Background: an optimization exercise with open tools, aiming at small area. Do not read the settings as production practice.
In this exercise RTL edits were held to simulation tests only and were not proved equivalent to the original.
Not every run is shown, and edits may drop behaviour that the tests do not exercise.

File: design/flow/design.v
module kernel(
    input  logic            CLK,
    input  logic            RESETn,
    input  logic            shift,
    input  logic     [7:0]  wa,wb,wc, wd,we,wf, wg,wh,wi, in_a, in_b, in_c,
    output logic     [15:0] out_val        
    );
    logic [7:0] d_0,q_0, d_1,q_1, d_2,q_2, d_3,q_3, d_4,q_4, d_5,q_5;
    logic [17:0] n0,n1,n2;
    logic [18:0] n3;
    logic [19:0] n4;
    always_ff @(posedge CLK, negedge RESETn)
    begin
        if(~RESETn)
            begin
            q_0  <= 8'b0;
            q_1  <= 8'b0;
            q_2  <= 8'b0;
            q_3  <= 8'b0;
            q_4  <= 8'b0;
            q_5  <= 8'b0;
            end
        else
            begin
            q_0  <= d_0;
            q_1  <= d_1;
            q_2  <= d_2;
            q_3  <= d_3;
            q_4  <= d_4;
            q_5  <= d_5;
            end
    end
    always_comb begin
       d_0 = q_0;
       d_1 = q_1;
       d_2 = q_2;
       d_3 = q_3;
       d_4 = q_4;
       d_5 = q_5;
       if (shift == 1'b1)
       begin
           d_0 = in_a;
           d_1 = q_0;
           d_2 = in_b;
           d_3 = q_2;
           d_4 = in_c;
           d_5 = q_4;
       end
    end
    always_comb begin
       n0 = wc*in_a + wb*q_0 + wa*q_1;
       n1 = wf*in_b + we*q_2 + wd*q_3;
       n2 = wi*in_c + wh*q_4 + wg*q_5;
    end
    assign n3 = n0 +n1;
    assign n4 = n3 +n2;
    assign out_val = n4[19:4];
endmodule
module control_signals(
    input  logic            CLK,
    input  logic            RESETn,
    input  logic            W,
    input  logic            EN,
    input  logic            SEL,
    input  logic     [2:0]  rel_addr,
    input  logic            pwdt0,
    input  logic     [4:0]  counter,
    output  logic           shift,
    output  logic           shift_out,
    output  logic           wr_n,
    output  logic           display,
    output  logic           clc,
    output  logic           final_shift,
    output  logic           addr_increment
    );
    logic wensel,shift_sig,shift_out_sig;
    logic d_0,q_0, d_1,q_1, d_2,q_2, d_3,q_3, d_4,q_4;
    assign wensel = W & EN & SEL;
    always_ff @(posedge CLK, negedge RESETn)
    begin
        if(~RESETn)
            begin
            q_0  <= 1'b0;
            q_1  <= 1'b0;
            q_2  <= 1'b0;
            q_3  <= 1'b0;
            q_4  <= 1'b0;
            end
        else
            begin
            q_0  <= d_0;
            q_1  <= d_1;
            q_2  <= d_2;
            q_3  <= d_3;
            q_4  <= d_4;
            end
    end
    always_comb begin
       display = 1'b0;
       clc = 1'b0;
       if (wensel && (rel_addr == 3'b100))
       begin
           if(pwdt0)begin
            display = 1'b1;
            end
        else begin
            clc = 1'b1;
            end
       end
    end
    always_comb begin
       d_3 = rel_addr[2];
       d_4 = q_3;
       d_0 = shift_sig;
       d_1 = q_0;
       d_2 = shift_out_sig;
       final_shift = q_4;
       shift = shift_sig;
       shift_out = shift_out_sig;
       wr_n = ~q_2;
    end
    always_comb begin
       shift_sig = 1'b0;
       if (wensel && (rel_addr == 3'b011)) begin
          shift_sig = 1'b1;
       end
    end
    always_comb begin
       shift_out_sig = 1'b0;
       if (q_1 && ((counter >= 5'b00011)&&(counter <= 5'b11100))) begin
          shift_out_sig = 1'b1;
       end
    end
    always_comb begin
       addr_increment = 1'b0;
       if ((!W) && EN && SEL && (rel_addr[2])) begin
          addr_increment = 1'b1;
       end
    end
endmodule
module control_unit(
    input  logic            CLK,
    input  logic            RESETn,
    input  logic            wr_n,
    input  logic            display,
    input  logic            clc,
    input  logic            shift,
    input  logic            shift_out,
    input  logic            addr_increment,
    output logic            WRITEn,
    output logic      [4:0] counter,
    output logic     [10:0] ADDR
    );
    enum {RESET,CALC,DISPLAY} next_state,curr_state;
    logic [10:0] next_address,curr_address;
    logic [4:0] next_counter,curr_counter;
    always_ff @(posedge CLK, negedge RESETn)
    begin
        if(~RESETn)
            begin
            curr_state   <= RESET;
            curr_address <= 11'b0;
            curr_counter <= 5'b0;
            end
        else
            begin
            curr_state   <= next_state;
            curr_address <= next_address;
            curr_counter <= next_counter;
            end
    end
    always_comb begin
       WRITEn = 1'b1;
       next_address = curr_address;
       next_counter = curr_counter;
       next_state =curr_state;
       case (curr_state)          
           RESET:begin
                 WRITEn = 1'b0;
                 next_address = curr_address + 1;
               if (curr_address == 338)begin
                        next_state = CALC;
                        next_address = 11'b0;
                    end
                 end      
           CALC:begin
                   WRITEn = wr_n;
                      if(~wr_n)begin
                         next_address = curr_address + 1;
                      end
                      else if(shift)begin
                         next_counter = curr_counter + 1;
                         if(curr_counter == 5'b11100)begin
                         next_counter = 5'b00001;
                         end
                      end 
                      else if(display)begin
                         next_address = 11'b0;
                         next_state = DISPLAY;
                         next_counter = 5'b0;
                      end
                   end       
           DISPLAY:begin
                      WRITEn = 1'b1;
                      if(addr_increment)begin
                         next_address = curr_address + 1;
                      end
                      else if(clc)begin
                         next_address = 11'b0;
                         next_state = CALC;
                      end
                   end     
       endcase
    end
    assign counter = curr_counter;
    assign ADDR    = curr_address;
endmodule
module result_register(
    input  logic            CLK,
    input  logic            RESETn,
    input  logic            shift_out,
    input  logic     [15:0] res_a,res_b,
    output logic     [31:0] to_sram   
    );
    logic [31:0] d_res,q_res;
    always_ff @(posedge CLK, negedge RESETn)
    begin
        if(~RESETn)
            begin
            q_res <= 32'b0;
            end
        else
            begin
            q_res <= d_res;
            end
    end
    always_comb begin
       d_res <= q_res;
       if (shift_out == 1'b1)
       begin
          d_res <= {res_a ,res_b};
       end
    end
    assign to_sram = q_res;
endmodule
module main_module_c(
    input  logic            CLK,
    input  logic            RESETn,
    input  logic     [7:0]  wa,wb,wc, wd,we,wf, wg,wh,wi, in1, in2, in3, in4,
    input  logic            W,
    input  logic            EN,
    input  logic            SEL,
    input  logic     [2:0]  rel_addr,
    input  logic            pwdt0,
    output logic            final_shift,
    output logic     [31:0] two_results,
    output logic            mem_wen_n,
    output logic     [10:0] mem_addr,
    output logic     [31:0] mem_wdata,
    input  logic     [31:0] mem_rdata
    );
    logic shift,WRITEn,shift_out,wr_n,display,clc,addr_increment;
    logic  [4:0] counter;
    logic [15:0] outa,outb;
    logic [10:0] address;
    logic [31:0] WDATA;
    kernel
    first
    (
    .CLK      (CLK   ),
    .RESETn   (RESETn),
    .shift    (shift ),
    .wa       (wa    ),
    .wb       (wb    ),
    .wc       (wc    ),
    .wd       (wd    ),
    .we       (we    ),
    .wf       (wf    ),
    .wg       (wg    ),
    .wh       (wh    ),
    .wi       (wi    ),
    .in_a     (in1   ),
    .in_b     (in2   ),
    .in_c     (in3   ),
    .out_val  (outa  )
    );
    kernel
    second
    (
    .CLK      (CLK   ),
    .RESETn   (RESETn),
    .shift    (shift ),
    .wa       (wa    ),
    .wb       (wb    ),
    .wc       (wc    ),
    .wd       (wd    ),
    .we       (we    ),
    .wf       (wf    ),
    .wg       (wg    ),
    .wh       (wh    ),
    .wi       (wi    ),
    .in_a     (in2   ),
    .in_b     (in3   ),
    .in_c     (in4   ),
    .out_val  (outb  )
    );
    result_register
    before_sram
    (
    .CLK      (CLK   ),
    .RESETn   (RESETn),
    .shift_out(shift_out ),
    .res_a    (outa  ),
    .res_b    (outb  ),
    .to_sram  (WDATA )
    );
    assign mem_wen_n   = WRITEn;
    assign mem_addr    = address;
    assign mem_wdata   = WDATA;
    assign two_results = mem_rdata;
    control_signals
    gen_signals
    (
    .CLK      (CLK   ),
    .RESETn   (RESETn),
    .W        (W      ),
    .EN       (EN     ),
    .SEL      (SEL    ),
    .rel_addr (rel_addr),
    .pwdt0    (pwdt0  ),
    .counter  (counter),
    .shift    (shift  ),
    .shift_out(shift_out),
    .wr_n     (wr_n   ),
    .display  (display),
    .clc  (clc),
    .final_shift (final_shift),
    .addr_increment (addr_increment)
    );
    control_unit
    fsm
    (
    .CLK      (CLK   ),
    .RESETn   (RESETn),
    .wr_n     (wr_n   ),
    .display  (display),
    .clc  (clc),
    .shift    (shift  ),
    .shift_out(shift_out),
    .addr_increment (addr_increment),
    .WRITEn   (WRITEn ),
    .ADDR     (address),
    .counter   (counter)
    );
endmodule
module apb_convolver(
    input  logic                      HCLK,
    input  logic                      HRESETn,
    input  logic               [11:0] PADDR,
    input  logic               [31:0] PWDATA,
    input  logic                      PWRITE,
    input  logic                      PSEL,
    input  logic                      PENABLE,
    output logic               [31:0] PRDATA,
    output logic                      PREADY,
    output logic                      PSLVERR,
    output logic               [3:0]  irq_o,
    output logic                      mem_wen_n,
    output logic               [10:0] mem_addr,
    output logic               [31:0] mem_wdata,
    input  logic               [31:0] mem_rdata
    );
    logic final_shift;
    logic [2:0]   rel_addr;
    assign rel_addr = PADDR[4:2];
    assign PREADY  = 1'b1;
    assign PSLVERR = 1'b0;
    assign irq_o   = 4'b0;
    logic [31:0] dw1, qw1, dw2, qw2, dw3, qw3, d_inp, q_inp, d_out, q_out, two_results;
        always_ff @(posedge HCLK, negedge HRESETn)
    begin
        if(~HRESETn)
            begin
            qw1    <= 32'b0;
            qw2    <= 32'b0;
            qw3    <= 32'b0;
            q_inp  <= 32'b0;
            q_out  <= 32'b0;
            end
        else
            begin
            qw1    <= dw1  ;
            qw2    <= dw2  ;
            qw3    <= dw3  ;
            q_inp  <= d_inp;
            q_out  <= d_out;
            end
    end
    always_comb 
    begin
       PRDATA = 32'b0;
       if (PSEL && PENABLE && !PWRITE)
        begin
            case (rel_addr)
                3'b000:
                    PRDATA = qw1;
                3'b001:
                    PRDATA = qw2;
                3'b010:
                    PRDATA = qw3;
                3'b011:
                    PRDATA = q_inp;
                3'b101:
                    PRDATA = q_out;
            endcase
        end
    end
    always_comb 
    begin
           dw1 = qw1;
           dw2 = qw2;
           dw3 = qw3;
           d_inp = q_inp;
       if (PSEL && PENABLE && PWRITE)
        begin
            case (rel_addr)
                3'b000:
                    dw1 = PWDATA;
                3'b001:
                    dw2 = PWDATA;
                3'b010:
                    dw3 = PWDATA;
                3'b011:
                    d_inp = PWDATA;
            endcase
        end
    end
    always_comb 
    begin
       d_out = q_out;
           if(final_shift)begin
              d_out =  two_results;
           end
    end
    main_module_c
    convolver
    (
    .CLK      (HCLK   ),
    .RESETn   (HRESETn),
    .wa       (qw1[23:16]),
    .wb       (qw1[15:8] ),
    .wc       (qw1[7:0]  ),
    .wd       (qw2[23:16]),
    .we       (qw2[15:8] ),
    .wf       (qw2[7:0]  ),
    .wg       (qw3[23:16]),
    .wh       (qw3[15:8] ),
    .wi       (qw3[7:0]  ),
    .in1      (q_inp[31:24]),
    .in2      (q_inp[23:16]),
    .in3      (q_inp[15:8]),
    .in4      (q_inp[7:0]),
    .W        (PWRITE   ),
    .EN       (PENABLE  ),
    .SEL      (PSEL     ),
    .rel_addr (rel_addr ),
    .pwdt0    (PWDATA[0]),
    .final_shift (final_shift),
    .two_results(two_results),
    .mem_wen_n   (mem_wen_n),
    .mem_addr    (mem_addr ),
    .mem_wdata   (mem_wdata),
    .mem_rdata   (mem_rdata)
    );
endmodule
File: design/flow/run.sh
#!/bin/bash
# synth_recipe.tcl (not shown) runs the flow's synth.tcl, then flattens the netlist and writes it again
# the make line also repeats each setting of config.mk as NAME=value (left out here)
make -C /OpenROAD-flow-scripts/flow DESIGN_CONFIG=/design/flow/config.mk WORK_HOME=/design/flow/orfs CLKGATE_MAP_FILE= SYNTH_SCRIPT=/design/flow/synth_recipe.tcl finish
File: design/flow/config.mk
export PLATFORM = sky130hd
export DESIGN_NAME = apb_convolver
export DESIGN_NICKNAME = apb_convolver
export VERILOG_FILES = /design/flow/design.v
export SDC_FILE = /design/flow/constraint.sdc
export NUM_CORES = 4
export LEC_CHECK = 0
export CAP_MARGIN = 20
export CORE_MARGIN = 2
export CORE_UTILIZATION = 40
export SLEW_MARGIN = 20
File: design/flow/constraint.sdc
create_clock -name core_clock -period 10.0 [get_ports {HCLK}]
set_input_delay 2.0000 -clock core_clock [delete_from_list [all_inputs] [get_ports {HCLK}]]
set_output_delay 2.0000 -clock core_clock [all_outputs]
set_load 0.01 [all_outputs]
Fig. 1: run 1, signal wires by layer
Only two layers are drawn.
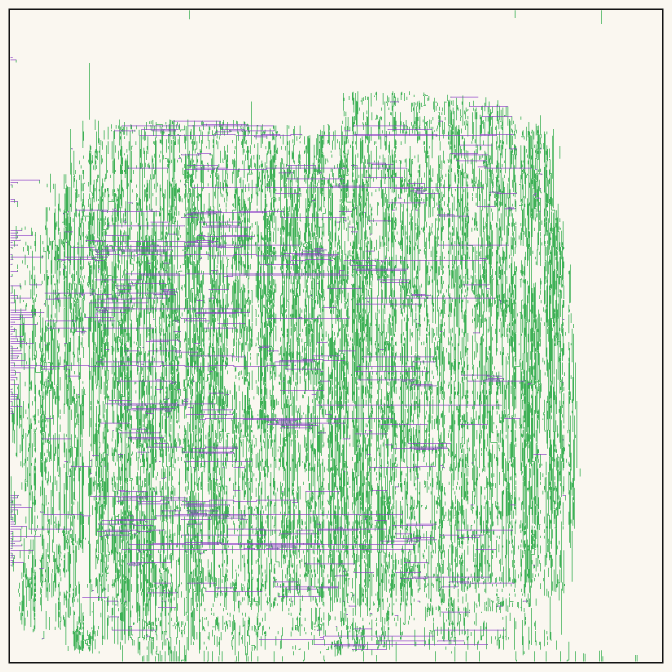
Key: green = M2 [wire length 76.2 mm]; purple = M3 [wire length 8580 um]

Fig. 2: run 1, routed clock nets over the placement
Scale bar: 100 um.
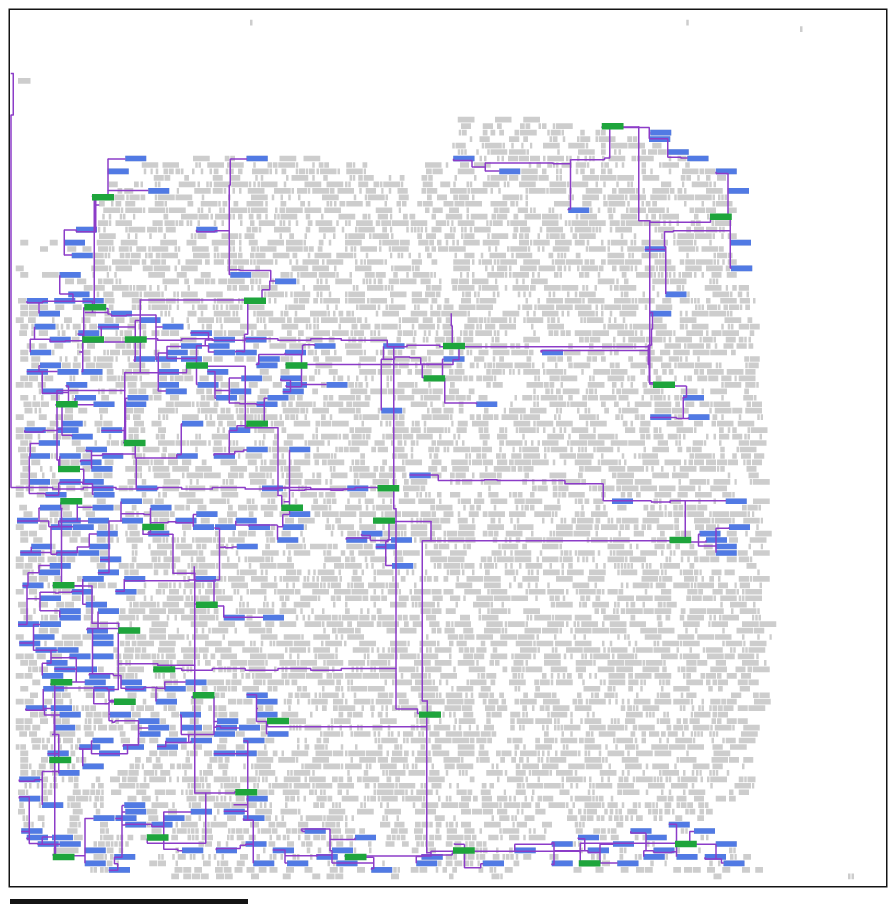
Key: blue = flip-flops [count 279]; green = clock-net drivers [count 39]; purple = clock wires [length 5820 um]
There are 40 routed clock nets.

==> notes.md, run 1 <==
ranking of synthesized cells by area=fa_1 (41%), dfrtp_1 (13%), ha_1 (12%); num ports=around 160; grt met2 use=0.403; GRT Util Overall=0.241; Ys Warns=5; worst path buffer plus inverter count=5; count leader, synth=inv_1; wire length on met1=~64000 um; adder-cell share of the synthesized area=0.530; GR Util met3=0.0302; most common cell after layout, fill and taps aside=inv_1; Post-Synth Simple-Gate Area=0.133; Synth Area in Compound Gates=0.0248; final setup violation count=0; Post-Syn Area=approximately 53000 um2; multiplexer share of the synthesized area=0.0551; worst setup margin=1260 ps; Area Overhead vs Synth=9.59%; Min Hold Slack=347 ps; critical-path cell list=nand2_1, fa_1, fa_1, fa_1, inv_1, fa_1, inv_1, fa_1, inv_1, fa_1, fa_1, fa_1, fa_1, inv_1, fa_1, inv_1, ha_1, o21a_1, o21ai_0, a31o_2, o21ai_0, o221ai_1, xnor2_1, o21ai_0; worst rel slew slack=0.215; Critical Setup Path Class=register to register; Unique masters post-synth=63; min Tclk post-route=8740 ps; crit-path max FO=15; width of the die=~370 um; max incr delay on CP=1000 ps; Via density=around 5; required time of the critical path=approximately 10000 ps; Hold Vio Cnt, Final=0; Port Buffers=approximately 150; Fillers=between 10000 and 15000; final cell count without fillers=around 7300; Seq/Total Area, Yosys=0.131; post-synth top area cell=fa_1; placed cells=7205; Avg Cell Area, Syn=between 9 and 10 um2; Clock Latency Late Sink=650 ps; met2 WL post-DR=approximately 76000 um; data arrival time of the worst path=around 9200 ps; full die area=136000 um2; EDFF count, synth=0; Starting DRT DRC Count=between 2000 and 2500; gr ovfl total=0; top-area cell type share of the netlist area=0.408; placed inst area=56800 um2; DR pass1 iterations=6; post-synthesis cell count=approximately 5400; top post-synthesis cells by count=inv_1 (1447), fa_1 (1084), and2_1 (715); DR WL met3=between 8000 and 9000 um; worst-margin pin slew=approximately 1200 ps; Final nets=roughly 7000; Slowest cell on crit path=dfrtp_1; vias in the first global route=~40000; HP Class=register to register; f_max=between 0.1 and 0.15 GHz; Max-cap violations=0; Final Cell Area=58200 um2; first-pass GRT wire length=245000 um; global route hottest layer=met2; Avg WL per Cell=approximately 22 um; Root Buffer=clkbuf_16; setup bufs post-CTS=0; period utilization=0.874; highest metal used=met4; Synth async-reset ratio=1.00; CTS tree=done; CTS Sinks=~280; initial antenna violation count=8; setup TNS=0 ps; site row count=133; Initial Util=0.404; status=no timing/DRC/antenna violations; via count=between 30000 and 40000; DP HPWL=130000 um; area of the multi-input gates=39900 um2; Seq. cell area=6980 um2; Critical Path Source Type=register; drt drc=0; Die Ht=approximately 370 um; most frequent cells in the layout=inv_1 (1447), fa_1 (1084), and2_1 (715); top_reg_cell synth=dfrtp_1; xor/xnor share of the synthesized area=0.00560; met1 usage=0.313; Worst path most repeated cell=fa_1; Yosys reg bits=between 200 and 300; Setup WS pre-CTS=1240 ps; total number of H-tree levels=2; CTS Buf Count=39; Worst Skew=between 60 and 70 ps; largest family of logic cells by synthesized area=adder cells; Final GP Congestion=slightly above 0.9; fin. max-slew vios=0; Worst setup EP type=register; share of cells above drive strength 1=0.0759; CP top delay family=adder cells; hold buffer count at cts=0; Max Buffers Root-to-Sink=3; Routed WL=between 150000 and 200000 um; clock transition at the registers of the reported paths=60 ps; cts repair resizes=0; RSZ-0062 raised after global routing=false; largest net degree at the start of global routing=about 150; Antenna Violating Nets Remaining=0
Fig. 3: run 1, supply network
Pins as bars on the die edge. Tap cells in gray.
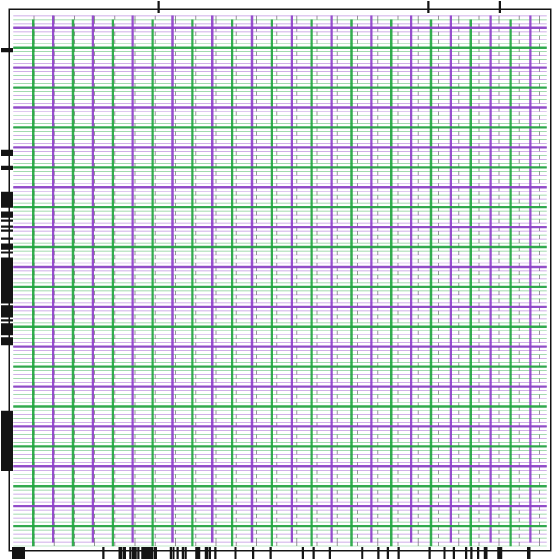
Key: purple = VDD; green = VSS
163 signal pins sit on the boundary. The core has 133 rows. 26 straps on met5. 1755 tap cells. 134 met1 rails follow the rows.

Fig. 4: run 1, local utilization
Scale bar: 100 um. The die is cut into 37 by 37 equal tiles; white is low, dark blue is high, 0 to 100% covered.
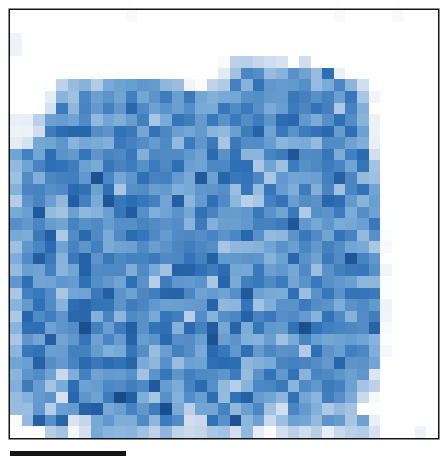
The emptiest ninth of the die: north-east. 6.3% of the tiles are over 75% full. 27% of the tiles are nearly empty. The mean over all tiles is 41%. The fullest tile reaches 89%.
core area: 132000 um2
Layout Utilization: 0.442

## run 1: final timing paths
| kind | start | slack [ps] | to | cells after the start |
|---|---|---|---|---|
| setup / recovery | q_inp[11] | 1260 | convolver.before_sram.q_res[15] | 24 |
| hold / removal | convolver.gen_signals.q_3 | 350 | convolver.gen_signals.q_4 | 0 |
| setup reg to reg | q_inp[11] | 1260 | convolver.before_sram.q_res[15] | 24 |
| hold reg to reg | convolver.gen_signals.q_3 | 350 | convolver.gen_signals.q_4 | 0 |
| max in group asynchronous | HRESETn | 6550 | convolver.before_sram.q_res[3] | 3 |
| min in group asynchronous | HRESETn | 1430 | qw3[12] | 1 |
## run 1: final cells by class
| class | instances | area share |
|---|---|---|
| multi-input combinational | 3466 | 0.685 |
| sequential | 279 | 0.120 |
| inverter | 1447 | 0.0933 |
| timing repair buffer | 258 | 0.0397 |
| tap | 1755 | 0.0377 |
| clock buffer | 49 | 0.0188 |
| clock inverter | 22 | 0.00572 |
| antenna | 2 | 0.0000860 |
--- run 2 (changed files replaced; the others as in run 1) ---
==> design/flow/design.v <==
module apb_convolver(
    input  logic                      HCLK,
    input  logic                      HRESETn,
    input  logic               [11:0] PADDR,
    input  logic               [31:0] PWDATA,
    input  logic                      PWRITE,
    input  logic                      PSEL,
    input  logic                      PENABLE,
    output logic               [31:0] PRDATA,
    output logic                      PREADY,
    output logic                      PSLVERR,
    output logic               [3:0]  irq_o,
    output logic                      mem_wen_n,
    output logic               [10:0] mem_addr,
    output logic               [31:0] mem_wdata,
    input  logic               [31:0] mem_rdata
    );
    logic [2:0] rel_addr;
    assign rel_addr = PADDR[4:2];
    assign PREADY  = 1'b1;
    assign PSLVERR = 1'b0;
    assign irq_o   = 4'b0;
    logic wensel, shift, setup_in, display, clc, addr_increment;
    assign wensel         = PWRITE & PENABLE & PSEL;
    assign shift          = wensel & (rel_addr == 3'd3);
    assign setup_in       = PSEL & ~PENABLE & PWRITE & (rel_addr == 3'd3);
    assign display        = wensel & (rel_addr == 3'd4) &  PWDATA[0];
    assign clc            = wensel & (rel_addr == 3'd4) & ~PWDATA[0];
    assign addr_increment = ~PWRITE & PENABLE & PSEL & rel_addr[2];
    logic [31:0] qw1, qw2, qw3, q_inp, h1, h2, q_out;
    logic        q_0, q_1, q_2, q_3, q_4, pa;
    always_ff @(posedge HCLK, negedge HRESETn)
        if (~HRESETn) begin
            qw1 <= '0; qw2 <= '0; qw3 <= '0;
            q_inp <= '0; h1 <= '0; h2 <= '0; q_out <= '0;
            q_0 <= 1'b0; q_1 <= 1'b0; q_2 <= 1'b0; q_3 <= 1'b0; q_4 <= 1'b0; pa <= 1'b0;
        end else begin
            if (wensel && rel_addr == 3'd0) qw1 <= PWDATA;
            if (wensel && rel_addr == 3'd1) qw2 <= PWDATA;
            if (wensel && rel_addr == 3'd2) qw3 <= PWDATA;
            if (shift) begin
                q_inp <= PWDATA;
                h1    <= q_inp;
                h2    <= h1;
            end
            if (q_4) q_out <= mem_rdata;
            q_0 <= shift;
            q_1 <= q_0;
            q_2 <= q_1 && (counter >= 5'd3) && (counter <= 5'd28);
            q_3 <= rel_addr[2];
            q_4 <= q_3;
            pa  <= setup_in;
        end
    always_comb begin
        case (rel_addr)
            3'd0: PRDATA = qw1;
            3'd1: PRDATA = qw2;
            3'd2: PRDATA = qw3;
            3'd3: PRDATA = q_inp;
            3'd5: PRDATA = q_out;
            default: PRDATA = 32'b0;
        endcase
    end
    localparam logic [1:0] RESET = 2'd0, CALC = 2'd1, DISPLAY = 2'd2;
    logic [1:0]  state, next_state;
    logic [10:0] address, next_address;
    logic [4:0]  counter, next_counter;
    logic        WRITEn;
    always_ff @(posedge HCLK, negedge HRESETn)
        if (~HRESETn) begin
            state   <= RESET;
            address <= '0;
            counter <= '0;
        end else begin
            state   <= next_state;
            address <= next_address;
            counter <= next_counter;
        end
    always_comb begin
        WRITEn       = 1'b1;
        next_address = address;
        next_counter = counter;
        next_state   = state;
        case (state)
            RESET: begin
                WRITEn = 1'b0;
                next_address = address + 1'b1;
                if (address == 11'd338) begin
                    next_state   = CALC;
                    next_address = '0;
                end
            end
            CALC: begin
                WRITEn = ~q_2;
                if (q_2)
                    next_address = address + 1'b1;
                else if (shift)
                    next_counter = (counter == 5'd28) ? 5'd1 : counter + 1'b1;
                else if (display) begin
                    next_address = '0;
                    next_state   = DISPLAY;
                    next_counter = '0;
                end
            end
            DISPLAY: begin
                if (addr_increment)
                    next_address = address + 1'b1;
                else if (clc) begin
                    next_address = '0;
                    next_state   = CALC;
                end
            end
            default: ;
        endcase
    end
    assign mem_wen_n = WRITEn;
    assign mem_addr  = address;
    logic [1:0] sel;
    assign sel = {q_0 | q_1, pa | q_1};
    logic [1:0] dC [4], dB [4], dA [4];    
    always_comb
        for (int k = 0; k < 4; k++) begin
            case (sel)
                2'd0: begin dC[k] = PWDATA[8*k+0 +: 2]; dB[k] = q_inp[8*k+0 +: 2]; dA[k] = h1[8*k+0 +: 2]; end
                2'd1: begin dC[k] = PWDATA[8*k+2 +: 2]; dB[k] = q_inp[8*k+2 +: 2]; dA[k] = h1[8*k+2 +: 2]; end
                2'd2: begin dC[k] = q_inp[8*k+4 +: 2];  dB[k] = h1[8*k+4 +: 2];    dA[k] = h2[8*k+4 +: 2]; end
                default: begin dC[k] = q_inp[8*k+6 +: 2]; dB[k] = h1[8*k+6 +: 2];  dA[k] = h2[8*k+6 +: 2]; end
            endcase
        end
    logic [12:0] p_up, p_lo;
    always_comb begin
        p_up = qw1[7:0]*dC[3] + qw1[15:8]*dB[3] + qw1[23:16]*dA[3]
             + qw2[7:0]*dC[2] + qw2[15:8]*dB[2] + qw2[23:16]*dA[2]
             + qw3[7:0]*dC[1] + qw3[15:8]*dB[1] + qw3[23:16]*dA[1];
        p_lo = qw1[7:0]*dC[2] + qw1[15:8]*dB[2] + qw1[23:16]*dA[2]
             + qw2[7:0]*dC[1] + qw2[15:8]*dB[1] + qw2[23:16]*dA[1]
             + qw3[7:0]*dC[0] + qw3[15:8]*dB[0] + qw3[23:16]*dA[0];
    end
    logic [13:0] acc_up, acc_lo;
    logic [1:0]  sv_up, sv_lo;
    logic        first;
    assign first = (sel == 2'd0);
    always_ff @(posedge HCLK, negedge HRESETn)
        if (~HRESETn) begin
            acc_up <= '0; acc_lo <= '0; sv_up <= '0; sv_lo <= '0;
        end else begin
            acc_up <= (first ? 14'd0 : {2'b0, acc_up[13:2]}) + p_up;
            acc_lo <= (first ? 14'd0 : {2'b0, acc_lo[13:2]}) + p_lo;
            sv_up  <= acc_up[1:0];
            sv_lo  <= acc_lo[1:0];
        end
    assign mem_wdata = {acc_up, sv_up, acc_lo, sv_lo};
endmodule
Fig. 5: run 2, routing congestion
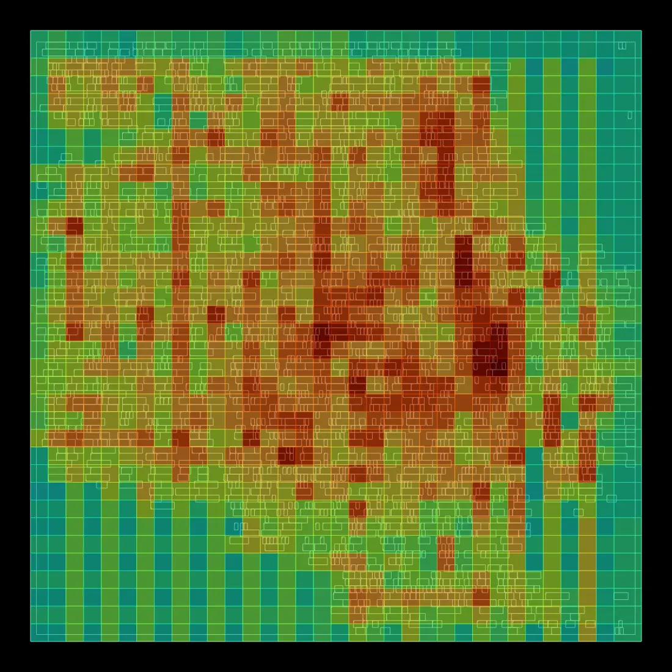
Layout Utilization: 0.471
GR Util met3: 0.0342

Fig. 6: run 2, routed clock nets over the placement
Scale bar: 50 um.
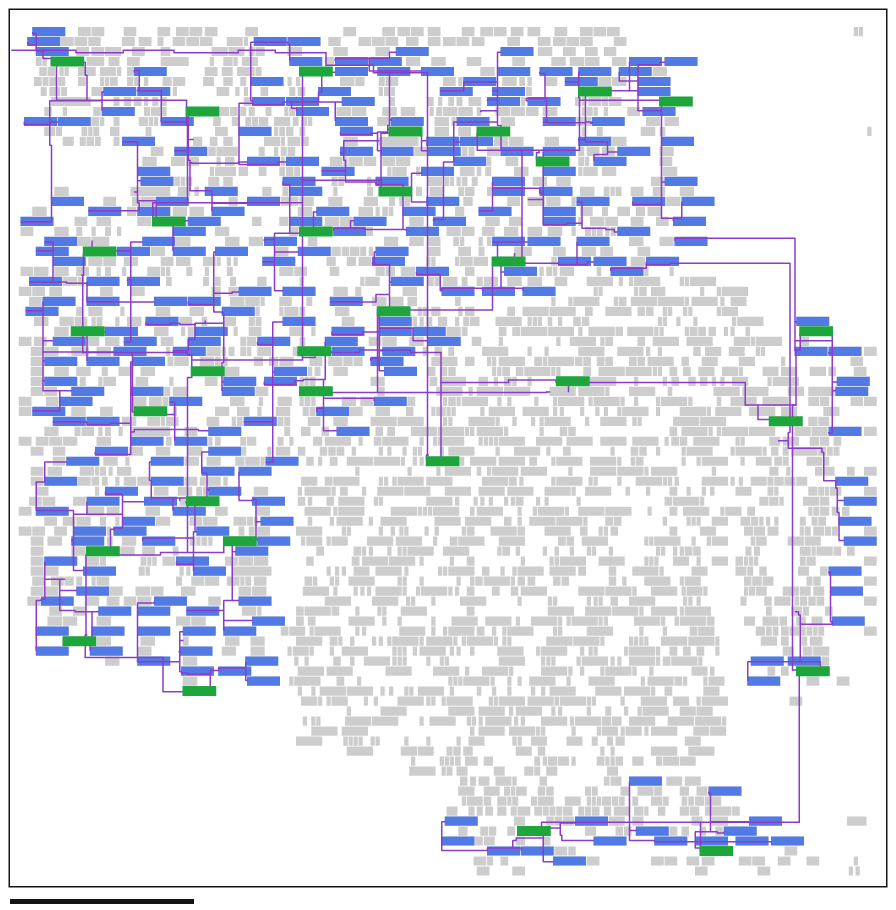
Key: blue = flip-flops [count 264]; purple = clock wires [length 4010 um]; green = clock-net drivers [count 31]
There are 32 routed clock nets. Position of the flops: spread over the die.
Worst Skew: 16.6 ps
Clock Latency Late Sink: 610 ps

Fig. 7: run 2, sequential cells colored by netlist name
Other sequential cells in the stronger gray, the rest of the logic in the fainter gray.
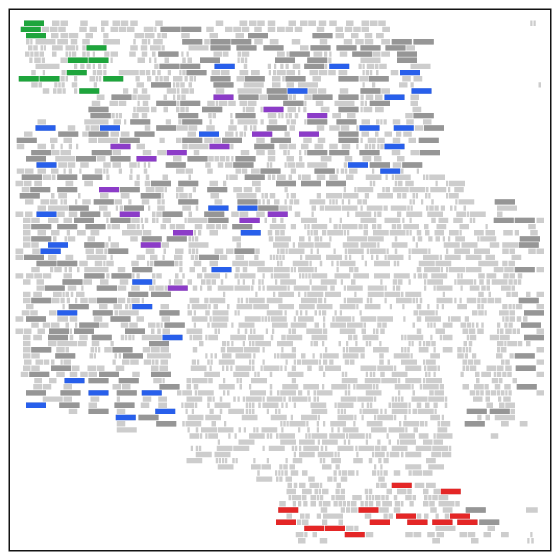
Key: blue = `qw3` [flops 32]; purple = `h2` [flops 16]; green = `address` [flops 11, where north-west]; red = `acc_up` [flops 14]

==> notes.md, run 2 <==
status=no timing/DRC/antenna violations; adder-cell share of the synthesized area=0.277 (-0.253); Avg WL per Cell=20.6 um (-4.8%); Min Hold Slack=356 ps (+8.93 ps); Seq/Total Area, Yosys=0.301 (+0.169); Critical Setup Path Class=primary input to register; required time of the critical path=10480 ps (about the same); worst path buffer plus inverter count=5 (unchanged); Hold Vio Cnt, Final=0 (unchanged); first-pass GRT wire length=97300 um (-60%); Final nets=2713 (-62%); worst reg2reg startpoint=q_0; top-area cell type share of the netlist area=0.301 (-0.108); Port Buffers=147 (unchanged); CTS Sinks=264 (-5.4%); Ys Warns=4 (-1); Synth Area in Compound Gates=0.0662 (+0.0414); max incr delay on CP=660 ps (-340 ps); top_reg_cell synth=dfrtp_1; Worst Setup SP=PWDATA[9]; cts repair resizes=0 (unchanged); CP top delay family=adder cells; Fillers=5076 (-60%); DR WL met3=3060 um (-64%); Die Ht=238 um (-35%); crit path capture=acc_up[10]; HP Class=register to register; Crit path depth=25 (+4.2%); most frequent cells in the layout=inv_1 (317), nand2_1 (274), dfrtp_1 (264); Via density=5.33 (+6.2%); initial antenna violation count=4 (-4); fin. max-slew vios=0 (unchanged); Worst path most repeated cell=fa_1; period utilization=0.880 (+0.00561); Initial Util=0.407 (+0.00321); Post-Syn Area=22000 um2 (-59%); post-synth top area cell=dfrtp_1; met2 WL post-DR=30400 um (-60%); Routed WL=62200 um (-61%); Area Overhead vs Synth=15.7%; Worst setup EP type=register; Max Buffers Root-to-Sink=3 (unchanged); CTS tree=done; Root Buffer=clkbuf_16; core area=54000 um2 (-59%); Avg Cell Area, Syn=10.2 um2 (+4.2%); CTS Buf Count=31 (-21%); global route hottest layer=met2; full die area=56800 um2 (-58%); clock transition at the registers of the reported paths=60 ps (about the same); Unique masters post-synth=61 (-3.2%); EDFF count, synth=0 (unchanged); top post-synthesis cells by count=inv_1 (317), nand2_1 (274), dfrtp_1 (264); worst-margin pin slew=1040 ps (-142 ps); data arrival time of the worst path=9280 ps (+50 ps); RSZ-0062 raised after global routing=false; DP HPWL=46900 um (-64%); flop2flop setup slack=1730 ps (+470 ps); post-synthesis cell count=2149 (-60%); grt met2 use=0.378 (-0.0252); met1 usage=0.292 (-0.0208); setup TNS=0 ps (unchanged); WHS Path Cells=0 (unchanged); Slowest cell on crit path=or4b_2; placed inst area=24300 um2 (-57%); multiplexer share of the synthesized area=0.146 (+0.0911); min Tclk post-route=8800 ps (+56.1 ps); most common cell after layout, fill and taps aside=inv_1; count leader, synth=inv_1; final setup violation count=0 (unchanged); DR pass1 iterations=7 (+1); hold buffer count at cts=0 (unchanged); Setup WS pre-CTS=623 ps (-618 ps); FF-to-FF path depth=23 (-4.2%); f_max=0.114 GHz (-0.64%); via count=16100 (-56%); share of cells above drive strength 1=0.138 (+0.0621); Starting DRT DRC Count=932 (-63%); Final Cell Area=25400 um2 (-56%); site row count=85 (-36%); hold endpoint=q_4; wire length on met1=26700 um (-59%); Post-Synth Simple-Gate Area=0.127 (-0.00607); width of the die=238 um (-35%); worst rel slew slack=0.308 (+0.0929); vias in the first global route=16800 (-58%); gr ovfl total=0 (unchanged); num ports=163 (unchanged); FF-to-FF End=acc_up[10]; highest metal used=met5; xor/xnor share of the synthesized area=0.0112 (+0.00555); worst setup margin=1200 ps (-56.0 ps); GRT Util Overall=0.222 (-0.0193); Antenna Violating Nets Remaining=0 (unchanged); setup bufs post-CTS=0 (unchanged); crit-path max FO=16 (+1); largest family of logic cells by synthesized area=adder cells; Yosys reg bits=264 (-5.4%); largest net degree at the start of global routing=76 (-51%); HP Start=q_3; ranking of synthesized cells by area=dfrtp_1 (30%), fa_1 (23%), mux2_2 (10%); total number of H-tree levels=1 (-1); Final GP Congestion=0.950 (+3.5%); Critical Path Source Type=primary input
run 2: changes by cell type after synthesis, moves of 10 or more:
cell and change:
a21oi_1 +39, a222oi_1 -31, and2_1 -590, clkbuf_1 -158
dfrtp_1 -15, fa_1 -836, ha_1 -428, inv_1 -1130
mux2_2 -21, mux2i_1 +51, nand2_1 -252, nor2b_1 +25
o21ai_0 +22, o21ai_1 +10
run 2: per-stage QoR:
| step | cells | util |
|---|---|---|
| finish | 3017 | 0.471 |
| global route | 3015 | 0.471 |
| CTS | 3015 | 0.471 |
| detailed placement | 2957 | 0.450 |
| global placement | 2957 | 0.450 |
| floorplan | 2153 | - |
run 2: final cells by class:
| class | instances | area, um2 | area share |
|---|---|---|---|
| clock buffers | 39 | 856 | 0.0336 |
| multi-input cells | 1489 | 13900 | 0.545 |
| flip-flops and latches | 264 | 6610 | 0.260 |
| inverters | 317 | 1190 | 0.0468 |
| repair buffers | 191 | 1800 | 0.0706 |
| clock inverters | 19 | 255 | 0.0100 |
| well taps | 696 | 871 | 0.0342 |
| diodes | 2 | 5.00 | 0.000197 |
==> run 3: a larger rewrite; changed files in full <==
==> design/flow/design.v <==
module ksum(
    input  logic [11:0] a,
    input  logic [7:0] w0,
    input  logic [1:0] d0,
    input  logic [7:0] w1,
    input  logic [1:0] d1,
    input  logic [7:0] w2,
    input  logic [1:0] d2,
    input  logic [7:0] w3,
    input  logic [1:0] d3,
    input  logic [7:0] w4,
    input  logic [1:0] d4,
    input  logic [7:0] w5,
    input  logic [1:0] d5,
    input  logic [7:0] w6,
    input  logic [1:0] d6,
    input  logic [7:0] w7,
    input  logic [1:0] d7,
    input  logic [7:0] w8,
    input  logic [1:0] d8,
    output logic [13:0] s);
    wire pp1;
    assign pp1 = w1[0] & d1[0];
    wire pp2;
    assign pp2 = w1[0] & d1[1];
    wire pp3;
    assign pp3 = w1[1] & d1[0];
    wire pp4;
    assign pp4 = w1[1] & d1[1];
    wire pp5;
    assign pp5 = w1[2] & d1[0];
    wire pp6;
    assign pp6 = w1[2] & d1[1];
    wire pp7;
    assign pp7 = w1[3] & d1[0];
    wire pp8;
    assign pp8 = w1[3] & d1[1];
    wire pp9;
    assign pp9 = w1[4] & d1[0];
    wire pp10;
    assign pp10 = w1[4] & d1[1];
    wire pp11;
    assign pp11 = w1[5] & d1[0];
    wire pp12;
    assign pp12 = w1[5] & d1[1];
    wire pp13;
    assign pp13 = w1[6] & d1[0];
    wire pp14;
    assign pp14 = w1[6] & d1[1];
    wire pp15;
    assign pp15 = w1[7] & d1[0];
    wire pp16;
    assign pp16 = w1[7] & d1[1];
    wire pp17;
    assign pp17 = w2[0] & d2[0];
    wire pp18;
    assign pp18 = w2[0] & d2[1];
    wire pp19;
    assign pp19 = w2[1] & d2[0];
    wire pp20;
    assign pp20 = w2[1] & d2[1];
    wire pp21;
    assign pp21 = w2[2] & d2[0];
    wire pp22;
    assign pp22 = w2[2] & d2[1];
    wire pp23;
    assign pp23 = w2[3] & d2[0];
    wire pp24;
    assign pp24 = w2[3] & d2[1];
    wire pp25;
    assign pp25 = w2[4] & d2[0];
    wire pp26;
    assign pp26 = w2[4] & d2[1];
    wire pp27;
    assign pp27 = w2[5] & d2[0];
    wire pp28;
    assign pp28 = w2[5] & d2[1];
    wire pp29;
    assign pp29 = w2[6] & d2[0];
    wire pp30;
    assign pp30 = w2[6] & d2[1];
    wire pp31;
    assign pp31 = w2[7] & d2[0];
    wire pp32;
    assign pp32 = w2[7] & d2[1];
    wire pp33;
    assign pp33 = w4[0] & d4[0];
    wire pp34;
    assign pp34 = w4[0] & d4[1];
    wire pp35;
    assign pp35 = w4[1] & d4[0];
    wire pp36;
    assign pp36 = w4[1] & d4[1];
    wire pp37;
    assign pp37 = w4[2] & d4[0];
    wire pp38;
    assign pp38 = w4[2] & d4[1];
    wire pp39;
    assign pp39 = w4[3] & d4[0];
    wire pp40;
    assign pp40 = w4[3] & d4[1];
    wire pp41;
    assign pp41 = w4[4] & d4[0];
    wire pp42;
    assign pp42 = w4[4] & d4[1];
    wire pp43;
    assign pp43 = w4[5] & d4[0];
    wire pp44;
    assign pp44 = w4[5] & d4[1];
    wire pp45;
    assign pp45 = w4[6] & d4[0];
    wire pp46;
    assign pp46 = w4[6] & d4[1];
    wire pp47;
    assign pp47 = w4[7] & d4[0];
    wire pp48;
    assign pp48 = w4[7] & d4[1];
    wire pp49;
    assign pp49 = w5[0] & d5[0];
    wire pp50;
    assign pp50 = w5[0] & d5[1];
    wire pp51;
    assign pp51 = w5[1] & d5[0];
    wire pp52;
    assign pp52 = w5[1] & d5[1];
    wire pp53;
    assign pp53 = w5[2] & d5[0];
    wire pp54;
    assign pp54 = w5[2] & d5[1];
    wire pp55;
    assign pp55 = w5[3] & d5[0];
    wire pp56;
    assign pp56 = w5[3] & d5[1];
    wire pp57;
    assign pp57 = w5[4] & d5[0];
    wire pp58;
    assign pp58 = w5[4] & d5[1];
    wire pp59;
    assign pp59 = w5[5] & d5[0];
    wire pp60;
    assign pp60 = w5[5] & d5[1];
    wire pp61;
    assign pp61 = w5[6] & d5[0];
    wire pp62;
    assign pp62 = w5[6] & d5[1];
    wire pp63;
    assign pp63 = w5[7] & d5[0];
    wire pp64;
    assign pp64 = w5[7] & d5[1];
    wire pp65;
    assign pp65 = w7[0] & d7[0];
    wire pp66;
    assign pp66 = w7[0] & d7[1];
    wire pp67;
    assign pp67 = w7[1] & d7[0];
    wire pp68;
    assign pp68 = w7[1] & d7[1];
    wire pp69;
    assign pp69 = w7[2] & d7[0];
    wire pp70;
    assign pp70 = w7[2] & d7[1];
    wire pp71;
    assign pp71 = w7[3] & d7[0];
    wire pp72;
    assign pp72 = w7[3] & d7[1];
    wire pp73;
    assign pp73 = w7[4] & d7[0];
    wire pp74;
    assign pp74 = w7[4] & d7[1];
    wire pp75;
    assign pp75 = w7[5] & d7[0];
    wire pp76;
    assign pp76 = w7[5] & d7[1];
    wire pp77;
    assign pp77 = w7[6] & d7[0];
    wire pp78;
    assign pp78 = w7[6] & d7[1];
    wire pp79;
    assign pp79 = w7[7] & d7[0];
    wire pp80;
    assign pp80 = w7[7] & d7[1];
    wire pp81;
    assign pp81 = w8[0] & d8[0];
    wire pp82;
    assign pp82 = w8[0] & d8[1];
    wire pp83;
    assign pp83 = w8[1] & d8[0];
    wire pp84;
    assign pp84 = w8[1] & d8[1];
    wire pp85;
    assign pp85 = w8[2] & d8[0];
    wire pp86;
    assign pp86 = w8[2] & d8[1];
    wire pp87;
    assign pp87 = w8[3] & d8[0];
    wire pp88;
    assign pp88 = w8[3] & d8[1];
    wire pp89;
    assign pp89 = w8[4] & d8[0];
    wire pp90;
    assign pp90 = w8[4] & d8[1];
    wire pp91;
    assign pp91 = w8[5] & d8[0];
    wire pp92;
    assign pp92 = w8[5] & d8[1];
    wire pp93;
    assign pp93 = w8[6] & d8[0];
    wire pp94;
    assign pp94 = w8[6] & d8[1];
    wire pp95;
    assign pp95 = w8[7] & d8[0];
    wire pp96;
    assign pp96 = w8[7] & d8[1];
    wire pp97;
    assign pp97 = w0[0] & d0[0];
    wire pp98;
    assign pp98 = w0[0] & d0[1];
    wire pp99;
    assign pp99 = w0[1] & d0[0];
    wire pp100;
    assign pp100 = w0[1] & d0[1];
    wire pp101;
    assign pp101 = w0[2] & d0[0];
    wire pp102;
    assign pp102 = w0[2] & d0[1];
    wire pp103;
    assign pp103 = w0[3] & d0[0];
    wire pp104;
    assign pp104 = w0[3] & d0[1];
    wire pp105;
    assign pp105 = w0[4] & d0[0];
    wire pp106;
    assign pp106 = w0[4] & d0[1];
    wire pp107;
    assign pp107 = w0[5] & d0[0];
    wire pp108;
    assign pp108 = w0[5] & d0[1];
    wire pp109;
    assign pp109 = w0[6] & d0[0];
    wire pp110;
    assign pp110 = w0[6] & d0[1];
    wire pp111;
    assign pp111 = w0[7] & d0[0];
    wire pp112;
    assign pp112 = w0[7] & d0[1];
    wire pp113;
    assign pp113 = w3[0] & d3[0];
    wire pp114;
    assign pp114 = w3[0] & d3[1];
    wire pp115;
    assign pp115 = w3[1] & d3[0];
    wire pp116;
    assign pp116 = w3[1] & d3[1];
    wire pp117;
    assign pp117 = w3[2] & d3[0];
    wire pp118;
    assign pp118 = w3[2] & d3[1];
    wire pp119;
    assign pp119 = w3[3] & d3[0];
    wire pp120;
    assign pp120 = w3[3] & d3[1];
    wire pp121;
    assign pp121 = w3[4] & d3[0];
    wire pp122;
    assign pp122 = w3[4] & d3[1];
    wire pp123;
    assign pp123 = w3[5] & d3[0];
    wire pp124;
    assign pp124 = w3[5] & d3[1];
    wire pp125;
    assign pp125 = w3[6] & d3[0];
    wire pp126;
    assign pp126 = w3[6] & d3[1];
    wire pp127;
    assign pp127 = w3[7] & d3[0];
    wire pp128;
    assign pp128 = w3[7] & d3[1];
    wire pp129;
    assign pp129 = w6[0] & d6[0];
    wire pp130;
    assign pp130 = w6[0] & d6[1];
    wire pp131;
    assign pp131 = w6[1] & d6[0];
    wire pp132;
    assign pp132 = w6[1] & d6[1];
    wire pp133;
    assign pp133 = w6[2] & d6[0];
    wire pp134;
    assign pp134 = w6[2] & d6[1];
    wire pp135;
    assign pp135 = w6[3] & d6[0];
    wire pp136;
    assign pp136 = w6[3] & d6[1];
    wire pp137;
    assign pp137 = w6[4] & d6[0];
    wire pp138;
    assign pp138 = w6[4] & d6[1];
    wire pp139;
    assign pp139 = w6[5] & d6[0];
    wire pp140;
    assign pp140 = w6[5] & d6[1];
    wire pp141;
    assign pp141 = w6[6] & d6[0];
    wire pp142;
    assign pp142 = w6[6] & d6[1];
    wire pp143;
    assign pp143 = w6[7] & d6[0];
    wire pp144;
    assign pp144 = w6[7] & d6[1];
    wire s145;
    wire c146;
    assign s145 = a[1] ^ pp2 ^ pp3;
    assign c146 = (a[1] & pp2) | (pp3 & (a[1] ^ pp2));
    wire s147;
    wire c148;
    assign s147 = pp18 ^ pp19 ^ pp34;
    assign c148 = (pp18 & pp19) | (pp34 & (pp18 ^ pp19));
    wire s149;
    wire c150;
    assign s149 = pp35 ^ pp50 ^ pp51;
    assign c150 = (pp35 & pp50) | (pp51 & (pp35 ^ pp50));
    wire s151;
    wire c152;
    assign s151 = a[2] ^ pp4 ^ pp5;
    assign c152 = (a[2] & pp4) | (pp5 & (a[2] ^ pp4));
    wire s153;
    wire c154;
    assign s153 = pp20 ^ pp21 ^ pp36;
    assign c154 = (pp20 & pp21) | (pp36 & (pp20 ^ pp21));
    wire s155;
    wire c156;
    assign s155 = pp37 ^ pp52 ^ pp53;
    assign c156 = (pp37 & pp52) | (pp53 & (pp37 ^ pp52));
    wire s157;
    wire c158;
    assign s157 = pp68 ^ pp69 ^ pp84;
    assign c158 = (pp68 & pp69) | (pp84 & (pp68 ^ pp69));
    wire s159;
    wire c160;
    assign s159 = pp85 ^ pp100;
    assign c160 = pp85 & pp100;
    wire s161;
    wire c162;
    assign s161 = a[3] ^ pp6 ^ pp7;
    assign c162 = (a[3] & pp6) | (pp7 & (a[3] ^ pp6));
    wire s163;
    wire c164;
    assign s163 = pp22 ^ pp23 ^ pp38;
    assign c164 = (pp22 & pp23) | (pp38 & (pp22 ^ pp23));
    wire s165;
    wire c166;
    assign s165 = pp39 ^ pp54 ^ pp55;
    assign c166 = (pp39 & pp54) | (pp55 & (pp39 ^ pp54));
    wire s167;
    wire c168;
    assign s167 = pp70 ^ pp71 ^ pp86;
    assign c168 = (pp70 & pp71) | (pp86 & (pp70 ^ pp71));
    wire s169;
    wire c170;
    assign s169 = pp87 ^ pp102 ^ pp103;
    assign c170 = (pp87 & pp102) | (pp103 & (pp87 ^ pp102));
    wire s171;
    wire c172;
    assign s171 = pp118 ^ pp119;
    assign c172 = pp118 & pp119;
    wire s173;
    wire c174;
    assign s173 = a[4] ^ pp8 ^ pp9;
    assign c174 = (a[4] & pp8) | (pp9 & (a[4] ^ pp8));
    wire s175;
    wire c176;
    assign s175 = pp24 ^ pp25 ^ pp40;
    assign c176 = (pp24 & pp25) | (pp40 & (pp24 ^ pp25));
    wire s177;
    wire c178;
    assign s177 = pp41 ^ pp56 ^ pp57;
    assign c178 = (pp41 & pp56) | (pp57 & (pp41 ^ pp56));
    wire s179;
    wire c180;
    assign s179 = pp72 ^ pp73 ^ pp88;
    assign c180 = (pp72 & pp73) | (pp88 & (pp72 ^ pp73));
    wire s181;
    wire c182;
    assign s181 = pp89 ^ pp104 ^ pp105;
    assign c182 = (pp89 & pp104) | (pp105 & (pp89 ^ pp104));
    wire s183;
    wire c184;
    assign s183 = pp120 ^ pp121 ^ pp136;
    assign c184 = (pp120 & pp121) | (pp136 & (pp120 ^ pp121));
    wire s185;
    wire c186;
    assign s185 = a[5] ^ pp10 ^ pp11;
    assign c186 = (a[5] & pp10) | (pp11 & (a[5] ^ pp10));
    wire s187;
    wire c188;
    assign s187 = pp26 ^ pp27 ^ pp42;
    assign c188 = (pp26 & pp27) | (pp42 & (pp26 ^ pp27));
    wire s189;
    wire c190;
    assign s189 = pp43 ^ pp58 ^ pp59;
    assign c190 = (pp43 & pp58) | (pp59 & (pp43 ^ pp58));
    wire s191;
    wire c192;
    assign s191 = pp74 ^ pp75 ^ pp90;
    assign c192 = (pp74 & pp75) | (pp90 & (pp74 ^ pp75));
    wire s193;
    wire c194;
    assign s193 = pp91 ^ pp106 ^ pp107;
    assign c194 = (pp91 & pp106) | (pp107 & (pp91 ^ pp106));
    wire s195;
    wire c196;
    assign s195 = pp122 ^ pp123 ^ pp138;
    assign c196 = (pp122 & pp123) | (pp138 & (pp122 ^ pp123));
    wire s197;
    wire c198;
    assign s197 = a[6] ^ pp12 ^ pp13;
    assign c198 = (a[6] & pp12) | (pp13 & (a[6] ^ pp12));
    wire s199;
    wire c200;
    assign s199 = pp28 ^ pp29 ^ pp44;
    assign c200 = (pp28 & pp29) | (pp44 & (pp28 ^ pp29));
    wire s201;
    wire c202;
    assign s201 = pp45 ^ pp60 ^ pp61;
    assign c202 = (pp45 & pp60) | (pp61 & (pp45 ^ pp60));
    wire s203;
    wire c204;
    assign s203 = pp76 ^ pp77 ^ pp92;
    assign c204 = (pp76 & pp77) | (pp92 & (pp76 ^ pp77));
    wire s205;
    wire c206;
    assign s205 = pp93 ^ pp108 ^ pp109;
    assign c206 = (pp93 & pp108) | (pp109 & (pp93 ^ pp108));
    wire s207;
    wire c208;
    assign s207 = pp124 ^ pp125 ^ pp140;
    assign c208 = (pp124 & pp125) | (pp140 & (pp124 ^ pp125));
    wire s209;
    wire c210;
    assign s209 = a[7] ^ pp14 ^ pp15;
    assign c210 = (a[7] & pp14) | (pp15 & (a[7] ^ pp14));
    wire s211;
    wire c212;
    assign s211 = pp30 ^ pp31 ^ pp46;
    assign c212 = (pp30 & pp31) | (pp46 & (pp30 ^ pp31));
    wire s213;
    wire c214;
    assign s213 = pp47 ^ pp62 ^ pp63;
    assign c214 = (pp47 & pp62) | (pp63 & (pp47 ^ pp62));
    wire s215;
    wire c216;
    assign s215 = pp78 ^ pp79 ^ pp94;
    assign c216 = (pp78 & pp79) | (pp94 & (pp78 ^ pp79));
    wire s217;
    wire c218;
    assign s217 = pp95 ^ pp110 ^ pp111;
    assign c218 = (pp95 & pp110) | (pp111 & (pp95 ^ pp110));
    wire s219;
    wire c220;
    assign s219 = pp126 ^ pp127 ^ pp142;
    assign c220 = (pp126 & pp127) | (pp142 & (pp126 ^ pp127));
    wire s221;
    wire c222;
    assign s221 = a[8] ^ pp16 ^ pp32;
    assign c222 = (a[8] & pp16) | (pp32 & (a[8] ^ pp16));
    wire s223;
    wire c224;
    assign s223 = pp48 ^ pp64;
    assign c224 = pp48 & pp64;
    wire s225;
    wire c226;
    assign s225 = a[0] ^ pp1;
    assign c226 = a[0] & pp1;
    wire s227;
    wire c228;
    assign s227 = pp66 ^ pp67 ^ pp82;
    assign c228 = (pp66 & pp67) | (pp82 & (pp66 ^ pp67));
    wire s229;
    wire c230;
    assign s229 = pp83 ^ pp98 ^ pp99;
    assign c230 = (pp83 & pp98) | (pp99 & (pp83 ^ pp98));
    wire s231;
    wire c232;
    assign s231 = pp114 ^ pp115;
    assign c232 = pp114 & pp115;
    wire s233;
    wire c234;
    assign s233 = pp101 ^ pp116 ^ pp117;
    assign c234 = (pp101 & pp116) | (pp117 & (pp101 ^ pp116));
    wire s235;
    wire c236;
    assign s235 = pp132 ^ pp133 ^ s151;
    assign c236 = (pp132 & pp133) | (s151 & (pp132 ^ pp133));
    wire s237;
    wire c238;
    assign s237 = s153 ^ s155 ^ s157;
    assign c238 = (s153 & s155) | (s157 & (s153 ^ s155));
    wire s239;
    wire c240;
    assign s239 = s159 ^ c146;
    assign c240 = s159 & c146;
    wire s241;
    wire c242;
    assign s241 = pp134 ^ pp135 ^ s161;
    assign c242 = (pp134 & pp135) | (s161 & (pp134 ^ pp135));
    wire s243;
    wire c244;
    assign s243 = s163 ^ s165 ^ s167;
    assign c244 = (s163 & s165) | (s167 & (s163 ^ s165));
    wire s245;
    wire c246;
    assign s245 = s169 ^ s171 ^ c152;
    assign c246 = (s169 & s171) | (c152 & (s169 ^ s171));
    wire s247;
    wire c248;
    assign s247 = c154 ^ c156 ^ c158;
    assign c248 = (c154 & c156) | (c158 & (c154 ^ c156));
    wire s249;
    wire c250;
    assign s249 = pp137 ^ s173 ^ s175;
    assign c250 = (pp137 & s173) | (s175 & (pp137 ^ s173));
    wire s251;
    wire c252;
    assign s251 = s177 ^ s179 ^ s181;
    assign c252 = (s177 & s179) | (s181 & (s177 ^ s179));
    wire s253;
    wire c254;
    assign s253 = s183 ^ c162 ^ c164;
    assign c254 = (s183 & c162) | (c164 & (s183 ^ c162));
    wire s255;
    wire c256;
    assign s255 = c166 ^ c168 ^ c170;
    assign c256 = (c166 & c168) | (c170 & (c166 ^ c168));
    wire s257;
    wire c258;
    assign s257 = pp139 ^ s185 ^ s187;
    assign c258 = (pp139 & s185) | (s187 & (pp139 ^ s185));
    wire s259;
    wire c260;
    assign s259 = s189 ^ s191 ^ s193;
    assign c260 = (s189 & s191) | (s193 & (s189 ^ s191));
    wire s261;
    wire c262;
    assign s261 = s195 ^ c174 ^ c176;
    assign c262 = (s195 & c174) | (c176 & (s195 ^ c174));
    wire s263;
    wire c264;
    assign s263 = c178 ^ c180 ^ c182;
    assign c264 = (c178 & c180) | (c182 & (c178 ^ c180));
    wire s265;
    wire c266;
    assign s265 = pp141 ^ s197 ^ s199;
    assign c266 = (pp141 & s197) | (s199 & (pp141 ^ s197));
    wire s267;
    wire c268;
    assign s267 = s201 ^ s203 ^ s205;
    assign c268 = (s201 & s203) | (s205 & (s201 ^ s203));
    wire s269;
    wire c270;
    assign s269 = s207 ^ c186 ^ c188;
    assign c270 = (s207 & c186) | (c188 & (s207 ^ c186));
    wire s271;
    wire c272;
    assign s271 = c190 ^ c192 ^ c194;
    assign c272 = (c190 & c192) | (c194 & (c190 ^ c192));
    wire s273;
    wire c274;
    assign s273 = pp143 ^ s209 ^ s211;
    assign c274 = (pp143 & s209) | (s211 & (pp143 ^ s209));
    wire s275;
    wire c276;
    assign s275 = s213 ^ s215 ^ s217;
    assign c276 = (s213 & s215) | (s217 & (s213 ^ s215));
    wire s277;
    wire c278;
    assign s277 = s219 ^ c198 ^ c200;
    assign c278 = (s219 & c198) | (c200 & (s219 ^ c198));
    wire s279;
    wire c280;
    assign s279 = c202 ^ c204 ^ c206;
    assign c280 = (c202 & c204) | (c206 & (c202 ^ c204));
    wire s281;
    wire c282;
    assign s281 = pp80 ^ pp96 ^ pp112;
    assign c282 = (pp80 & pp96) | (pp112 & (pp80 ^ pp96));
    wire s283;
    wire c284;
    assign s283 = pp128 ^ pp144 ^ s221;
    assign c284 = (pp128 & pp144) | (s221 & (pp128 ^ pp144));
    wire s285;
    wire c286;
    assign s285 = s223 ^ c210 ^ c212;
    assign c286 = (s223 & c210) | (c212 & (s223 ^ c210));
    wire s287;
    wire c288;
    assign s287 = c214 ^ c216 ^ c218;
    assign c288 = (c214 & c216) | (c218 & (c214 ^ c216));
    wire s289;
    wire c290;
    assign s289 = pp17 ^ pp33 ^ pp49;
    assign c290 = (pp17 & pp33) | (pp49 & (pp17 ^ pp33));
    wire s291;
    wire c292;
    assign s291 = pp65 ^ pp81;
    assign c292 = pp65 & pp81;
    wire s293;
    wire c294;
    assign s293 = pp130 ^ pp131 ^ s145;
    assign c294 = (pp130 & pp131) | (s145 & (pp130 ^ pp131));
    wire s295;
    wire c296;
    assign s295 = s147 ^ s149 ^ s227;
    assign c296 = (s147 & s149) | (s227 & (s147 ^ s149));
    wire s297;
    wire c298;
    assign s297 = s229 ^ s231;
    assign c298 = s229 & s231;
    wire s299;
    wire c300;
    assign s299 = c148 ^ c150 ^ s233;
    assign c300 = (c148 & c150) | (s233 & (c148 ^ c150));
    wire s301;
    wire c302;
    assign s301 = s235 ^ s237 ^ s239;
    assign c302 = (s235 & s237) | (s239 & (s235 ^ s237));
    wire s303;
    wire c304;
    assign s303 = c228 ^ c230 ^ c232;
    assign c304 = (c228 & c230) | (c232 & (c228 ^ c230));
    wire s305;
    wire c306;
    assign s305 = c160 ^ s241 ^ s243;
    assign c306 = (c160 & s241) | (s243 & (c160 ^ s241));
    wire s307;
    wire c308;
    assign s307 = s245 ^ s247 ^ c234;
    assign c308 = (s245 & s247) | (c234 & (s245 ^ s247));
    wire s309;
    wire c310;
    assign s309 = c236 ^ c238 ^ c240;
    assign c310 = (c236 & c238) | (c240 & (c236 ^ c238));
    wire s311;
    wire c312;
    assign s311 = c172 ^ s249 ^ s251;
    assign c312 = (c172 & s249) | (s251 & (c172 ^ s249));
    wire s313;
    wire c314;
    assign s313 = s253 ^ s255 ^ c242;
    assign c314 = (s253 & s255) | (c242 & (s253 ^ s255));
    wire s315;
    wire c316;
    assign s315 = c244 ^ c246 ^ c248;
    assign c316 = (c244 & c246) | (c248 & (c244 ^ c246));
    wire s317;
    wire c318;
    assign s317 = c184 ^ s257 ^ s259;
    assign c318 = (c184 & s257) | (s259 & (c184 ^ s257));
    wire s319;
    wire c320;
    assign s319 = s261 ^ s263 ^ c250;
    assign c320 = (s261 & s263) | (c250 & (s261 ^ s263));
    wire s321;
    wire c322;
    assign s321 = c252 ^ c254 ^ c256;
    assign c322 = (c252 & c254) | (c256 & (c252 ^ c254));
    wire s323;
    wire c324;
    assign s323 = c196 ^ s265 ^ s267;
    assign c324 = (c196 & s265) | (s267 & (c196 ^ s265));
    wire s325;
    wire c326;
    assign s325 = s269 ^ s271 ^ c258;
    assign c326 = (s269 & s271) | (c258 & (s269 ^ s271));
    wire s327;
    wire c328;
    assign s327 = c260 ^ c262 ^ c264;
    assign c328 = (c260 & c262) | (c264 & (c260 ^ c262));
    wire s329;
    wire c330;
    assign s329 = c208 ^ s273 ^ s275;
    assign c330 = (c208 & s273) | (s275 & (c208 ^ s273));
    wire s331;
    wire c332;
    assign s331 = s277 ^ s279 ^ c266;
    assign c332 = (s277 & s279) | (c266 & (s277 ^ s279));
    wire s333;
    wire c334;
    assign s333 = c268 ^ c270 ^ c272;
    assign c334 = (c268 & c270) | (c272 & (c268 ^ c270));
    wire s335;
    wire c336;
    assign s335 = c220 ^ s281 ^ s283;
    assign c336 = (c220 & s281) | (s283 & (c220 ^ s281));
    wire s337;
    wire c338;
    assign s337 = s285 ^ s287 ^ c274;
    assign c338 = (s285 & s287) | (c274 & (s285 ^ s287));
    wire s339;
    wire c340;
    assign s339 = c276 ^ c278 ^ c280;
    assign c340 = (c276 & c278) | (c280 & (c276 ^ c278));
    wire s341;
    wire c342;
    assign s341 = a[9] ^ c222 ^ c224;
    assign c342 = (a[9] & c222) | (c224 & (a[9] ^ c222));
    wire s343;
    wire c344;
    assign s343 = c282 ^ c284 ^ c286;
    assign c344 = (c282 & c284) | (c286 & (c282 ^ c284));
    wire s345;
    wire c346;
    assign s345 = pp97 ^ pp113 ^ pp129;
    assign c346 = (pp97 & pp113) | (pp129 & (pp97 ^ pp113));
    wire s347;
    wire c348;
    assign s347 = c226 ^ s293 ^ s295;
    assign c348 = (c226 & s293) | (s295 & (c226 ^ s293));
    wire s349;
    wire c350;
    assign s349 = s297 ^ c290;
    assign c350 = s297 & c290;
    wire s351;
    wire c352;
    assign s351 = s299 ^ s301 ^ s303;
    assign c352 = (s299 & s301) | (s303 & (s299 ^ s301));
    wire s353;
    wire c354;
    assign s353 = c294 ^ c296 ^ c298;
    assign c354 = (c294 & c296) | (c298 & (c294 ^ c296));
    wire s355;
    wire c356;
    assign s355 = s305 ^ s307 ^ s309;
    assign c356 = (s305 & s307) | (s309 & (s305 ^ s307));
    wire s357;
    wire c358;
    assign s357 = c300 ^ c302 ^ c304;
    assign c358 = (c300 & c302) | (c304 & (c300 ^ c302));
    wire s359;
    wire c360;
    assign s359 = s311 ^ s313 ^ s315;
    assign c360 = (s311 & s313) | (s315 & (s311 ^ s313));
    wire s361;
    wire c362;
    assign s361 = c306 ^ c308 ^ c310;
    assign c362 = (c306 & c308) | (c310 & (c306 ^ c308));
    wire s363;
    wire c364;
    assign s363 = s317 ^ s319 ^ s321;
    assign c364 = (s317 & s319) | (s321 & (s317 ^ s319));
    wire s365;
    wire c366;
    assign s365 = c312 ^ c314 ^ c316;
    assign c366 = (c312 & c314) | (c316 & (c312 ^ c314));
    wire s367;
    wire c368;
    assign s367 = s323 ^ s325 ^ s327;
    assign c368 = (s323 & s325) | (s327 & (s323 ^ s325));
    wire s369;
    wire c370;
    assign s369 = c318 ^ c320 ^ c322;
    assign c370 = (c318 & c320) | (c322 & (c318 ^ c320));
    wire s371;
    wire c372;
    assign s371 = s329 ^ s331 ^ s333;
    assign c372 = (s329 & s331) | (s333 & (s329 ^ s331));
    wire s373;
    wire c374;
    assign s373 = c324 ^ c326 ^ c328;
    assign c374 = (c324 & c326) | (c328 & (c324 ^ c326));
    wire s375;
    wire c376;
    assign s375 = s335 ^ s337 ^ s339;
    assign c376 = (s335 & s337) | (s339 & (s335 ^ s337));
    wire s377;
    wire c378;
    assign s377 = c330 ^ c332 ^ c334;
    assign c378 = (c330 & c332) | (c334 & (c330 ^ c332));
    wire s379;
    wire c380;
    assign s379 = c288 ^ s341 ^ s343;
    assign c380 = (c288 & s341) | (s343 & (c288 ^ s341));
    wire s381;
    wire c382;
    assign s381 = c336 ^ c338 ^ c340;
    assign c382 = (c336 & c338) | (c340 & (c336 ^ c338));
    wire s383;
    wire c384;
    assign s383 = a[10] ^ c342;
    assign c384 = a[10] & c342;
    wire s385;
    wire c386;
    assign s385 = s225 ^ s289;
    assign c386 = s225 & s289;
    wire s387;
    wire c388;
    assign s387 = c292 ^ s347 ^ s349;
    assign c388 = (c292 & s347) | (s349 & (c292 ^ s347));
    wire s389;
    wire c390;
    assign s389 = s351 ^ s353 ^ c348;
    assign c390 = (s351 & s353) | (c348 & (s351 ^ s353));
    wire s391;
    wire c392;
    assign s391 = s355 ^ s357 ^ c352;
    assign c392 = (s355 & s357) | (c352 & (s355 ^ s357));
    wire s393;
    wire c394;
    assign s393 = s359 ^ s361 ^ c356;
    assign c394 = (s359 & s361) | (c356 & (s359 ^ s361));
    wire s395;
    wire c396;
    assign s395 = s363 ^ s365 ^ c360;
    assign c396 = (s363 & s365) | (c360 & (s363 ^ s365));
    wire s397;
    wire c398;
    assign s397 = s367 ^ s369 ^ c364;
    assign c398 = (s367 & s369) | (c364 & (s367 ^ s369));
    wire s399;
    wire c400;
    assign s399 = s371 ^ s373 ^ c368;
    assign c400 = (s371 & s373) | (c368 & (s371 ^ s373));
    wire s401;
    wire c402;
    assign s401 = s375 ^ s377 ^ c372;
    assign c402 = (s375 & s377) | (c372 & (s375 ^ s377));
    wire s403;
    wire c404;
    assign s403 = s379 ^ s381 ^ c376;
    assign c404 = (s379 & s381) | (c376 & (s379 ^ s381));
    wire s405;
    wire c406;
    assign s405 = c344 ^ s383 ^ c380;
    assign c406 = (c344 & s383) | (c380 & (c344 ^ s383));
    wire s407;
    wire c408;
    assign s407 = s291 ^ s345;
    assign c408 = s291 & s345;
    wire s409;
    wire c410;
    assign s409 = c346 ^ s387 ^ c386;
    assign c410 = (c346 & s387) | (c386 & (c346 ^ s387));
    wire s411;
    wire c412;
    assign s411 = c350 ^ s389 ^ c388;
    assign c412 = (c350 & s389) | (c388 & (c350 ^ s389));
    wire s413;
    wire c414;
    assign s413 = c354 ^ s391 ^ c390;
    assign c414 = (c354 & s391) | (c390 & (c354 ^ s391));
    wire s415;
    wire c416;
    assign s415 = c358 ^ s393 ^ c392;
    assign c416 = (c358 & s393) | (c392 & (c358 ^ s393));
    wire s417;
    wire c418;
    assign s417 = c362 ^ s395 ^ c394;
    assign c418 = (c362 & s395) | (c394 & (c362 ^ s395));
    wire s419;
    wire c420;
    assign s419 = c366 ^ s397 ^ c396;
    assign c420 = (c366 & s397) | (c396 & (c366 ^ s397));
    wire s421;
    wire c422;
    assign s421 = c370 ^ s399 ^ c398;
    assign c422 = (c370 & s399) | (c398 & (c370 ^ s399));
    wire s423;
    wire c424;
    assign s423 = c374 ^ s401 ^ c400;
    assign c424 = (c374 & s401) | (c400 & (c374 ^ s401));
    wire s425;
    wire c426;
    assign s425 = c378 ^ s403 ^ c402;
    assign c426 = (c378 & s403) | (c402 & (c378 ^ s403));
    wire s427;
    wire c428;
    assign s427 = c382 ^ s405 ^ c404;
    assign c428 = (c382 & s405) | (c404 & (c382 ^ s405));
    wire s429;
    wire c430;
    assign s429 = a[11] ^ c384 ^ c406;
    assign c430 = (a[11] & c384) | (c406 & (a[11] ^ c384));
    wire s431;
    wire c432;
    assign s431 = s385 ^ s407;
    assign c432 = s385 & s407;
    wire s433;
    wire c434;
    assign s433 = s409 ^ c408 ^ c432;
    assign c434 = (s409 & c408) | (c432 & (s409 ^ c408));
    wire s435;
    wire c436;
    assign s435 = s411 ^ c410 ^ c434;
    assign c436 = (s411 & c410) | (c434 & (s411 ^ c410));
    wire s437;
    wire c438;
    assign s437 = s413 ^ c412 ^ c436;
    assign c438 = (s413 & c412) | (c436 & (s413 ^ c412));
    wire s439;
    wire c440;
    assign s439 = s415 ^ c414 ^ c438;
    assign c440 = (s415 & c414) | (c438 & (s415 ^ c414));
    wire s441;
    wire c442;
    assign s441 = s417 ^ c416 ^ c440;
    assign c442 = (s417 & c416) | (c440 & (s417 ^ c416));
    wire s443;
    wire c444;
    assign s443 = s419 ^ c418 ^ c442;
    assign c444 = (s419 & c418) | (c442 & (s419 ^ c418));
    wire s445;
    wire c446;
    assign s445 = s421 ^ c420 ^ c444;
    assign c446 = (s421 & c420) | (c444 & (s421 ^ c420));
    wire s447;
    wire c448;
    assign s447 = s423 ^ c422 ^ c446;
    assign c448 = (s423 & c422) | (c446 & (s423 ^ c422));
    wire s449;
    wire c450;
    assign s449 = s425 ^ c424 ^ c448;
    assign c450 = (s425 & c424) | (c448 & (s425 ^ c424));
    wire s451;
    wire c452;
    assign s451 = s427 ^ c426 ^ c450;
    assign c452 = (s427 & c426) | (c450 & (s427 ^ c426));
    wire s453;
    wire c454;
    assign s453 = s429 ^ c428 ^ c452;
    assign c454 = (s429 & c428) | (c452 & (s429 ^ c428));
    wire s455;
    wire c456;
    assign s455 = c430 ^ c454;
    assign c456 = c430 & c454;
    assign s = {c456, s455, s453, s451, s449, s447, s445, s443, s441, s439, s437, s435, s433, s431};
endmodule
module apb_convolver(
    input  logic                      HCLK,
    input  logic                      HRESETn,
    input  logic               [11:0] PADDR,
    input  logic               [31:0] PWDATA,
    input  logic                      PWRITE,
    input  logic                      PSEL,
    input  logic                      PENABLE,
    output logic               [31:0] PRDATA,
    output logic                      PREADY,
    output logic                      PSLVERR,
    output logic               [3:0]  irq_o,
    output logic                      mem_wen_n,
    output logic               [10:0] mem_addr,
    output logic               [31:0] mem_wdata,
    input  logic               [31:0] mem_rdata
    );
    logic [2:0] rel_addr;
    assign rel_addr = PADDR[4:2];
    assign PREADY  = 1'b1;
    assign PSLVERR = 1'b0;
    assign irq_o   = 4'b0;
    logic wensel, shift, setup_in, display, clc, addr_increment;
    assign wensel         = PWRITE & PENABLE & PSEL;
    assign shift          = wensel & (rel_addr == 3'd3);
    assign setup_in       = PSEL & ~PENABLE & PWRITE & (rel_addr == 3'd3);
    assign display        = wensel & (rel_addr == 3'd4) &  PWDATA[0];
    assign clc            = wensel & (rel_addr == 3'd4) & ~PWDATA[0];
    assign addr_increment = ~PWRITE & PENABLE & PSEL & rel_addr[2];
    logic [31:0] qw1, qw2, qw3, q_inp, h1, h2, q_out;
    logic        q_0, q_1, q_2, q_3, q_4, pa;
    always_ff @(posedge HCLK, negedge HRESETn)
        if (~HRESETn) begin
            qw1 <= '0; qw2 <= '0; qw3 <= '0;
            q_inp <= '0; q_out <= '0;
            q_0 <= 1'b0; q_1 <= 1'b0; q_2 <= 1'b0; q_3 <= 1'b0; q_4 <= 1'b0; pa <= 1'b0;
        end else begin
            if (wensel && rel_addr == 3'd0) qw1 <= PWDATA;
            if (wensel && rel_addr == 3'd1) qw2 <= PWDATA;
            if (wensel && rel_addr == 3'd2) qw3 <= PWDATA;
            if (shift) q_inp <= PWDATA;
            if (q_4) q_out <= mem_rdata;
            q_0 <= shift;
            q_1 <= q_0;
            q_2 <= q_1 && (counter >= 5'd3) && (counter <= 5'd28);
            q_3 <= rel_addr[2];
            q_4 <= q_3;
            pa  <= setup_in;
        end
    always_comb begin
        case (rel_addr)
            3'd0: PRDATA = qw1;
            3'd1: PRDATA = qw2;
            3'd2: PRDATA = qw3;
            3'd3: PRDATA = q_inp;
            3'd5: PRDATA = q_out;
            default: PRDATA = 32'b0;
        endcase
    end
    always_ff @(posedge HCLK)
        if (shift) begin
            h1 <= q_inp;
            h2 <= h1;
        end
    localparam logic [1:0] RESET = 2'd0, CALC = 2'd1, DISPLAY = 2'd2;
    logic [1:0]  state, next_state;
    logic [10:0] address, next_address;
    logic [4:0]  counter, next_counter;
    logic        WRITEn;
    always_ff @(posedge HCLK, negedge HRESETn)
        if (~HRESETn) begin
            state   <= RESET;
            address <= '0;
            counter <= '0;
        end else begin
            state   <= next_state;
            address <= next_address;
            counter <= next_counter;
        end
    always_comb begin
        WRITEn       = 1'b1;
        next_address = address;
        next_counter = counter;
        next_state   = state;
        case (state)
            RESET: begin
                WRITEn = 1'b0;
                next_address = address + 1'b1;
                if (address == 11'd338) begin
                    next_state   = CALC;
                    next_address = '0;
                end
            end
            CALC: begin
                WRITEn = ~q_2;
                if (q_2)
                    next_address = address + 1'b1;
                else if (shift)
                    next_counter = (counter == 5'd28) ? 5'd1 : counter + 1'b1;
                else if (display) begin
                    next_address = '0;
                    next_state   = DISPLAY;
                    next_counter = '0;
                end
            end
            DISPLAY: begin
                if (addr_increment)
                    next_address = address + 1'b1;
                else if (clc) begin
                    next_address = '0;
                    next_state   = CALC;
                end
            end
            default: ;
        endcase
    end
    assign mem_wen_n = WRITEn;
    assign mem_addr  = address;
    logic [1:0] sel;
    assign sel = {q_0 | q_1, pa | q_1};
    logic [1:0] dC [4], dB [4], dA [4];    
    always_comb
        for (int k = 0; k < 4; k++) begin
            case (sel)
                2'd0: begin dC[k] = PWDATA[8*k+0 +: 2]; dB[k] = q_inp[8*k+0 +: 2]; dA[k] = h1[8*k+0 +: 2]; end
                2'd1: begin dC[k] = PWDATA[8*k+2 +: 2]; dB[k] = q_inp[8*k+2 +: 2]; dA[k] = h1[8*k+2 +: 2]; end
                2'd2: begin dC[k] = q_inp[8*k+4 +: 2];  dB[k] = h1[8*k+4 +: 2];    dA[k] = h2[8*k+4 +: 2]; end
                default: begin dC[k] = q_inp[8*k+6 +: 2]; dB[k] = h1[8*k+6 +: 2];  dA[k] = h2[8*k+6 +: 2]; end
            endcase
        end
    logic [13:0] acc_up, acc_lo, nx_up, nx_lo;
    logic [1:0]  sv_up, sv_lo;
    logic [11:0] fb_up, fb_lo;
    assign fb_up = (sel == 2'd0) ? 12'd0 : acc_up[13:2];
    assign fb_lo = (sel == 2'd0) ? 12'd0 : acc_lo[13:2];
    ksum k_up (.a(fb_up), .s(nx_up),
        .w0(qw1[7:0]), .d0(dC[3]), .w1(qw1[15:8]), .d1(dB[3]), .w2(qw1[23:16]), .d2(dA[3]),
        .w3(qw2[7:0]), .d3(dC[2]), .w4(qw2[15:8]), .d4(dB[2]), .w5(qw2[23:16]), .d5(dA[2]),
        .w6(qw3[7:0]), .d6(dC[1]), .w7(qw3[15:8]), .d7(dB[1]), .w8(qw3[23:16]), .d8(dA[1]));
    ksum k_lo (.a(fb_lo), .s(nx_lo),
        .w0(qw1[7:0]), .d0(dC[2]), .w1(qw1[15:8]), .d1(dB[2]), .w2(qw1[23:16]), .d2(dA[2]),
        .w3(qw2[7:0]), .d3(dC[1]), .w4(qw2[15:8]), .d4(dB[1]), .w5(qw2[23:16]), .d5(dA[1]),
        .w6(qw3[7:0]), .d6(dC[0]), .w7(qw3[15:8]), .d7(dB[0]), .w8(qw3[23:16]), .d8(dA[0]));
    always_ff @(posedge HCLK, negedge HRESETn)
        if (~HRESETn) begin
            acc_up <= '0; acc_lo <= '0; sv_up <= '0; sv_lo <= '0;
        end else begin
            acc_up <= nx_up;
            acc_lo <= nx_lo;
            sv_up  <= acc_up[1:0];
            sv_lo  <= acc_lo[1:0];
        end
    assign mem_wdata = {acc_up, sv_up, acc_lo, sv_lo};
endmodule
==> design/flow/config.mk <==
export PLATFORM = sky130hd
export DESIGN_NAME = apb_convolver
export DESIGN_NICKNAME = apb_convolver
export VERILOG_FILES = /design/flow/design.v
export SDC_FILE = /design/flow/constraint.sdc
export NUM_CORES = 4
export LEC_CHECK = 0
export CAP_MARGIN = 20
export CORE_MARGIN = 2
export CORE_UTILIZATION = 40
export CTS_BUF_LIST = sky130_fd_sc_hd__clkbuf_2 sky130_fd_sc_hd__clkbuf_4
export CTS_CLUSTER_SIZE = 30
export SLEW_MARGIN = 20
Fig. 8: run 3, sequential cells colored by netlist name
Other sequential cells in the stronger gray, the rest of the logic in the fainter gray.
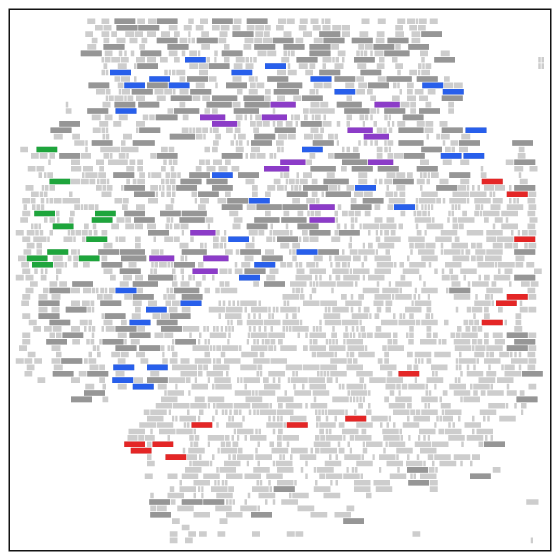
Key: red = `acc_up` [flops 14]; purple = `h2` [flops 16]; green = `address` [flops 11, where west]; blue = `qw3` [flops 32]
Another 191 sequential cells are not colored.

Fig. 9: run 3, local utilization
Scale bar: 50 um. The die is cut into 23 by 23 equal tiles; white is low, dark blue is high, 0 to 100% covered.
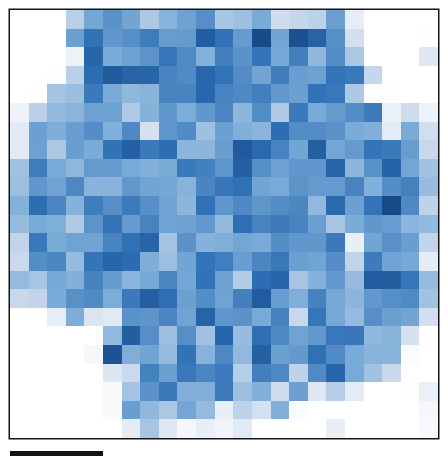
7.4% of the tiles are over 75% full. The mean over all tiles is 44%. The fullest tile reaches 90%. The emptiest ninth of the die: south-west.
Layout Utilization: 0.476
core area: 50100 um2

Fig. 10: run 3, signal wires by layer
Only two layers are drawn.
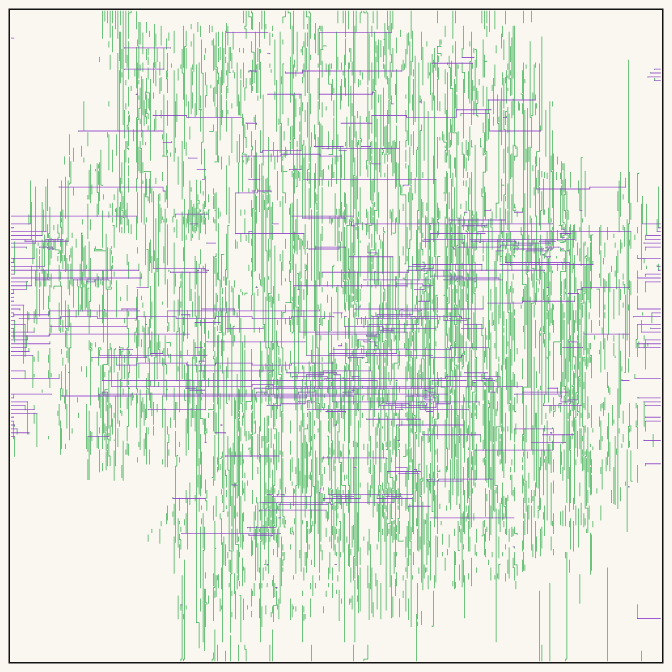
Key: purple = M3 [wire length 4530 um]; green = M2 [wire length 28.9 mm]

==> notes.md, run 3 <==
met1 usage=0.310 (+0.0181); clock buf count=123 (+220%); Ant. Diodes=3 (+1); worst-margin pin slew=1040 ps (+7.68 ps); CP top delay family=adder cells; CTS tree=done; Post-Syn Area=20300 um2 (-7.7%); Seq/Total Area, Yosys=0.338 (+0.0370); Avg WL per Cell=22.1 um (+7.0%); period utilization=0.908 (+0.0278); Fillers=4754 (-6.3%); status=no timing/DRC/antenna violations; final setup violation count=0 (unchanged); Area Overhead vs Synth=17.4%; Initial Util=0.405 (-0.00172); buffer share of cell area=0.0806 (+0.00996); GRT Util Overall=0.239 (+0.0171); CTS Buf Count=80 (+160%); fraction of area in registers=0.288 (+0.0279); crit-path max FO=9 (-7); count leader, synth=fa_1; first-pass GRT wire length=93700 um (-3.7%); HP Class=register to register; RSZ-0062 raised after global routing=false; CTS Sinks=264 (unchanged); final cell count without fillers=2767 (-8.3%); Yosys reg bits=264 (unchanged); placed inst area=22700 um2 (-6.6%); Routed WL=61100 um (-1.8%); global route hottest layer=met2; Max Buffers Root-to-Sink=3 (unchanged); via count=14300 (-11%); width of the die=229 um (-3.9%); total number of H-tree levels=3 (+2); cts repair resizes=0 (unchanged); most frequent cells in the layout=fa_1 (284), nand2_1 (283), inv_1 (250); site row count=82 (-3.5%); Avg Cell Area, Syn=11.2 um2 (+9.6%); worst path buffer plus inverter count=8 (+3); Final Cell Area=23800 um2 (-6.4%); Worst setup EP type=register; clock transition at the registers of the reported paths=60 ps (about the same); setup TNS=0 ps (unchanged); DR WL met3=4530 um (+48%); vias in the first global route=15600 (-6.7%); top_reg_cell synth=dfrtp_1; post-synthesis cell count=1809 (-16%); Root Buffer=clkbuf_4; setup bufs post-CTS=0 (unchanged); flip-flop and latch count=264 (unchanged); Worst Skew=80.7 ps (+64.1 ps); Worst path most repeated cell=fa_1; data arrival time of the worst path=9780 ps (+500 ps); placed cells=2616 (-12%); Starting DRT DRC Count=998 (+7.1%); share of cells above drive strength 1=0.177 (+0.0389); area of the multi-input gates=12200 um2 (-12%); wire length on met1=25300 um (-5.2%); highest metal used=met5; required time of the critical path=10700 ps (+220 ps); Antenna Violating Nets Remaining=0 (unchanged); Slowest cell on crit path=fa_1; top post-synthesis cells by count=fa_1 (284), nand2_1 (283), inv_1 (250); Synth async-reset ratio=0.818; worst rel slew slack=0.304 (-0.00365); Via density=5.18 (-2.8%); clock-cell share of area=0.0458 (+0.00208); full die area=52500 um2 (-7.6%); Min Hold Slack=350 ps (-5.76 ps); initial antenna violation count=7 (+3); most common cell after layout, fill and taps aside=fa_1; Critical Setup Path Class=primary input to register; multi-input gates=1223 (-18%); DR pass1 iterations=5 (-2); Port Buffers=147 (unchanged); DP HPWL=45200 um (-3.6%); # Taps=672 (-3.4%); Unique masters post-synth=56 (-8.2%); Ys Warns=7 (+3); ranking of synthesized cells by area=fa_1 (28%), dfrtp_1 (27%), mux2_2 (8.8%); flop2flop setup slack=1100 ps (-630 ps); largest net degree at the start of global routing=93 (+22%); EDFF count, synth=48 (+48); fin. max-slew vios=0 (unchanged); drt drc=0; count of non-CTS buffers in the layout=207 (+8.4%); multi-input combinational area share=0.511 (-0.0337); Hold Vio Cnt, Final=0 (unchanged); Clock Latency Late Sink=850 ps (+240 ps); worst setup margin=922 ps (-278 ps); Critical Path Source Type=primary input; num ports=163 (unchanged); min Tclk post-route=9080 ps (+278 ps); f_max=0.110 GHz (-3.1%); inverter count=250 (-21%); Setup WS pre-CTS=38.2 ps (-585 ps); largest cell class by area=multi-input combinational cells; Seq. cell area=6850 um2 (+3.7%); hold buffer count at cts=0 (unchanged); met2 WL post-DR=28900 um (-4.9%); GR Util met3=0.0623 (+0.0280); post-synth top area cell=fa_1; grt met2 use=0.385 (+0.00645); Final nets=2427 (-11%); Max-cap violations=0; max incr delay on CP=580 ps (-80 ps); top-area cell type share of the netlist area=0.280 (-0.0203); Final GP Congestion=0.960 (+0.99%); gr ovfl total=0 (unchanged); Die Ht=229 um (-3.9%)
==> run 3: cell types whose count changed after synthesis, sizes merged, moves of 31 or more <==
cell / before / now
inv: 317 / 250
fa: 248 / 284
ha: 90 / 36
a21oi: 65 / 19
dfrtp: 264 / 216
mux2: 208 / 162
nor2b: 34 / 3
edfxtp: 0 / 48
==> run 3: cell families after synthesis <==
group | after synthesis | synth area share
and+or+nand+nor | 497 | 0.118
buffers and inverters | 326 | 0.0647
adders and majority gates | 320 | 0.302
DFF | 264 | 0.338
muxes | 251 | 0.134
AOI/OAI and AO/OA | 149 | 0.0427
other | 2 | 0.000370
==> run 3: worst paths after layout <==
check	from	to	cells after the start
setup / recovery	PWDATA[11]	acc_lo[12]	27
hold / removal	q_3	q_4	0
setup reg to reg	pa	acc_up[11]	29
hold reg to reg	q_3	q_4	0
max in group asynchronous	HRESETn	pa	2
min in group asynchronous	HRESETn	acc_lo[4]	1
==> run 3 -> run 4 <==
--- a/design/flow/config.mk
+++ b/design/flow/config.mk
@@ -8,6 +8,4 @@
 export CAP_MARGIN = 20
 export CORE_MARGIN = 2
 export CORE_UTILIZATION = 40
-export CTS_BUF_LIST = sky130_fd_sc_hd__clkbuf_2 sky130_fd_sc_hd__clkbuf_4
-export CTS_CLUSTER_SIZE = 30
 export SLEW_MARGIN = 20
Fig. 11: run 4, signal wires by layer
Only two layers are drawn.
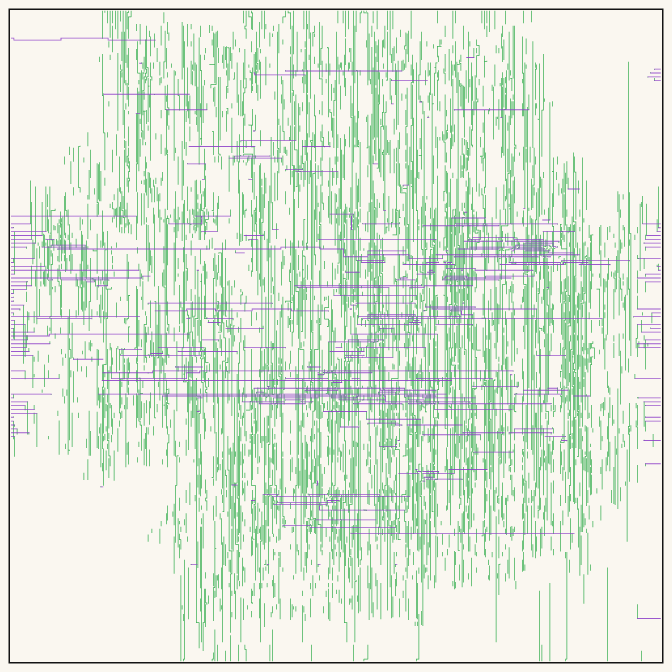
Key: green = M2 [wire length 28.4 mm]; purple = M3 [wire length 4150 um]
via count: 13900
Avg WL per Cell: 22.5 um

Fig. 12: run 4, routed clock nets over the placement
Scale bar: 50 um.
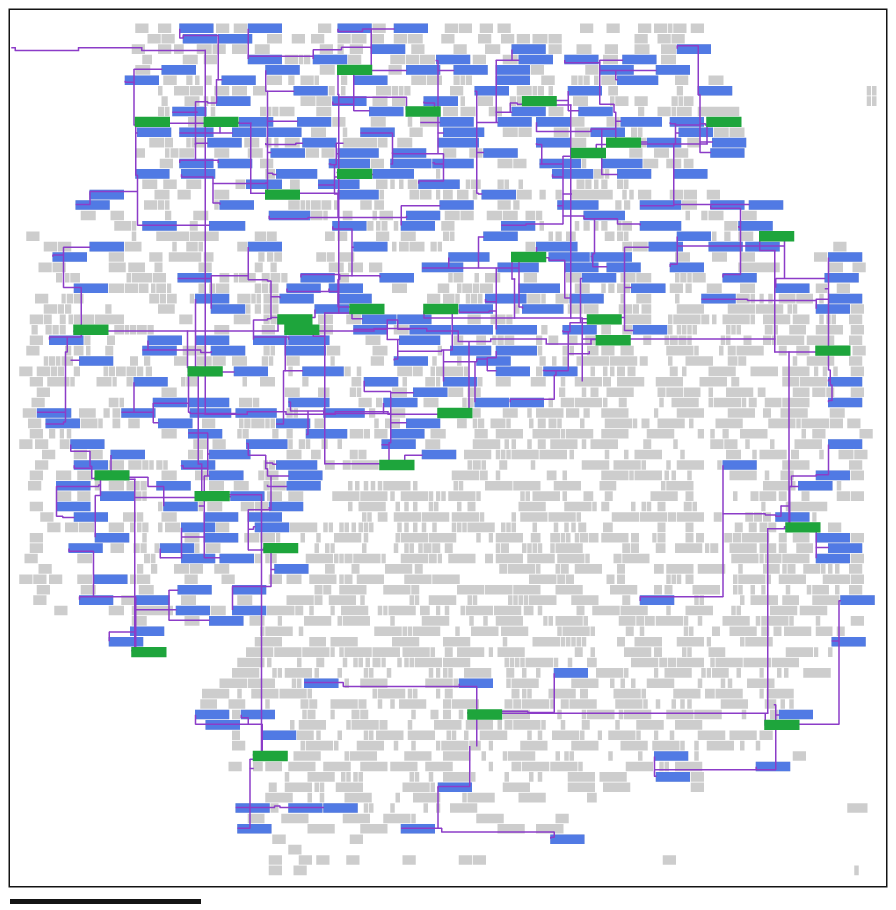
Clock Latency Late Sink: 600 ps
Worst Skew: 13.3 ps

Fig. 13: run 4, sequential cells colored by netlist name
Other sequential cells in the stronger gray, the rest of the logic in the fainter gray.
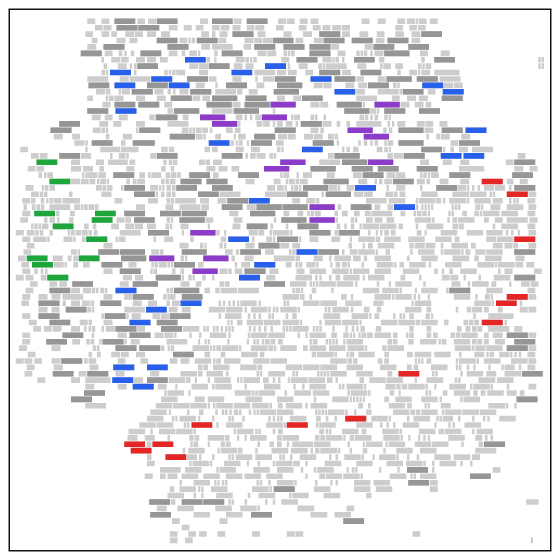
Key: purple = `h2` [flops 16]; green = `address` [flops 11, where west]; red = `acc_up` [flops 14]; blue = `qw3` [flops 32]
Another 191 sequential cells are not colored.

==> notes.md, run 4 <==
largest net degree at the start of global routing=93 (unchanged); crit path capture=acc_lo[12]; Starting DRT DRC Count=947 (-5.1%); total number of H-tree levels=1 (-2); cts repair resizes=0 (unchanged); min Tclk post-route=9310 ps (+234 ps); Synth async-reset ratio=0.818 (unchanged); Unique masters post-synth=56 (unchanged); Crit path depth=27 (unchanged); Worst Setup SP=PWDATA[11]; period utilization=0.931 (+0.0234); Port Buffers=147 (unchanged); DR pass1 iterations=6 (+1); Initial Util=0.405 (unchanged); max incr delay on CP=580 ps (about the same); required time of the critical path=10480 ps (-220 ps); Yosys reg bits=264 (unchanged); setup bufs post-CTS=0 (unchanged); Seq. cell area=6850 um2 (unchanged); status=no timing/DRC/antenna violations; data arrival time of the worst path=9790 ps (about the same); multiplexer share of the synthesized area=0.134 (unchanged); CTS tree=done; ranking of synthesized cells by area=fa_1 (28%), dfrtp_1 (27%), mux2_2 (8.8%); most frequent cells in the layout=fa_1 (284), nand2_1 (283), inv_1 (250); post-synthesis cell count=1809 (unchanged); xor/xnor share of the synthesized area=0 (unchanged); FF-to-FF path depth=29 (unchanged); Worst setup EP type=register; Antenna Violating Nets Remaining=0 (unchanged); crit-path max FO=9 (unchanged); Root Buffer=clkbuf_16; Routed WL=60300 um (-1.4%); Hold Vio Cnt, Final=0 (unchanged); setup TNS=0 ps (unchanged); placed cells=2616 (unchanged); HP Class=register to register; most common cell after layout, fill and taps aside=fa_1; share of cells above drive strength 1=0.145 (-0.0320); adder-cell share of the synthesized area=0.302 (unchanged); core area=50100 um2 (unchanged); num ports=163 (unchanged); Ant. Diodes=0 (-3); Final nets=2378 (-2.0%); worst reg2reg startpoint=pa; Setup WS pre-CTS=38.2 ps (unchanged); Max Buffers Root-to-Sink=3 (unchanged); worst rel slew slack=0.316 (+0.0117); first-pass GRT wire length=92600 um (-1.1%); final cell count without fillers=2674 (-3.4%); Die Ht=229 um (unchanged); CTS Sinks=264 (unchanged); final setup violation count=0 (unchanged); Critical Path Source Type=primary input; worst path buffer plus inverter count=8 (unchanged); EDFF count, synth=48 (unchanged); post-synth top area cell=fa_1; gr ovfl total=0 (unchanged); CTS Buf Count=31 (-61%); placed inst area=22700 um2 (unchanged); Post-Syn Area=20300 um2 (unchanged); Critical Setup Path Class=primary input to register; Ys Warns=7 (unchanged); Via density=5.21 (+0.63%); Final Cell Area=23800 um2 (about the same); FF-to-FF End=acc_up[11]; Post-Synth Simple-Gate Area=0.118 (unchanged); site row count=82 (unchanged); Min Hold Slack=349 ps (-0.476 ps); largest family of logic cells by synthesized area=adder cells; initial antenna violation count=5 (-2); worst-margin pin slew=1030 ps (-17.5 ps); Slowest cell on crit path=clkdlybuf4s50_1; hold buffer count at cts=0 (unchanged); Fillers=4687 (-1.4%); vias in the first global route=15100 (-3.6%); Area Overhead vs Synth=17.4% (about the same); GRT Util Overall=0.234 (-0.00478); hold endpoint=q_4; CP top delay family=adder cells; worst setup margin=688 ps (-234 ps); f_max=0.107 GHz (-2.5%); flop2flop setup slack=1090 ps (about the same); count leader, synth=fa_1; Final GP Congestion=0.960 (unchanged); DP HPWL=45200 um (unchanged); HP Start=q_3; top-area cell type share of the netlist area=0.280 (unchanged); Synth Area in Compound Gates=0.0427 (unchanged); full die area=52500 um2 (unchanged); Max-cap violations=0 (unchanged); top post-synthesis cells by count=fa_1 (284), nand2_1 (283), inv_1 (250); width of the die=229 um (unchanged); fin. max-slew vios=0 (unchanged); clock transition at the registers of the reported paths=60 ps (about the same); Layout Utilization=0.476 (about the same); RSZ-0062 raised after global routing=false; WHS Path Cells=0 (unchanged); Avg Cell Area, Syn=11.2 um2 (unchanged); Worst path most repeated cell=fa_1; area of the multi-input gates=12200 um2 (unchanged); drt drc=0 (unchanged)
==> run 4: layer usage <==
metal  share of wire  GRT usage  vias to the layer above
li1                -          -                     6092
met1            0.42      0.318                     7225
met2            0.47      0.381                      504
met3           0.069     0.0452                      108
met4           0.038     0.0755                        4
met5         0.00048          0                        -
==> run 4: layout make-up <==
class | count | share of cell area
timing repair buffer | 207 | 0.0806
inverter | 250 | 0.0394
clock buffer | 35 | 0.0345
tap | 672 | 0.0353
clock inverter | 23 | 0.0117
sequential | 264 | 0.288
multi-input combinational | 1223 | 0.511
==> run 4: logic make-up after synthesis <==
logic type	after synthesis
and+or+nand+nor	497
adders and majority gates	320
other	2
DFF	264
buffers and inverters	326
AOI/OAI and AO/OA	149
muxes	251
==> run 4 -> run 5 <==
==> design/flow/flow/run.sh (new file) <==
#!/bin/bash
# Own layout flow: the standard ORFS flow (standard.sh, standard synthesis unchanged),
# with two placement/CTS arguments changed:
#  - port buffers are sky130_fd_sc_hd__buf_1 instead of the default clkdlybuf4s50_1;
#  - CTS uses clkbuf_4 buffers and no dummy loads.
# The full make output goes to flow_make.log in the work folder; ORFS's per-step logs are
# under orfs/logs/.
set -euo pipefail
bash standard.sh \
  "BUFFER_PORTS_ARGS=-buffer_cell sky130_fd_sc_hd__buf_1" \
  "CTS_ARGS=-sink_clustering_enable -repair_clock_nets -dont_use_dummy_load -buf_list sky130_fd_sc_hd__clkbuf_4" \
  finish > flow_make.log 2>&1
==> design/flow/standard.sh (new file) <==
#!/bin/bash
# synth_recipe.tcl (not shown) runs the flow's synth.tcl, then flattens the netlist and writes it again
# the make line also repeats each setting of config.mk as NAME=value (left out here)
make -C /OpenROAD-flow-scripts/flow DESIGN_CONFIG=/design/flow/config.mk WORK_HOME=/design/flow/orfs CLKGATE_MAP_FILE= SYNTH_SCRIPT=/design/flow/synth_recipe.tcl "${@:-finish}"
removed: design/flow/run.sh
Fig. 14: run 5, routed clock nets over the placement
Scale bar: 50 um.
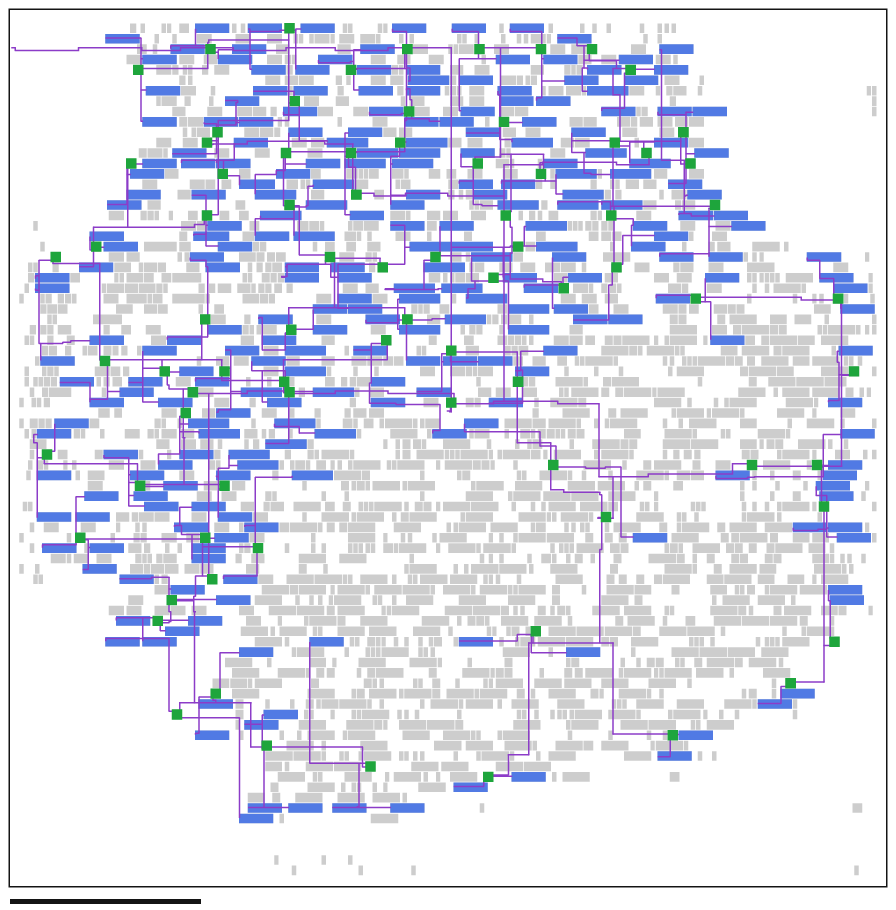
Key: blue = flip-flops [count 264]; green = clock-net drivers [count 80]; purple = clock wires [length 4520 um]
There are 81 routed clock nets.

Fig. 15: run 5, sequential cells colored by netlist name
Other sequential cells in the stronger gray, the rest of the logic in the fainter gray.
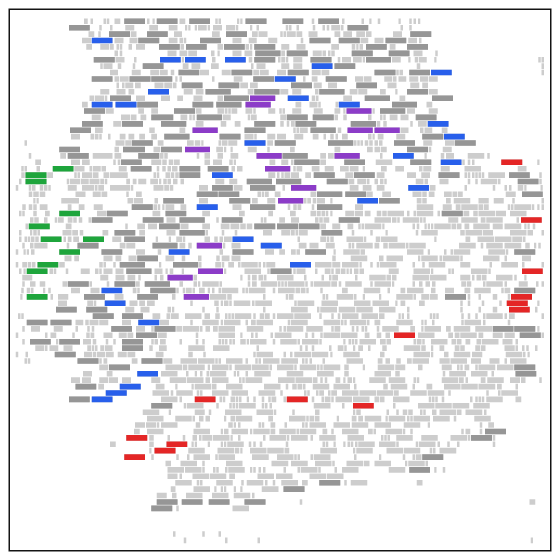
Key: green = `address` [flops 11, where west]; purple = `h2` [flops 16]; red = `acc_up` [flops 14]; blue = `qw3` [flops 32]
Another 191 sequential cells are not colored.
Seq. cell area: 6850 um2
fraction of area in registers: 0.306

Fig. 16: run 5, routing congestion
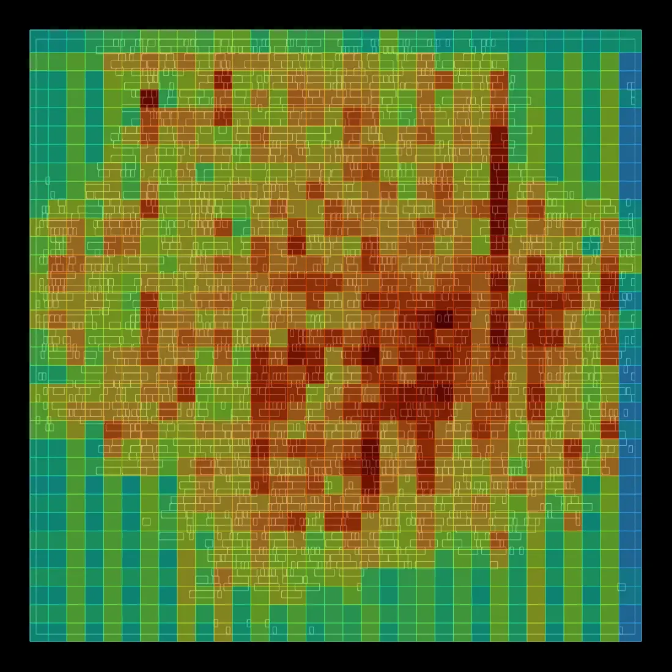
Avg WL per Cell: 22.6 um
GR Util met3: 0.0720
met1 usage: 0.305
global route hottest layer: met2

==> notes.md, run 5 <==
Critical Path Source Type=register; Worst Skew=105 ps (+91.4 ps); most frequent cells in the layout=fa_1 (284), nand2_1 (283), inv_1 (250); Area Overhead vs Synth=10.4%; total number of H-tree levels=3 (+2); FF-to-FF path depth=28 (-3.4%); highest metal used=met5; Clock Latency Late Sink=830 ps (+230 ps); Setup WS pre-CTS=383 ps (+345 ps); RSZ-0062 raised after global routing=false; Root Buffer=clkbuf_4; Min Hold Slack=353 ps (+3.90 ps); core area=50100 um2 (unchanged); Routed WL=60900 um (+1.1%); Antenna Violating Nets Remaining=0 (unchanged); Post-Syn Area=20300 um2 (unchanged); met2 WL post-DR=29000 um (+1.9%); hold buffer count at cts=0 (unchanged); worst reg2reg startpoint=q_0; Layout Utilization=0.447 (-0.0285); Synth async-reset ratio=0.818 (unchanged); Max Buffers Root-to-Sink=3 (unchanged); ranking of synthesized cells by area=fa_1 (28%), dfrtp_1 (27%), mux2_2 (8.8%); required time of the critical path=10630 ps (+150 ps); CTS Sinks=264 (unchanged); drt drc=0 (unchanged); HP Start=q_3; DP HPWL=45300 um (+0.22%); Max-cap violations=0 (unchanged); wire length on met1=24800 um (-2.0%); most common cell after layout, fill and taps aside=fa_1; max incr delay on CP=700 ps (+120 ps); Die Ht=229 um (unchanged); setup TNS=0 ps (unchanged); Worst setup EP type=register; worst setup margin=992 ps (+304 ps); post-synth top area cell=fa_1; placed cells=2611 (-0.19%); post-synthesis cell count=1809 (unchanged); Fillers=4811 (+2.6%); placed inst area=21800 um2 (-4.1%); FF-to-FF End=acc_up[12]; gr ovfl total=0 (unchanged); Via density=5.29 (+1.6%); fin. max-slew vios=0 (unchanged); worst rel slew slack=0.277 (-0.0384); Port Buffers=147 (unchanged); crit-path max FO=15 (+6); first-pass GRT wire length=93900 um (+1.4%); data arrival time of the worst path=9630 ps (-160 ps); cts repair resizes=0 (unchanged); CTS tree=done; Avg Cell Area, Syn=11.2 um2 (unchanged); Final nets=2422 (+1.9%); status=no timing/DRC/antenna violations; setup bufs post-CTS=0 (unchanged); worst path buffer plus inverter count=8 (unchanged); largest net degree at the start of global routing=73 (-22%); min Tclk post-route=9010 ps (-304 ps); hold endpoint=q_4; DR WL met3=5010 um (+21%); clock transition at the registers of the reported paths=50 ps (about the same); f_max=0.111 GHz (+3.4%)
[run 5: cell count changes in the layout (fill, tap and decap cells not counted), sizes merged, moves of 4 or more]
cell           previous run  this run
buf                      63       198
clkinv                   11         0
inv                     254       250
clkbuf                   35        84
bufinv                    5         0
clkdlybuf4s50           144         0
[run 5: area by class of cell]
| cell class | instances | area [um2] | share of cell area |
|---|---|---|---|
| repair buffers | 202 | 987 | 0.0441 |
| diodes | 1 | 2.50 | 0.000112 |
| clock buffers | 80 | 601 | 0.0268 |
| multi-input cells | 1223 | 12200 | 0.544 |
| well taps | 672 | 841 | 0.0376 |
| inverters | 250 | 938 | 0.0419 |
| flip-flops and latches | 264 | 6850 | 0.306 |
[run 5: cells by family after synthesis]
kind of cell | synth area share
AO/OA/AOI/OAI | 0.0427
adder cells (fa/ha/maj) | 0.302
buffers and inverters | 0.0647
flip-flops | 0.338
multiplexers | 0.134
other | 0.000370
AND/OR/NAND/NOR | 0.118
==> run 5 -> run 6 <==
==> design/flow/flow/run.sh (replaced) <==
#!/bin/bash
# Own layout flow, built on the standard ORFS flow (standard.sh):
#  1. the standard synthesis, unchanged (standard.sh synth);
#  2. flow/polarity.py rewrites the synthesised netlist's inverters: full adders are
#     self-dual and many gates have a complementary cell, so it picks their polarities to
#     need fewer inverters (registers and the logic function are unchanged);
#  3. the rest of the standard flow, with port buffers of sky130_fd_sc_hd__buf_1 (instead of
#     clkdlybuf4s50_1) and CTS with clkbuf_4 buffers and no dummy loads.
# Each tool's full output goes to a log in the work folder: flow_synth.log, flow_polarity.log,
# flow_layout.log (ORFS's per-step logs are under orfs/logs/).
set -euo pipefail
RES=orfs/results/${FLOW_PLATFORM}/apb_convolver/base
LIB=${FLOW_HOME}/platforms/${FLOW_PLATFORM}/lib/sky130_fd_sc_hd__tt_025C_1v80.lib
bash standard.sh synth > flow_synth.log 2>&1
cp ${RES}/1_2_yosys.v ${RES}/1_2_yosys.standard.v
python3 flow/polarity.py ${RES}/1_2_yosys.standard.v ${RES}/1_2_yosys.pol.v ${LIB} > flow_polarity.log 2>&1
cp ${RES}/1_2_yosys.pol.v ${RES}/1_2_yosys.v
rm -f ${RES}/1_synth.odb ${RES}/1_synth.sdc
bash standard.sh \
  "BUFFER_PORTS_ARGS=-buffer_cell sky130_fd_sc_hd__buf_1" \
  "CTS_ARGS=-sink_clustering_enable -repair_clock_nets -dont_use_dummy_load -buf_list sky130_fd_sc_hd__clkbuf_4" \
  finish > flow_layout.log 2>&1
==> design/flow/flow/polarity.py (new file) <==
#!/usr/bin/env python3
"""Inverter-polarity optimisation of a flat sky130hd gate netlist written by Yosys.

Two kinds of cell may change the polarity of what they drive:
  - a full adder (fa) is self-dual, FA(~a,~b,~c) = (~sum, ~cout), so it may be
    "flipped": fed the complements of its inputs it drives the complements of
    its outputs;
  - a simple gate may be swapped for its complementary cell (nand2 <-> and2,
    xnor2 <-> xor2, a21oi <-> a21o, mux2i <-> mux2, ...), which has the same
    inputs and drives the complement of the output.
All of the netlist's inverters (except any that drive an output port) are
removed, a polarity is chosen for every such cell by simulated annealing to
minimise (inverter area + swapped-cell area change), and one inverter is put
back for every signal whose complement is still needed. The function of every
output and register input is unchanged; registers are untouched.

usage: polarity2.py IN.v OUT.v [LIBERTY]
"""
import re, sys, random, math
from collections import defaultdict

P = "sky130_fd_sc_hd__"
INV = P + "inv_1"
LIB = sys.argv[3] if len(sys.argv) > 3 else \
    "/OpenROAD-flow-scripts/flow/platforms/sky130hd/lib/sky130_fd_sc_hd__tt_025C_1v80.lib"
PAIRS = [("nand2_1", "Y", "and2_1", "X"), ("nand2_1", "Y", "and2_0", "X"),
         ("nor2_1", "Y", "or2_1", "X"), ("nor2_1", "Y", "or2_0", "X"),
         ("nand3_1", "Y", "and3_1", "X"), ("nor3_1", "Y", "or3_1", "X"),
         ("nand4_1", "Y", "and4_1", "X"), ("nor4_1", "Y", "or4_1", "X"),
         ("xnor2_1", "Y", "xor2_1", "X"),
         ("a21oi_1", "Y", "a21o_1", "X"), ("o21ai_0", "Y", "o21a_1", "X"),
         ("o21ai_1", "Y", "o21a_1", "X"),
         ("a22oi_1", "Y", "a22o_1", "X"), ("o22ai_1", "Y", "o22a_1", "X"),
         ("a211oi_1", "Y", "a211o_1", "X"), ("o211ai_1", "Y", "o211a_1", "X"),
         ("a31oi_1", "Y", "a31o_1", "X"), ("o31ai_1", "Y", "o31a_1", "X"),
         ("a2bb2oi_1", "Y", "a2bb2o_1", "X"), ("o2bb2ai_1", "Y", "o2bb2a_1", "X"),
         ("a21boi_0", "Y", "a21bo_1", "X"), ("o21bai_1", "Y", "o21ba_1", "X"),
         ("mux2i_1", "Y", "mux2_1", "X")]
SWAP = {}
for a, pa, b, pb in PAIRS:
    SWAP.setdefault(P + a, (P + b, pa, pb))
    SWAP.setdefault(P + b, (P + a, pb, pa))
AREA = {}
_n = None
for l in open(LIB):
    mm = re.match(r'\s*cell\s*\(\s*"?(\w+)"?\s*\)', l)
    if mm:
        _n = mm.group(1)
    mm = re.match(r'\s*area\s*:\s*([\d.]+)', l)
    if mm and _n:
        AREA[_n] = float(mm.group(1)); _n = None
INV_AREA = AREA[INV]

src = open(sys.argv[1]).read()
m = re.search(r"^module\s+(\w+)\s*\((.*?)\);", src, re.S | re.M)
head_end = m.end()
endm = src.rindex("endmodule")
body = src[head_end:endm]
inst_re = re.compile(r"^\s*(sky130_fd_sc_hd__\w+)\s+(\S+)\s*\((.*?)\);\s*$", re.S | re.M)
pin_re = re.compile(r"\.(\w+)\(\s*(.*?)\s*\)\s*(?:,|$)", re.S)
cells = []
for im in inst_re.finditer(body):
    cells.append([im.group(1), im.group(2), [(p, n.strip()) for p, n in pin_re.findall(im.group(3))]])
first_inst = inst_re.search(body).start()
decls = body[:first_inst]
assert inst_re.sub("", body[first_inst:]).strip() == ""
port_dir = {}
for d, rng, names in re.findall(r"^\s*(input|output|inout)\s+(\[[^\]]*\])?\s*([^;]+);", decls, re.M):
    for n in names.split(","):
        port_dir[n.strip()] = d
def port_kind(net):
    return port_dir.get(net.split("[")[0].strip())

OUTPINS = {"X", "Y", "Q", "Q_N", "SUM", "COUT", "HI", "LO", "GCLK"}
def is_const(n):
    return n == "" or n.startswith("1'b") or n.startswith("'")

inv_of = {}
n_inv = 0
for c in cells:
    if c[0].startswith(P + "inv_"):
        n_inv += 1
        pins = dict(c[2])
        if port_kind(pins["Y"]) != "output":
            inv_of[pins["Y"]] = pins["A"]
def root(net):
    par = 0
    while net in inv_of:
        net = inv_of[net]; par ^= 1
    return net, par
def removed(c):
    return c[0].startswith(P + "inv_") and dict(c[2])["Y"] in inv_of

# nodes: fa cells (flip inputs and outputs) and swappable gates (flip output)
is_fa = {}
node_out = {}      # cell idx -> list of output nets
drv_node = {}      # net -> cell idx whose polarity sets it
swap_gain = {}     # cell idx -> area change when flipped
for i, c in enumerate(cells):
    typ = c[0]
    if typ.startswith(P + "fa_"):
        outs = [n for p, n in c[2] if p in ("SUM", "COUT")]
        if any(port_kind(n) == "output" for n in outs):
            continue
        is_fa[i] = True
        node_out[i] = outs
        swap_gain[i] = 0.0
    elif typ in SWAP:
        outs = [n for p, n in c[2] if p in OUTPINS]
        if len(outs) != 1 or port_kind(outs[0]) == "output":
            continue
        is_fa[i] = False
        node_out[i] = outs
        swap_gain[i] = AREA[SWAP[typ][0]] - AREA[typ]
    else:
        continue
    for n in node_out[i]:
        drv_node[n] = i
nodes = list(node_out)

uses = defaultdict(list)    # root -> [(cell idx, parity)]
in_roots = defaultdict(set)
for i, c in enumerate(cells):
    if removed(c):
        continue
    for p, n in c[2]:
        if p in OUTPINS or is_const(n):
            continue
        r, par = root(n)
        uses[r].append((i, par))
        if is_fa.get(i):
            in_roots[i].add(r)
flip = defaultdict(int)
def need(r):
    ph = flip[drv_node[r]] if r in drv_node else 0
    for i, par in uses[r]:
        if par ^ (flip[i] if is_fa.get(i) else 0) ^ ph:
            return 1
    return 0
touch = {i: set(node_out[i]) | in_roots[i] for i in nodes}
def local(i):
    return sum(need(r) for r in touch[i]) * INV_AREA + (swap_gain[i] if flip[i] else 0.0)
cost = sum(need(r) for r in uses) * INV_AREA
start = cost
random.seed(1)
best = cost; best_flip = dict(flip)
T = 2.0
steps = 200 * len(nodes)
for s in range(steps):
    T = 2.0 * (1 - s / steps) + 0.01
    i = random.choice(nodes)
    c0 = local(i)
    flip[i] ^= 1
    d = local(i) - c0
    if d <= 0 or random.random() < math.exp(-d / T):
        cost += d
        if cost < best - 1e-9:
            best = cost; best_flip = dict(flip)
    else:
        flip[i] ^= 1
flip = defaultdict(int, best_flip)
improved = True
while improved:
    improved = False
    for i in nodes:
        c0 = local(i); flip[i] ^= 1
        if local(i) < c0 - 1e-9:
            improved = True
        else:
            flip[i] ^= 1
ninv = sum(need(r) for r in uses)
dswap = sum(swap_gain[i] for i in nodes if flip[i])
sys.stderr.write(f"polarity: {n_inv} inverters in, {ninv} out; {sum(1 for i in nodes if flip[i] and is_fa[i])} fa flipped, "
                 f"{sum(1 for i in nodes if flip[i] and not is_fa[i])} gates swapped (area {dswap:+.1f}); "
                 f"net area change {(ninv - n_inv) * INV_AREA + dswap:+.1f} um2\n")

newdecl, inv_net = [], {}
def comp_net(r):
    if r not in inv_net:
        nn = f"_pol{len(inv_net) + 1}_"
        inv_net[r] = nn
        newdecl.append(f"  wire {nn};\n")
    return inv_net[r]
out_cells = []
for i, c in enumerate(cells):
    if removed(c):
        continue
    typ, name, pl = c
    if flip[i] and not is_fa.get(i, True):
        newtyp, oldpin, newpin = SWAP[typ]
        typ = newtyp
        pl = [(newpin if p == oldpin else p, n) for p, n in pl]
    npl = []
    for p, n in pl:
        if p in OUTPINS or is_const(n):
            npl.append((p, n)); continue
        r, par = root(n)
        ph = flip[drv_node[r]] if r in drv_node else 0
        q = par ^ (flip[i] if is_fa.get(i) else 0) ^ ph
        npl.append((p, comp_net(r) if q else r))
    out_cells.append((typ, name, npl))
for k, (r, nn) in enumerate(inv_net.items()):
    ph = flip[drv_node[r]] if r in drv_node else 0
    out_cells.append((INV, f"_polinv{k + 1}_", [("A", r), ("Y", nn)]))
def esc(n):
    return n + " " if n.startswith("\\") else n
def fmt(c):
    typ, name, pl = c
    return f"  {typ} {esc(name)} (\n" + ",\n".join(f"    .{p}({esc(n)})" for p, n in pl) + "\n  );\n"
open(sys.argv[2], "w").write(src[:head_end] + decls + "".join(newdecl) + "".join(fmt(c) for c in out_cells) + src[endm:])
Fig. 17: run 6, routing congestion
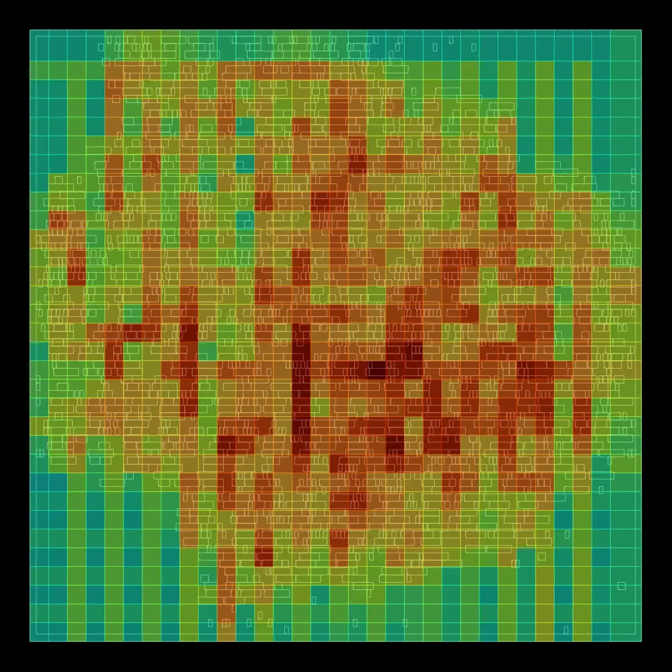
grt met2 use: 0.381
Avg WL per Cell: 23.0 um
met1 usage: 0.306
GRT Util Overall: 0.237
Layout Utilization: 0.449

Fig. 18: run 6, signal wires by layer
Only two layers are drawn.
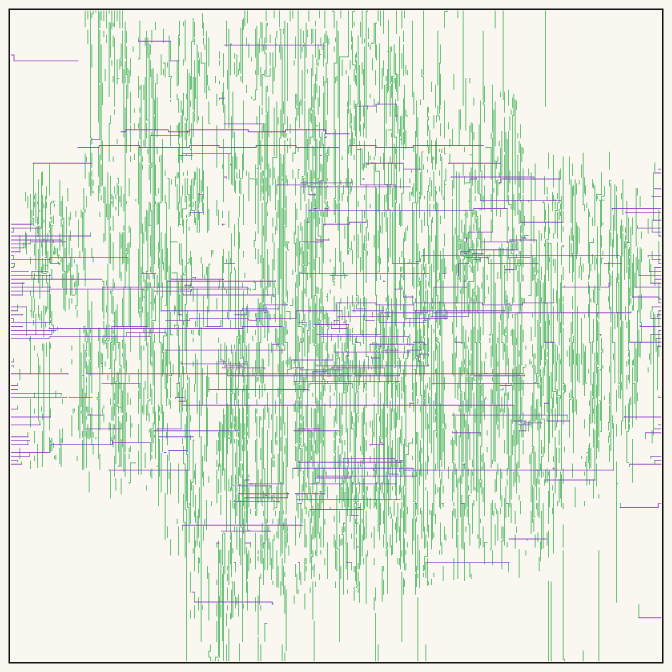
Routed WL: 58000 um
via count: 13700

Fig. 19: run 6, routed clock nets over the placement
Scale bar: 50 um.
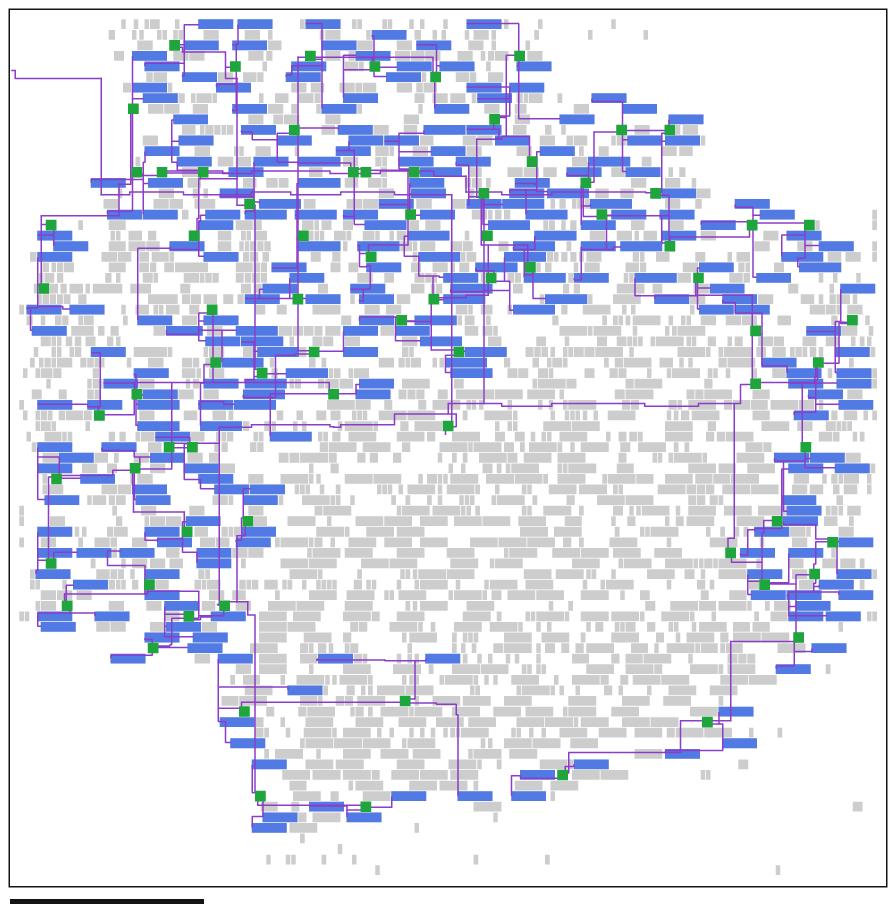
Key: purple = clock wires [length 4170 um]; blue = flip-flops [count 264]; green = clock-net drivers [count 77]
There are 78 routed clock nets.
Clock Latency Late Sink: 800 ps

==> notes.md, run 6 <==
Worst Skew=101 ps (-3.59 ps); RSZ-0062 raised after global routing=false; first-pass GRT wire length=88400 um (-5.9%); fin. max-slew vios=0 (unchanged); Min Hold Slack=345 ps (-7.91 ps); cts repair resizes=0 (unchanged); Via density=5.42 (+2.5%); clock transition at the registers of the reported paths=70 ps (+20 ps); DR WL met3=3970 um (-21%); Max Buffers Root-to-Sink=3 (unchanged); most common cell after layout, fill and taps aside=nand2_1; inverter count=101 (-60%); Worst setup EP type=register; multi-input gates=1223 (unchanged); Seq. cell area=6850 um2 (about the same); Antenna Violating Nets Remaining=0 (unchanged); highest metal used=met5; area of the multi-input gates=12000 um2 (-1.1%); share of cells above drive strength 1=0.177; Ant. Diodes=2 (+1); flip-flop and latch count=264 (unchanged); Final nets=2297 (-5.2%); wire length on met1=23600 um (-5.1%); count of non-CTS buffers in the layout=229 (+13%); required time of the critical path=10660 ps (+30 ps); gr ovfl total=0 (unchanged); DP HPWL=44900 um (-0.84%); max incr delay on CP=650 ps (-50 ps); met2 WL post-DR=27900 um (-3.7%); worst rel slew slack=0.393 (+0.116); multi-input combinational area share=0.551 (+0.00774); # Taps=622 (-7.4%); Fillers=4628 (-3.8%); Port Buffers=147 (unchanged); CTS Sinks=264 (unchanged); placed cells=2438 (-6.6%); Root Buffer=clkbuf_4; clock buf count=77 (-3.8%); min Tclk post-route=9720 ps (+714 ps); core area=48600 um2 (-2.8%); Area Overhead vs Synth=11.4%; Post-Syn Area=19600 um2 (-3.4%); Worst path most repeated cell=fa_1; drt drc=0 (unchanged); hold buffer count at cts=0 (unchanged); largest cell class by area=multi-input combinational cells; Max-cap violations=0 (unchanged); clock-cell share of area=0.0265 (-0.000355); f_max=0.103 GHz (-7.3%); most frequent cells in the layout=nand2_1 (335), fa_1 (284), dfrtp_1 (215); status=no timing/DRC/antenna violations; total number of H-tree levels=3 (unchanged); data arrival time of the worst path=10380 ps (+750 ps); largest net degree at the start of global routing=79 (+8.2%); Die Ht=225 um (-1.7%); buffer share of cell area=0.0554 (+0.0113); Critical Path Source Type=register; Avg Cell Area, Syn=11.8 um2 (+5.3%); fraction of area in registers=0.314 (+0.00766); setup bufs post-CTS=0 (unchanged); crit-path max FO=22 (+7)
run 6: worst paths after layout:
kind                          from          to  cells after the start
max                             pa  acc_lo[12]                     23
min                            q_3         q_4                      0
max reg2reg                     pa  acc_lo[12]                     23
min reg2reg                    q_3         q_4                      0
max in group asynchronous  HRESETn     qw2[18]                      3
min in group asynchronous  HRESETn   acc_lo[0]                      1
run 6: metrics by stage:
stage	TNS (ps)	area [um2]	setup WS, ps
2_1_floorplan	0	19600	158
3_3_place_gp	-172	21200	-94.6
3_5_place_dp	-282	21200	-149
4_1_cts	0	21800	286
5_1_grt	0	21800	32.1
6_report	0	21800	278
run 6: routing by layer:
layer  vias up  GRT usage
li1       5920          -
met1      7124      0.306
met2       489      0.381
met3       122     0.0537
met4         4      0.108
met5         -          0

==> gallery <==
Local utilization.
picture 1
Scale bar: 50 um. The die is cut into 23 by 23 equal tiles; white is low, dark blue is high, 0 to 100% covered.
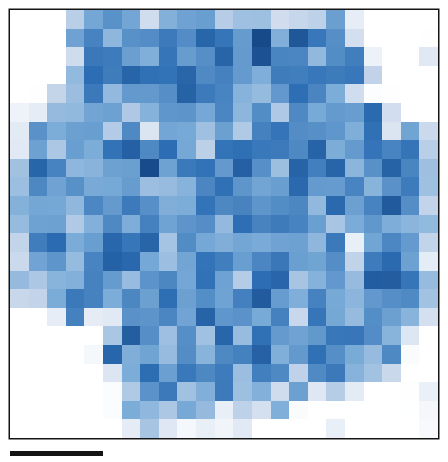
picture 2
Scale bar: 50 um. The die is cut into 24 by 24 equal tiles; white is low, dark blue is high, 0 to 100% covered.
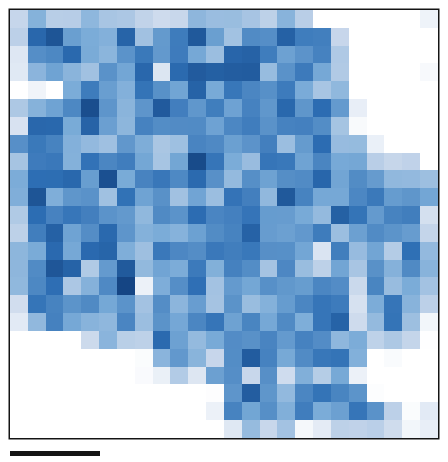
For run 2, see picture 2.
For run 4, see picture 1.

Key to picture 2:
The fullest tile reaches 92%. The emptiest ninth of the die: south-west. 8.3% of the tiles are over 75% full.


## Gallery

Routing congestion.
panel A
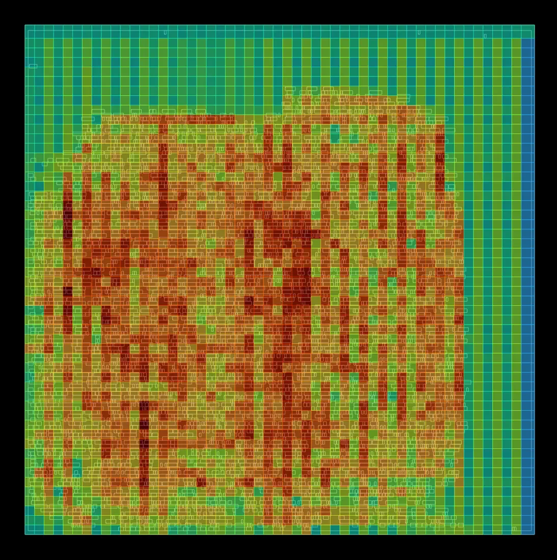
panel B
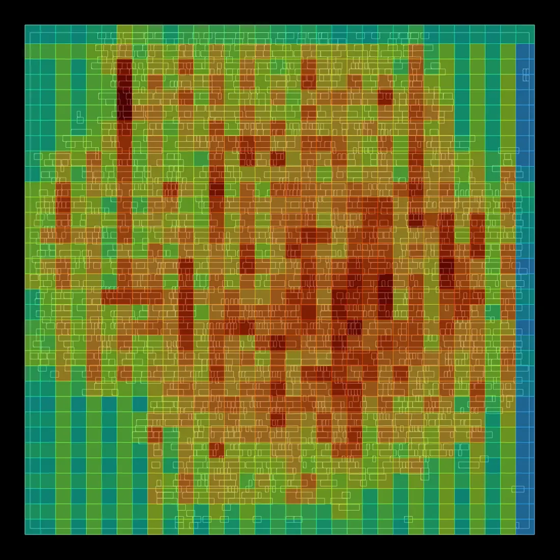
- run 3 = panel B
- run 1 = panel A

afterwards: timing with drivers on the ports:
No port has a modelled driver above. Below, the same layouts with a new extraction and two added sets of constraints.
Step 1, drivers: a clkbuf_16 drives HCLK and a buf_2 each remaining input, both assumed.
Step 2 moves the port delays by t, midway between the first and last clock arrival at a register: inputs arrive t later, outputs are due t later. That takes back most of the time a late clock gives input paths.
Three values: ideal, step 1, step 2; two values: the first two.
run	t, ns	setup slack, ns	worst setup path after step 2	worst register clock-pin slew, ns
run 1	0.691	1.257 / 1.257 / 1.257	register to register	0.07 / 0.07
run 2	0.659	1.201 / 1.238 / 0.579	input to register	0.06 / 0.06
run 3	0.859	0.922 / 0.948 / 0.090	input to register	0.08 / 0.08
run 4	0.653	0.688 / 0.719 / 0.066	input to register	0.07 / 0.07
run 5	0.834	0.992 / 0.992 / 0.309	input to register	0.07 / 0.07
run 6	0.803	0.278 / 0.278 / -0.055	input to register	0.07 / 0.07
Met with ideal ports but missed after step 2: setup timing in run 6. For run 3, which loses most, drivers alone change the setup slack by +0.026 ns; drivers and shift together by -0.832 ns.
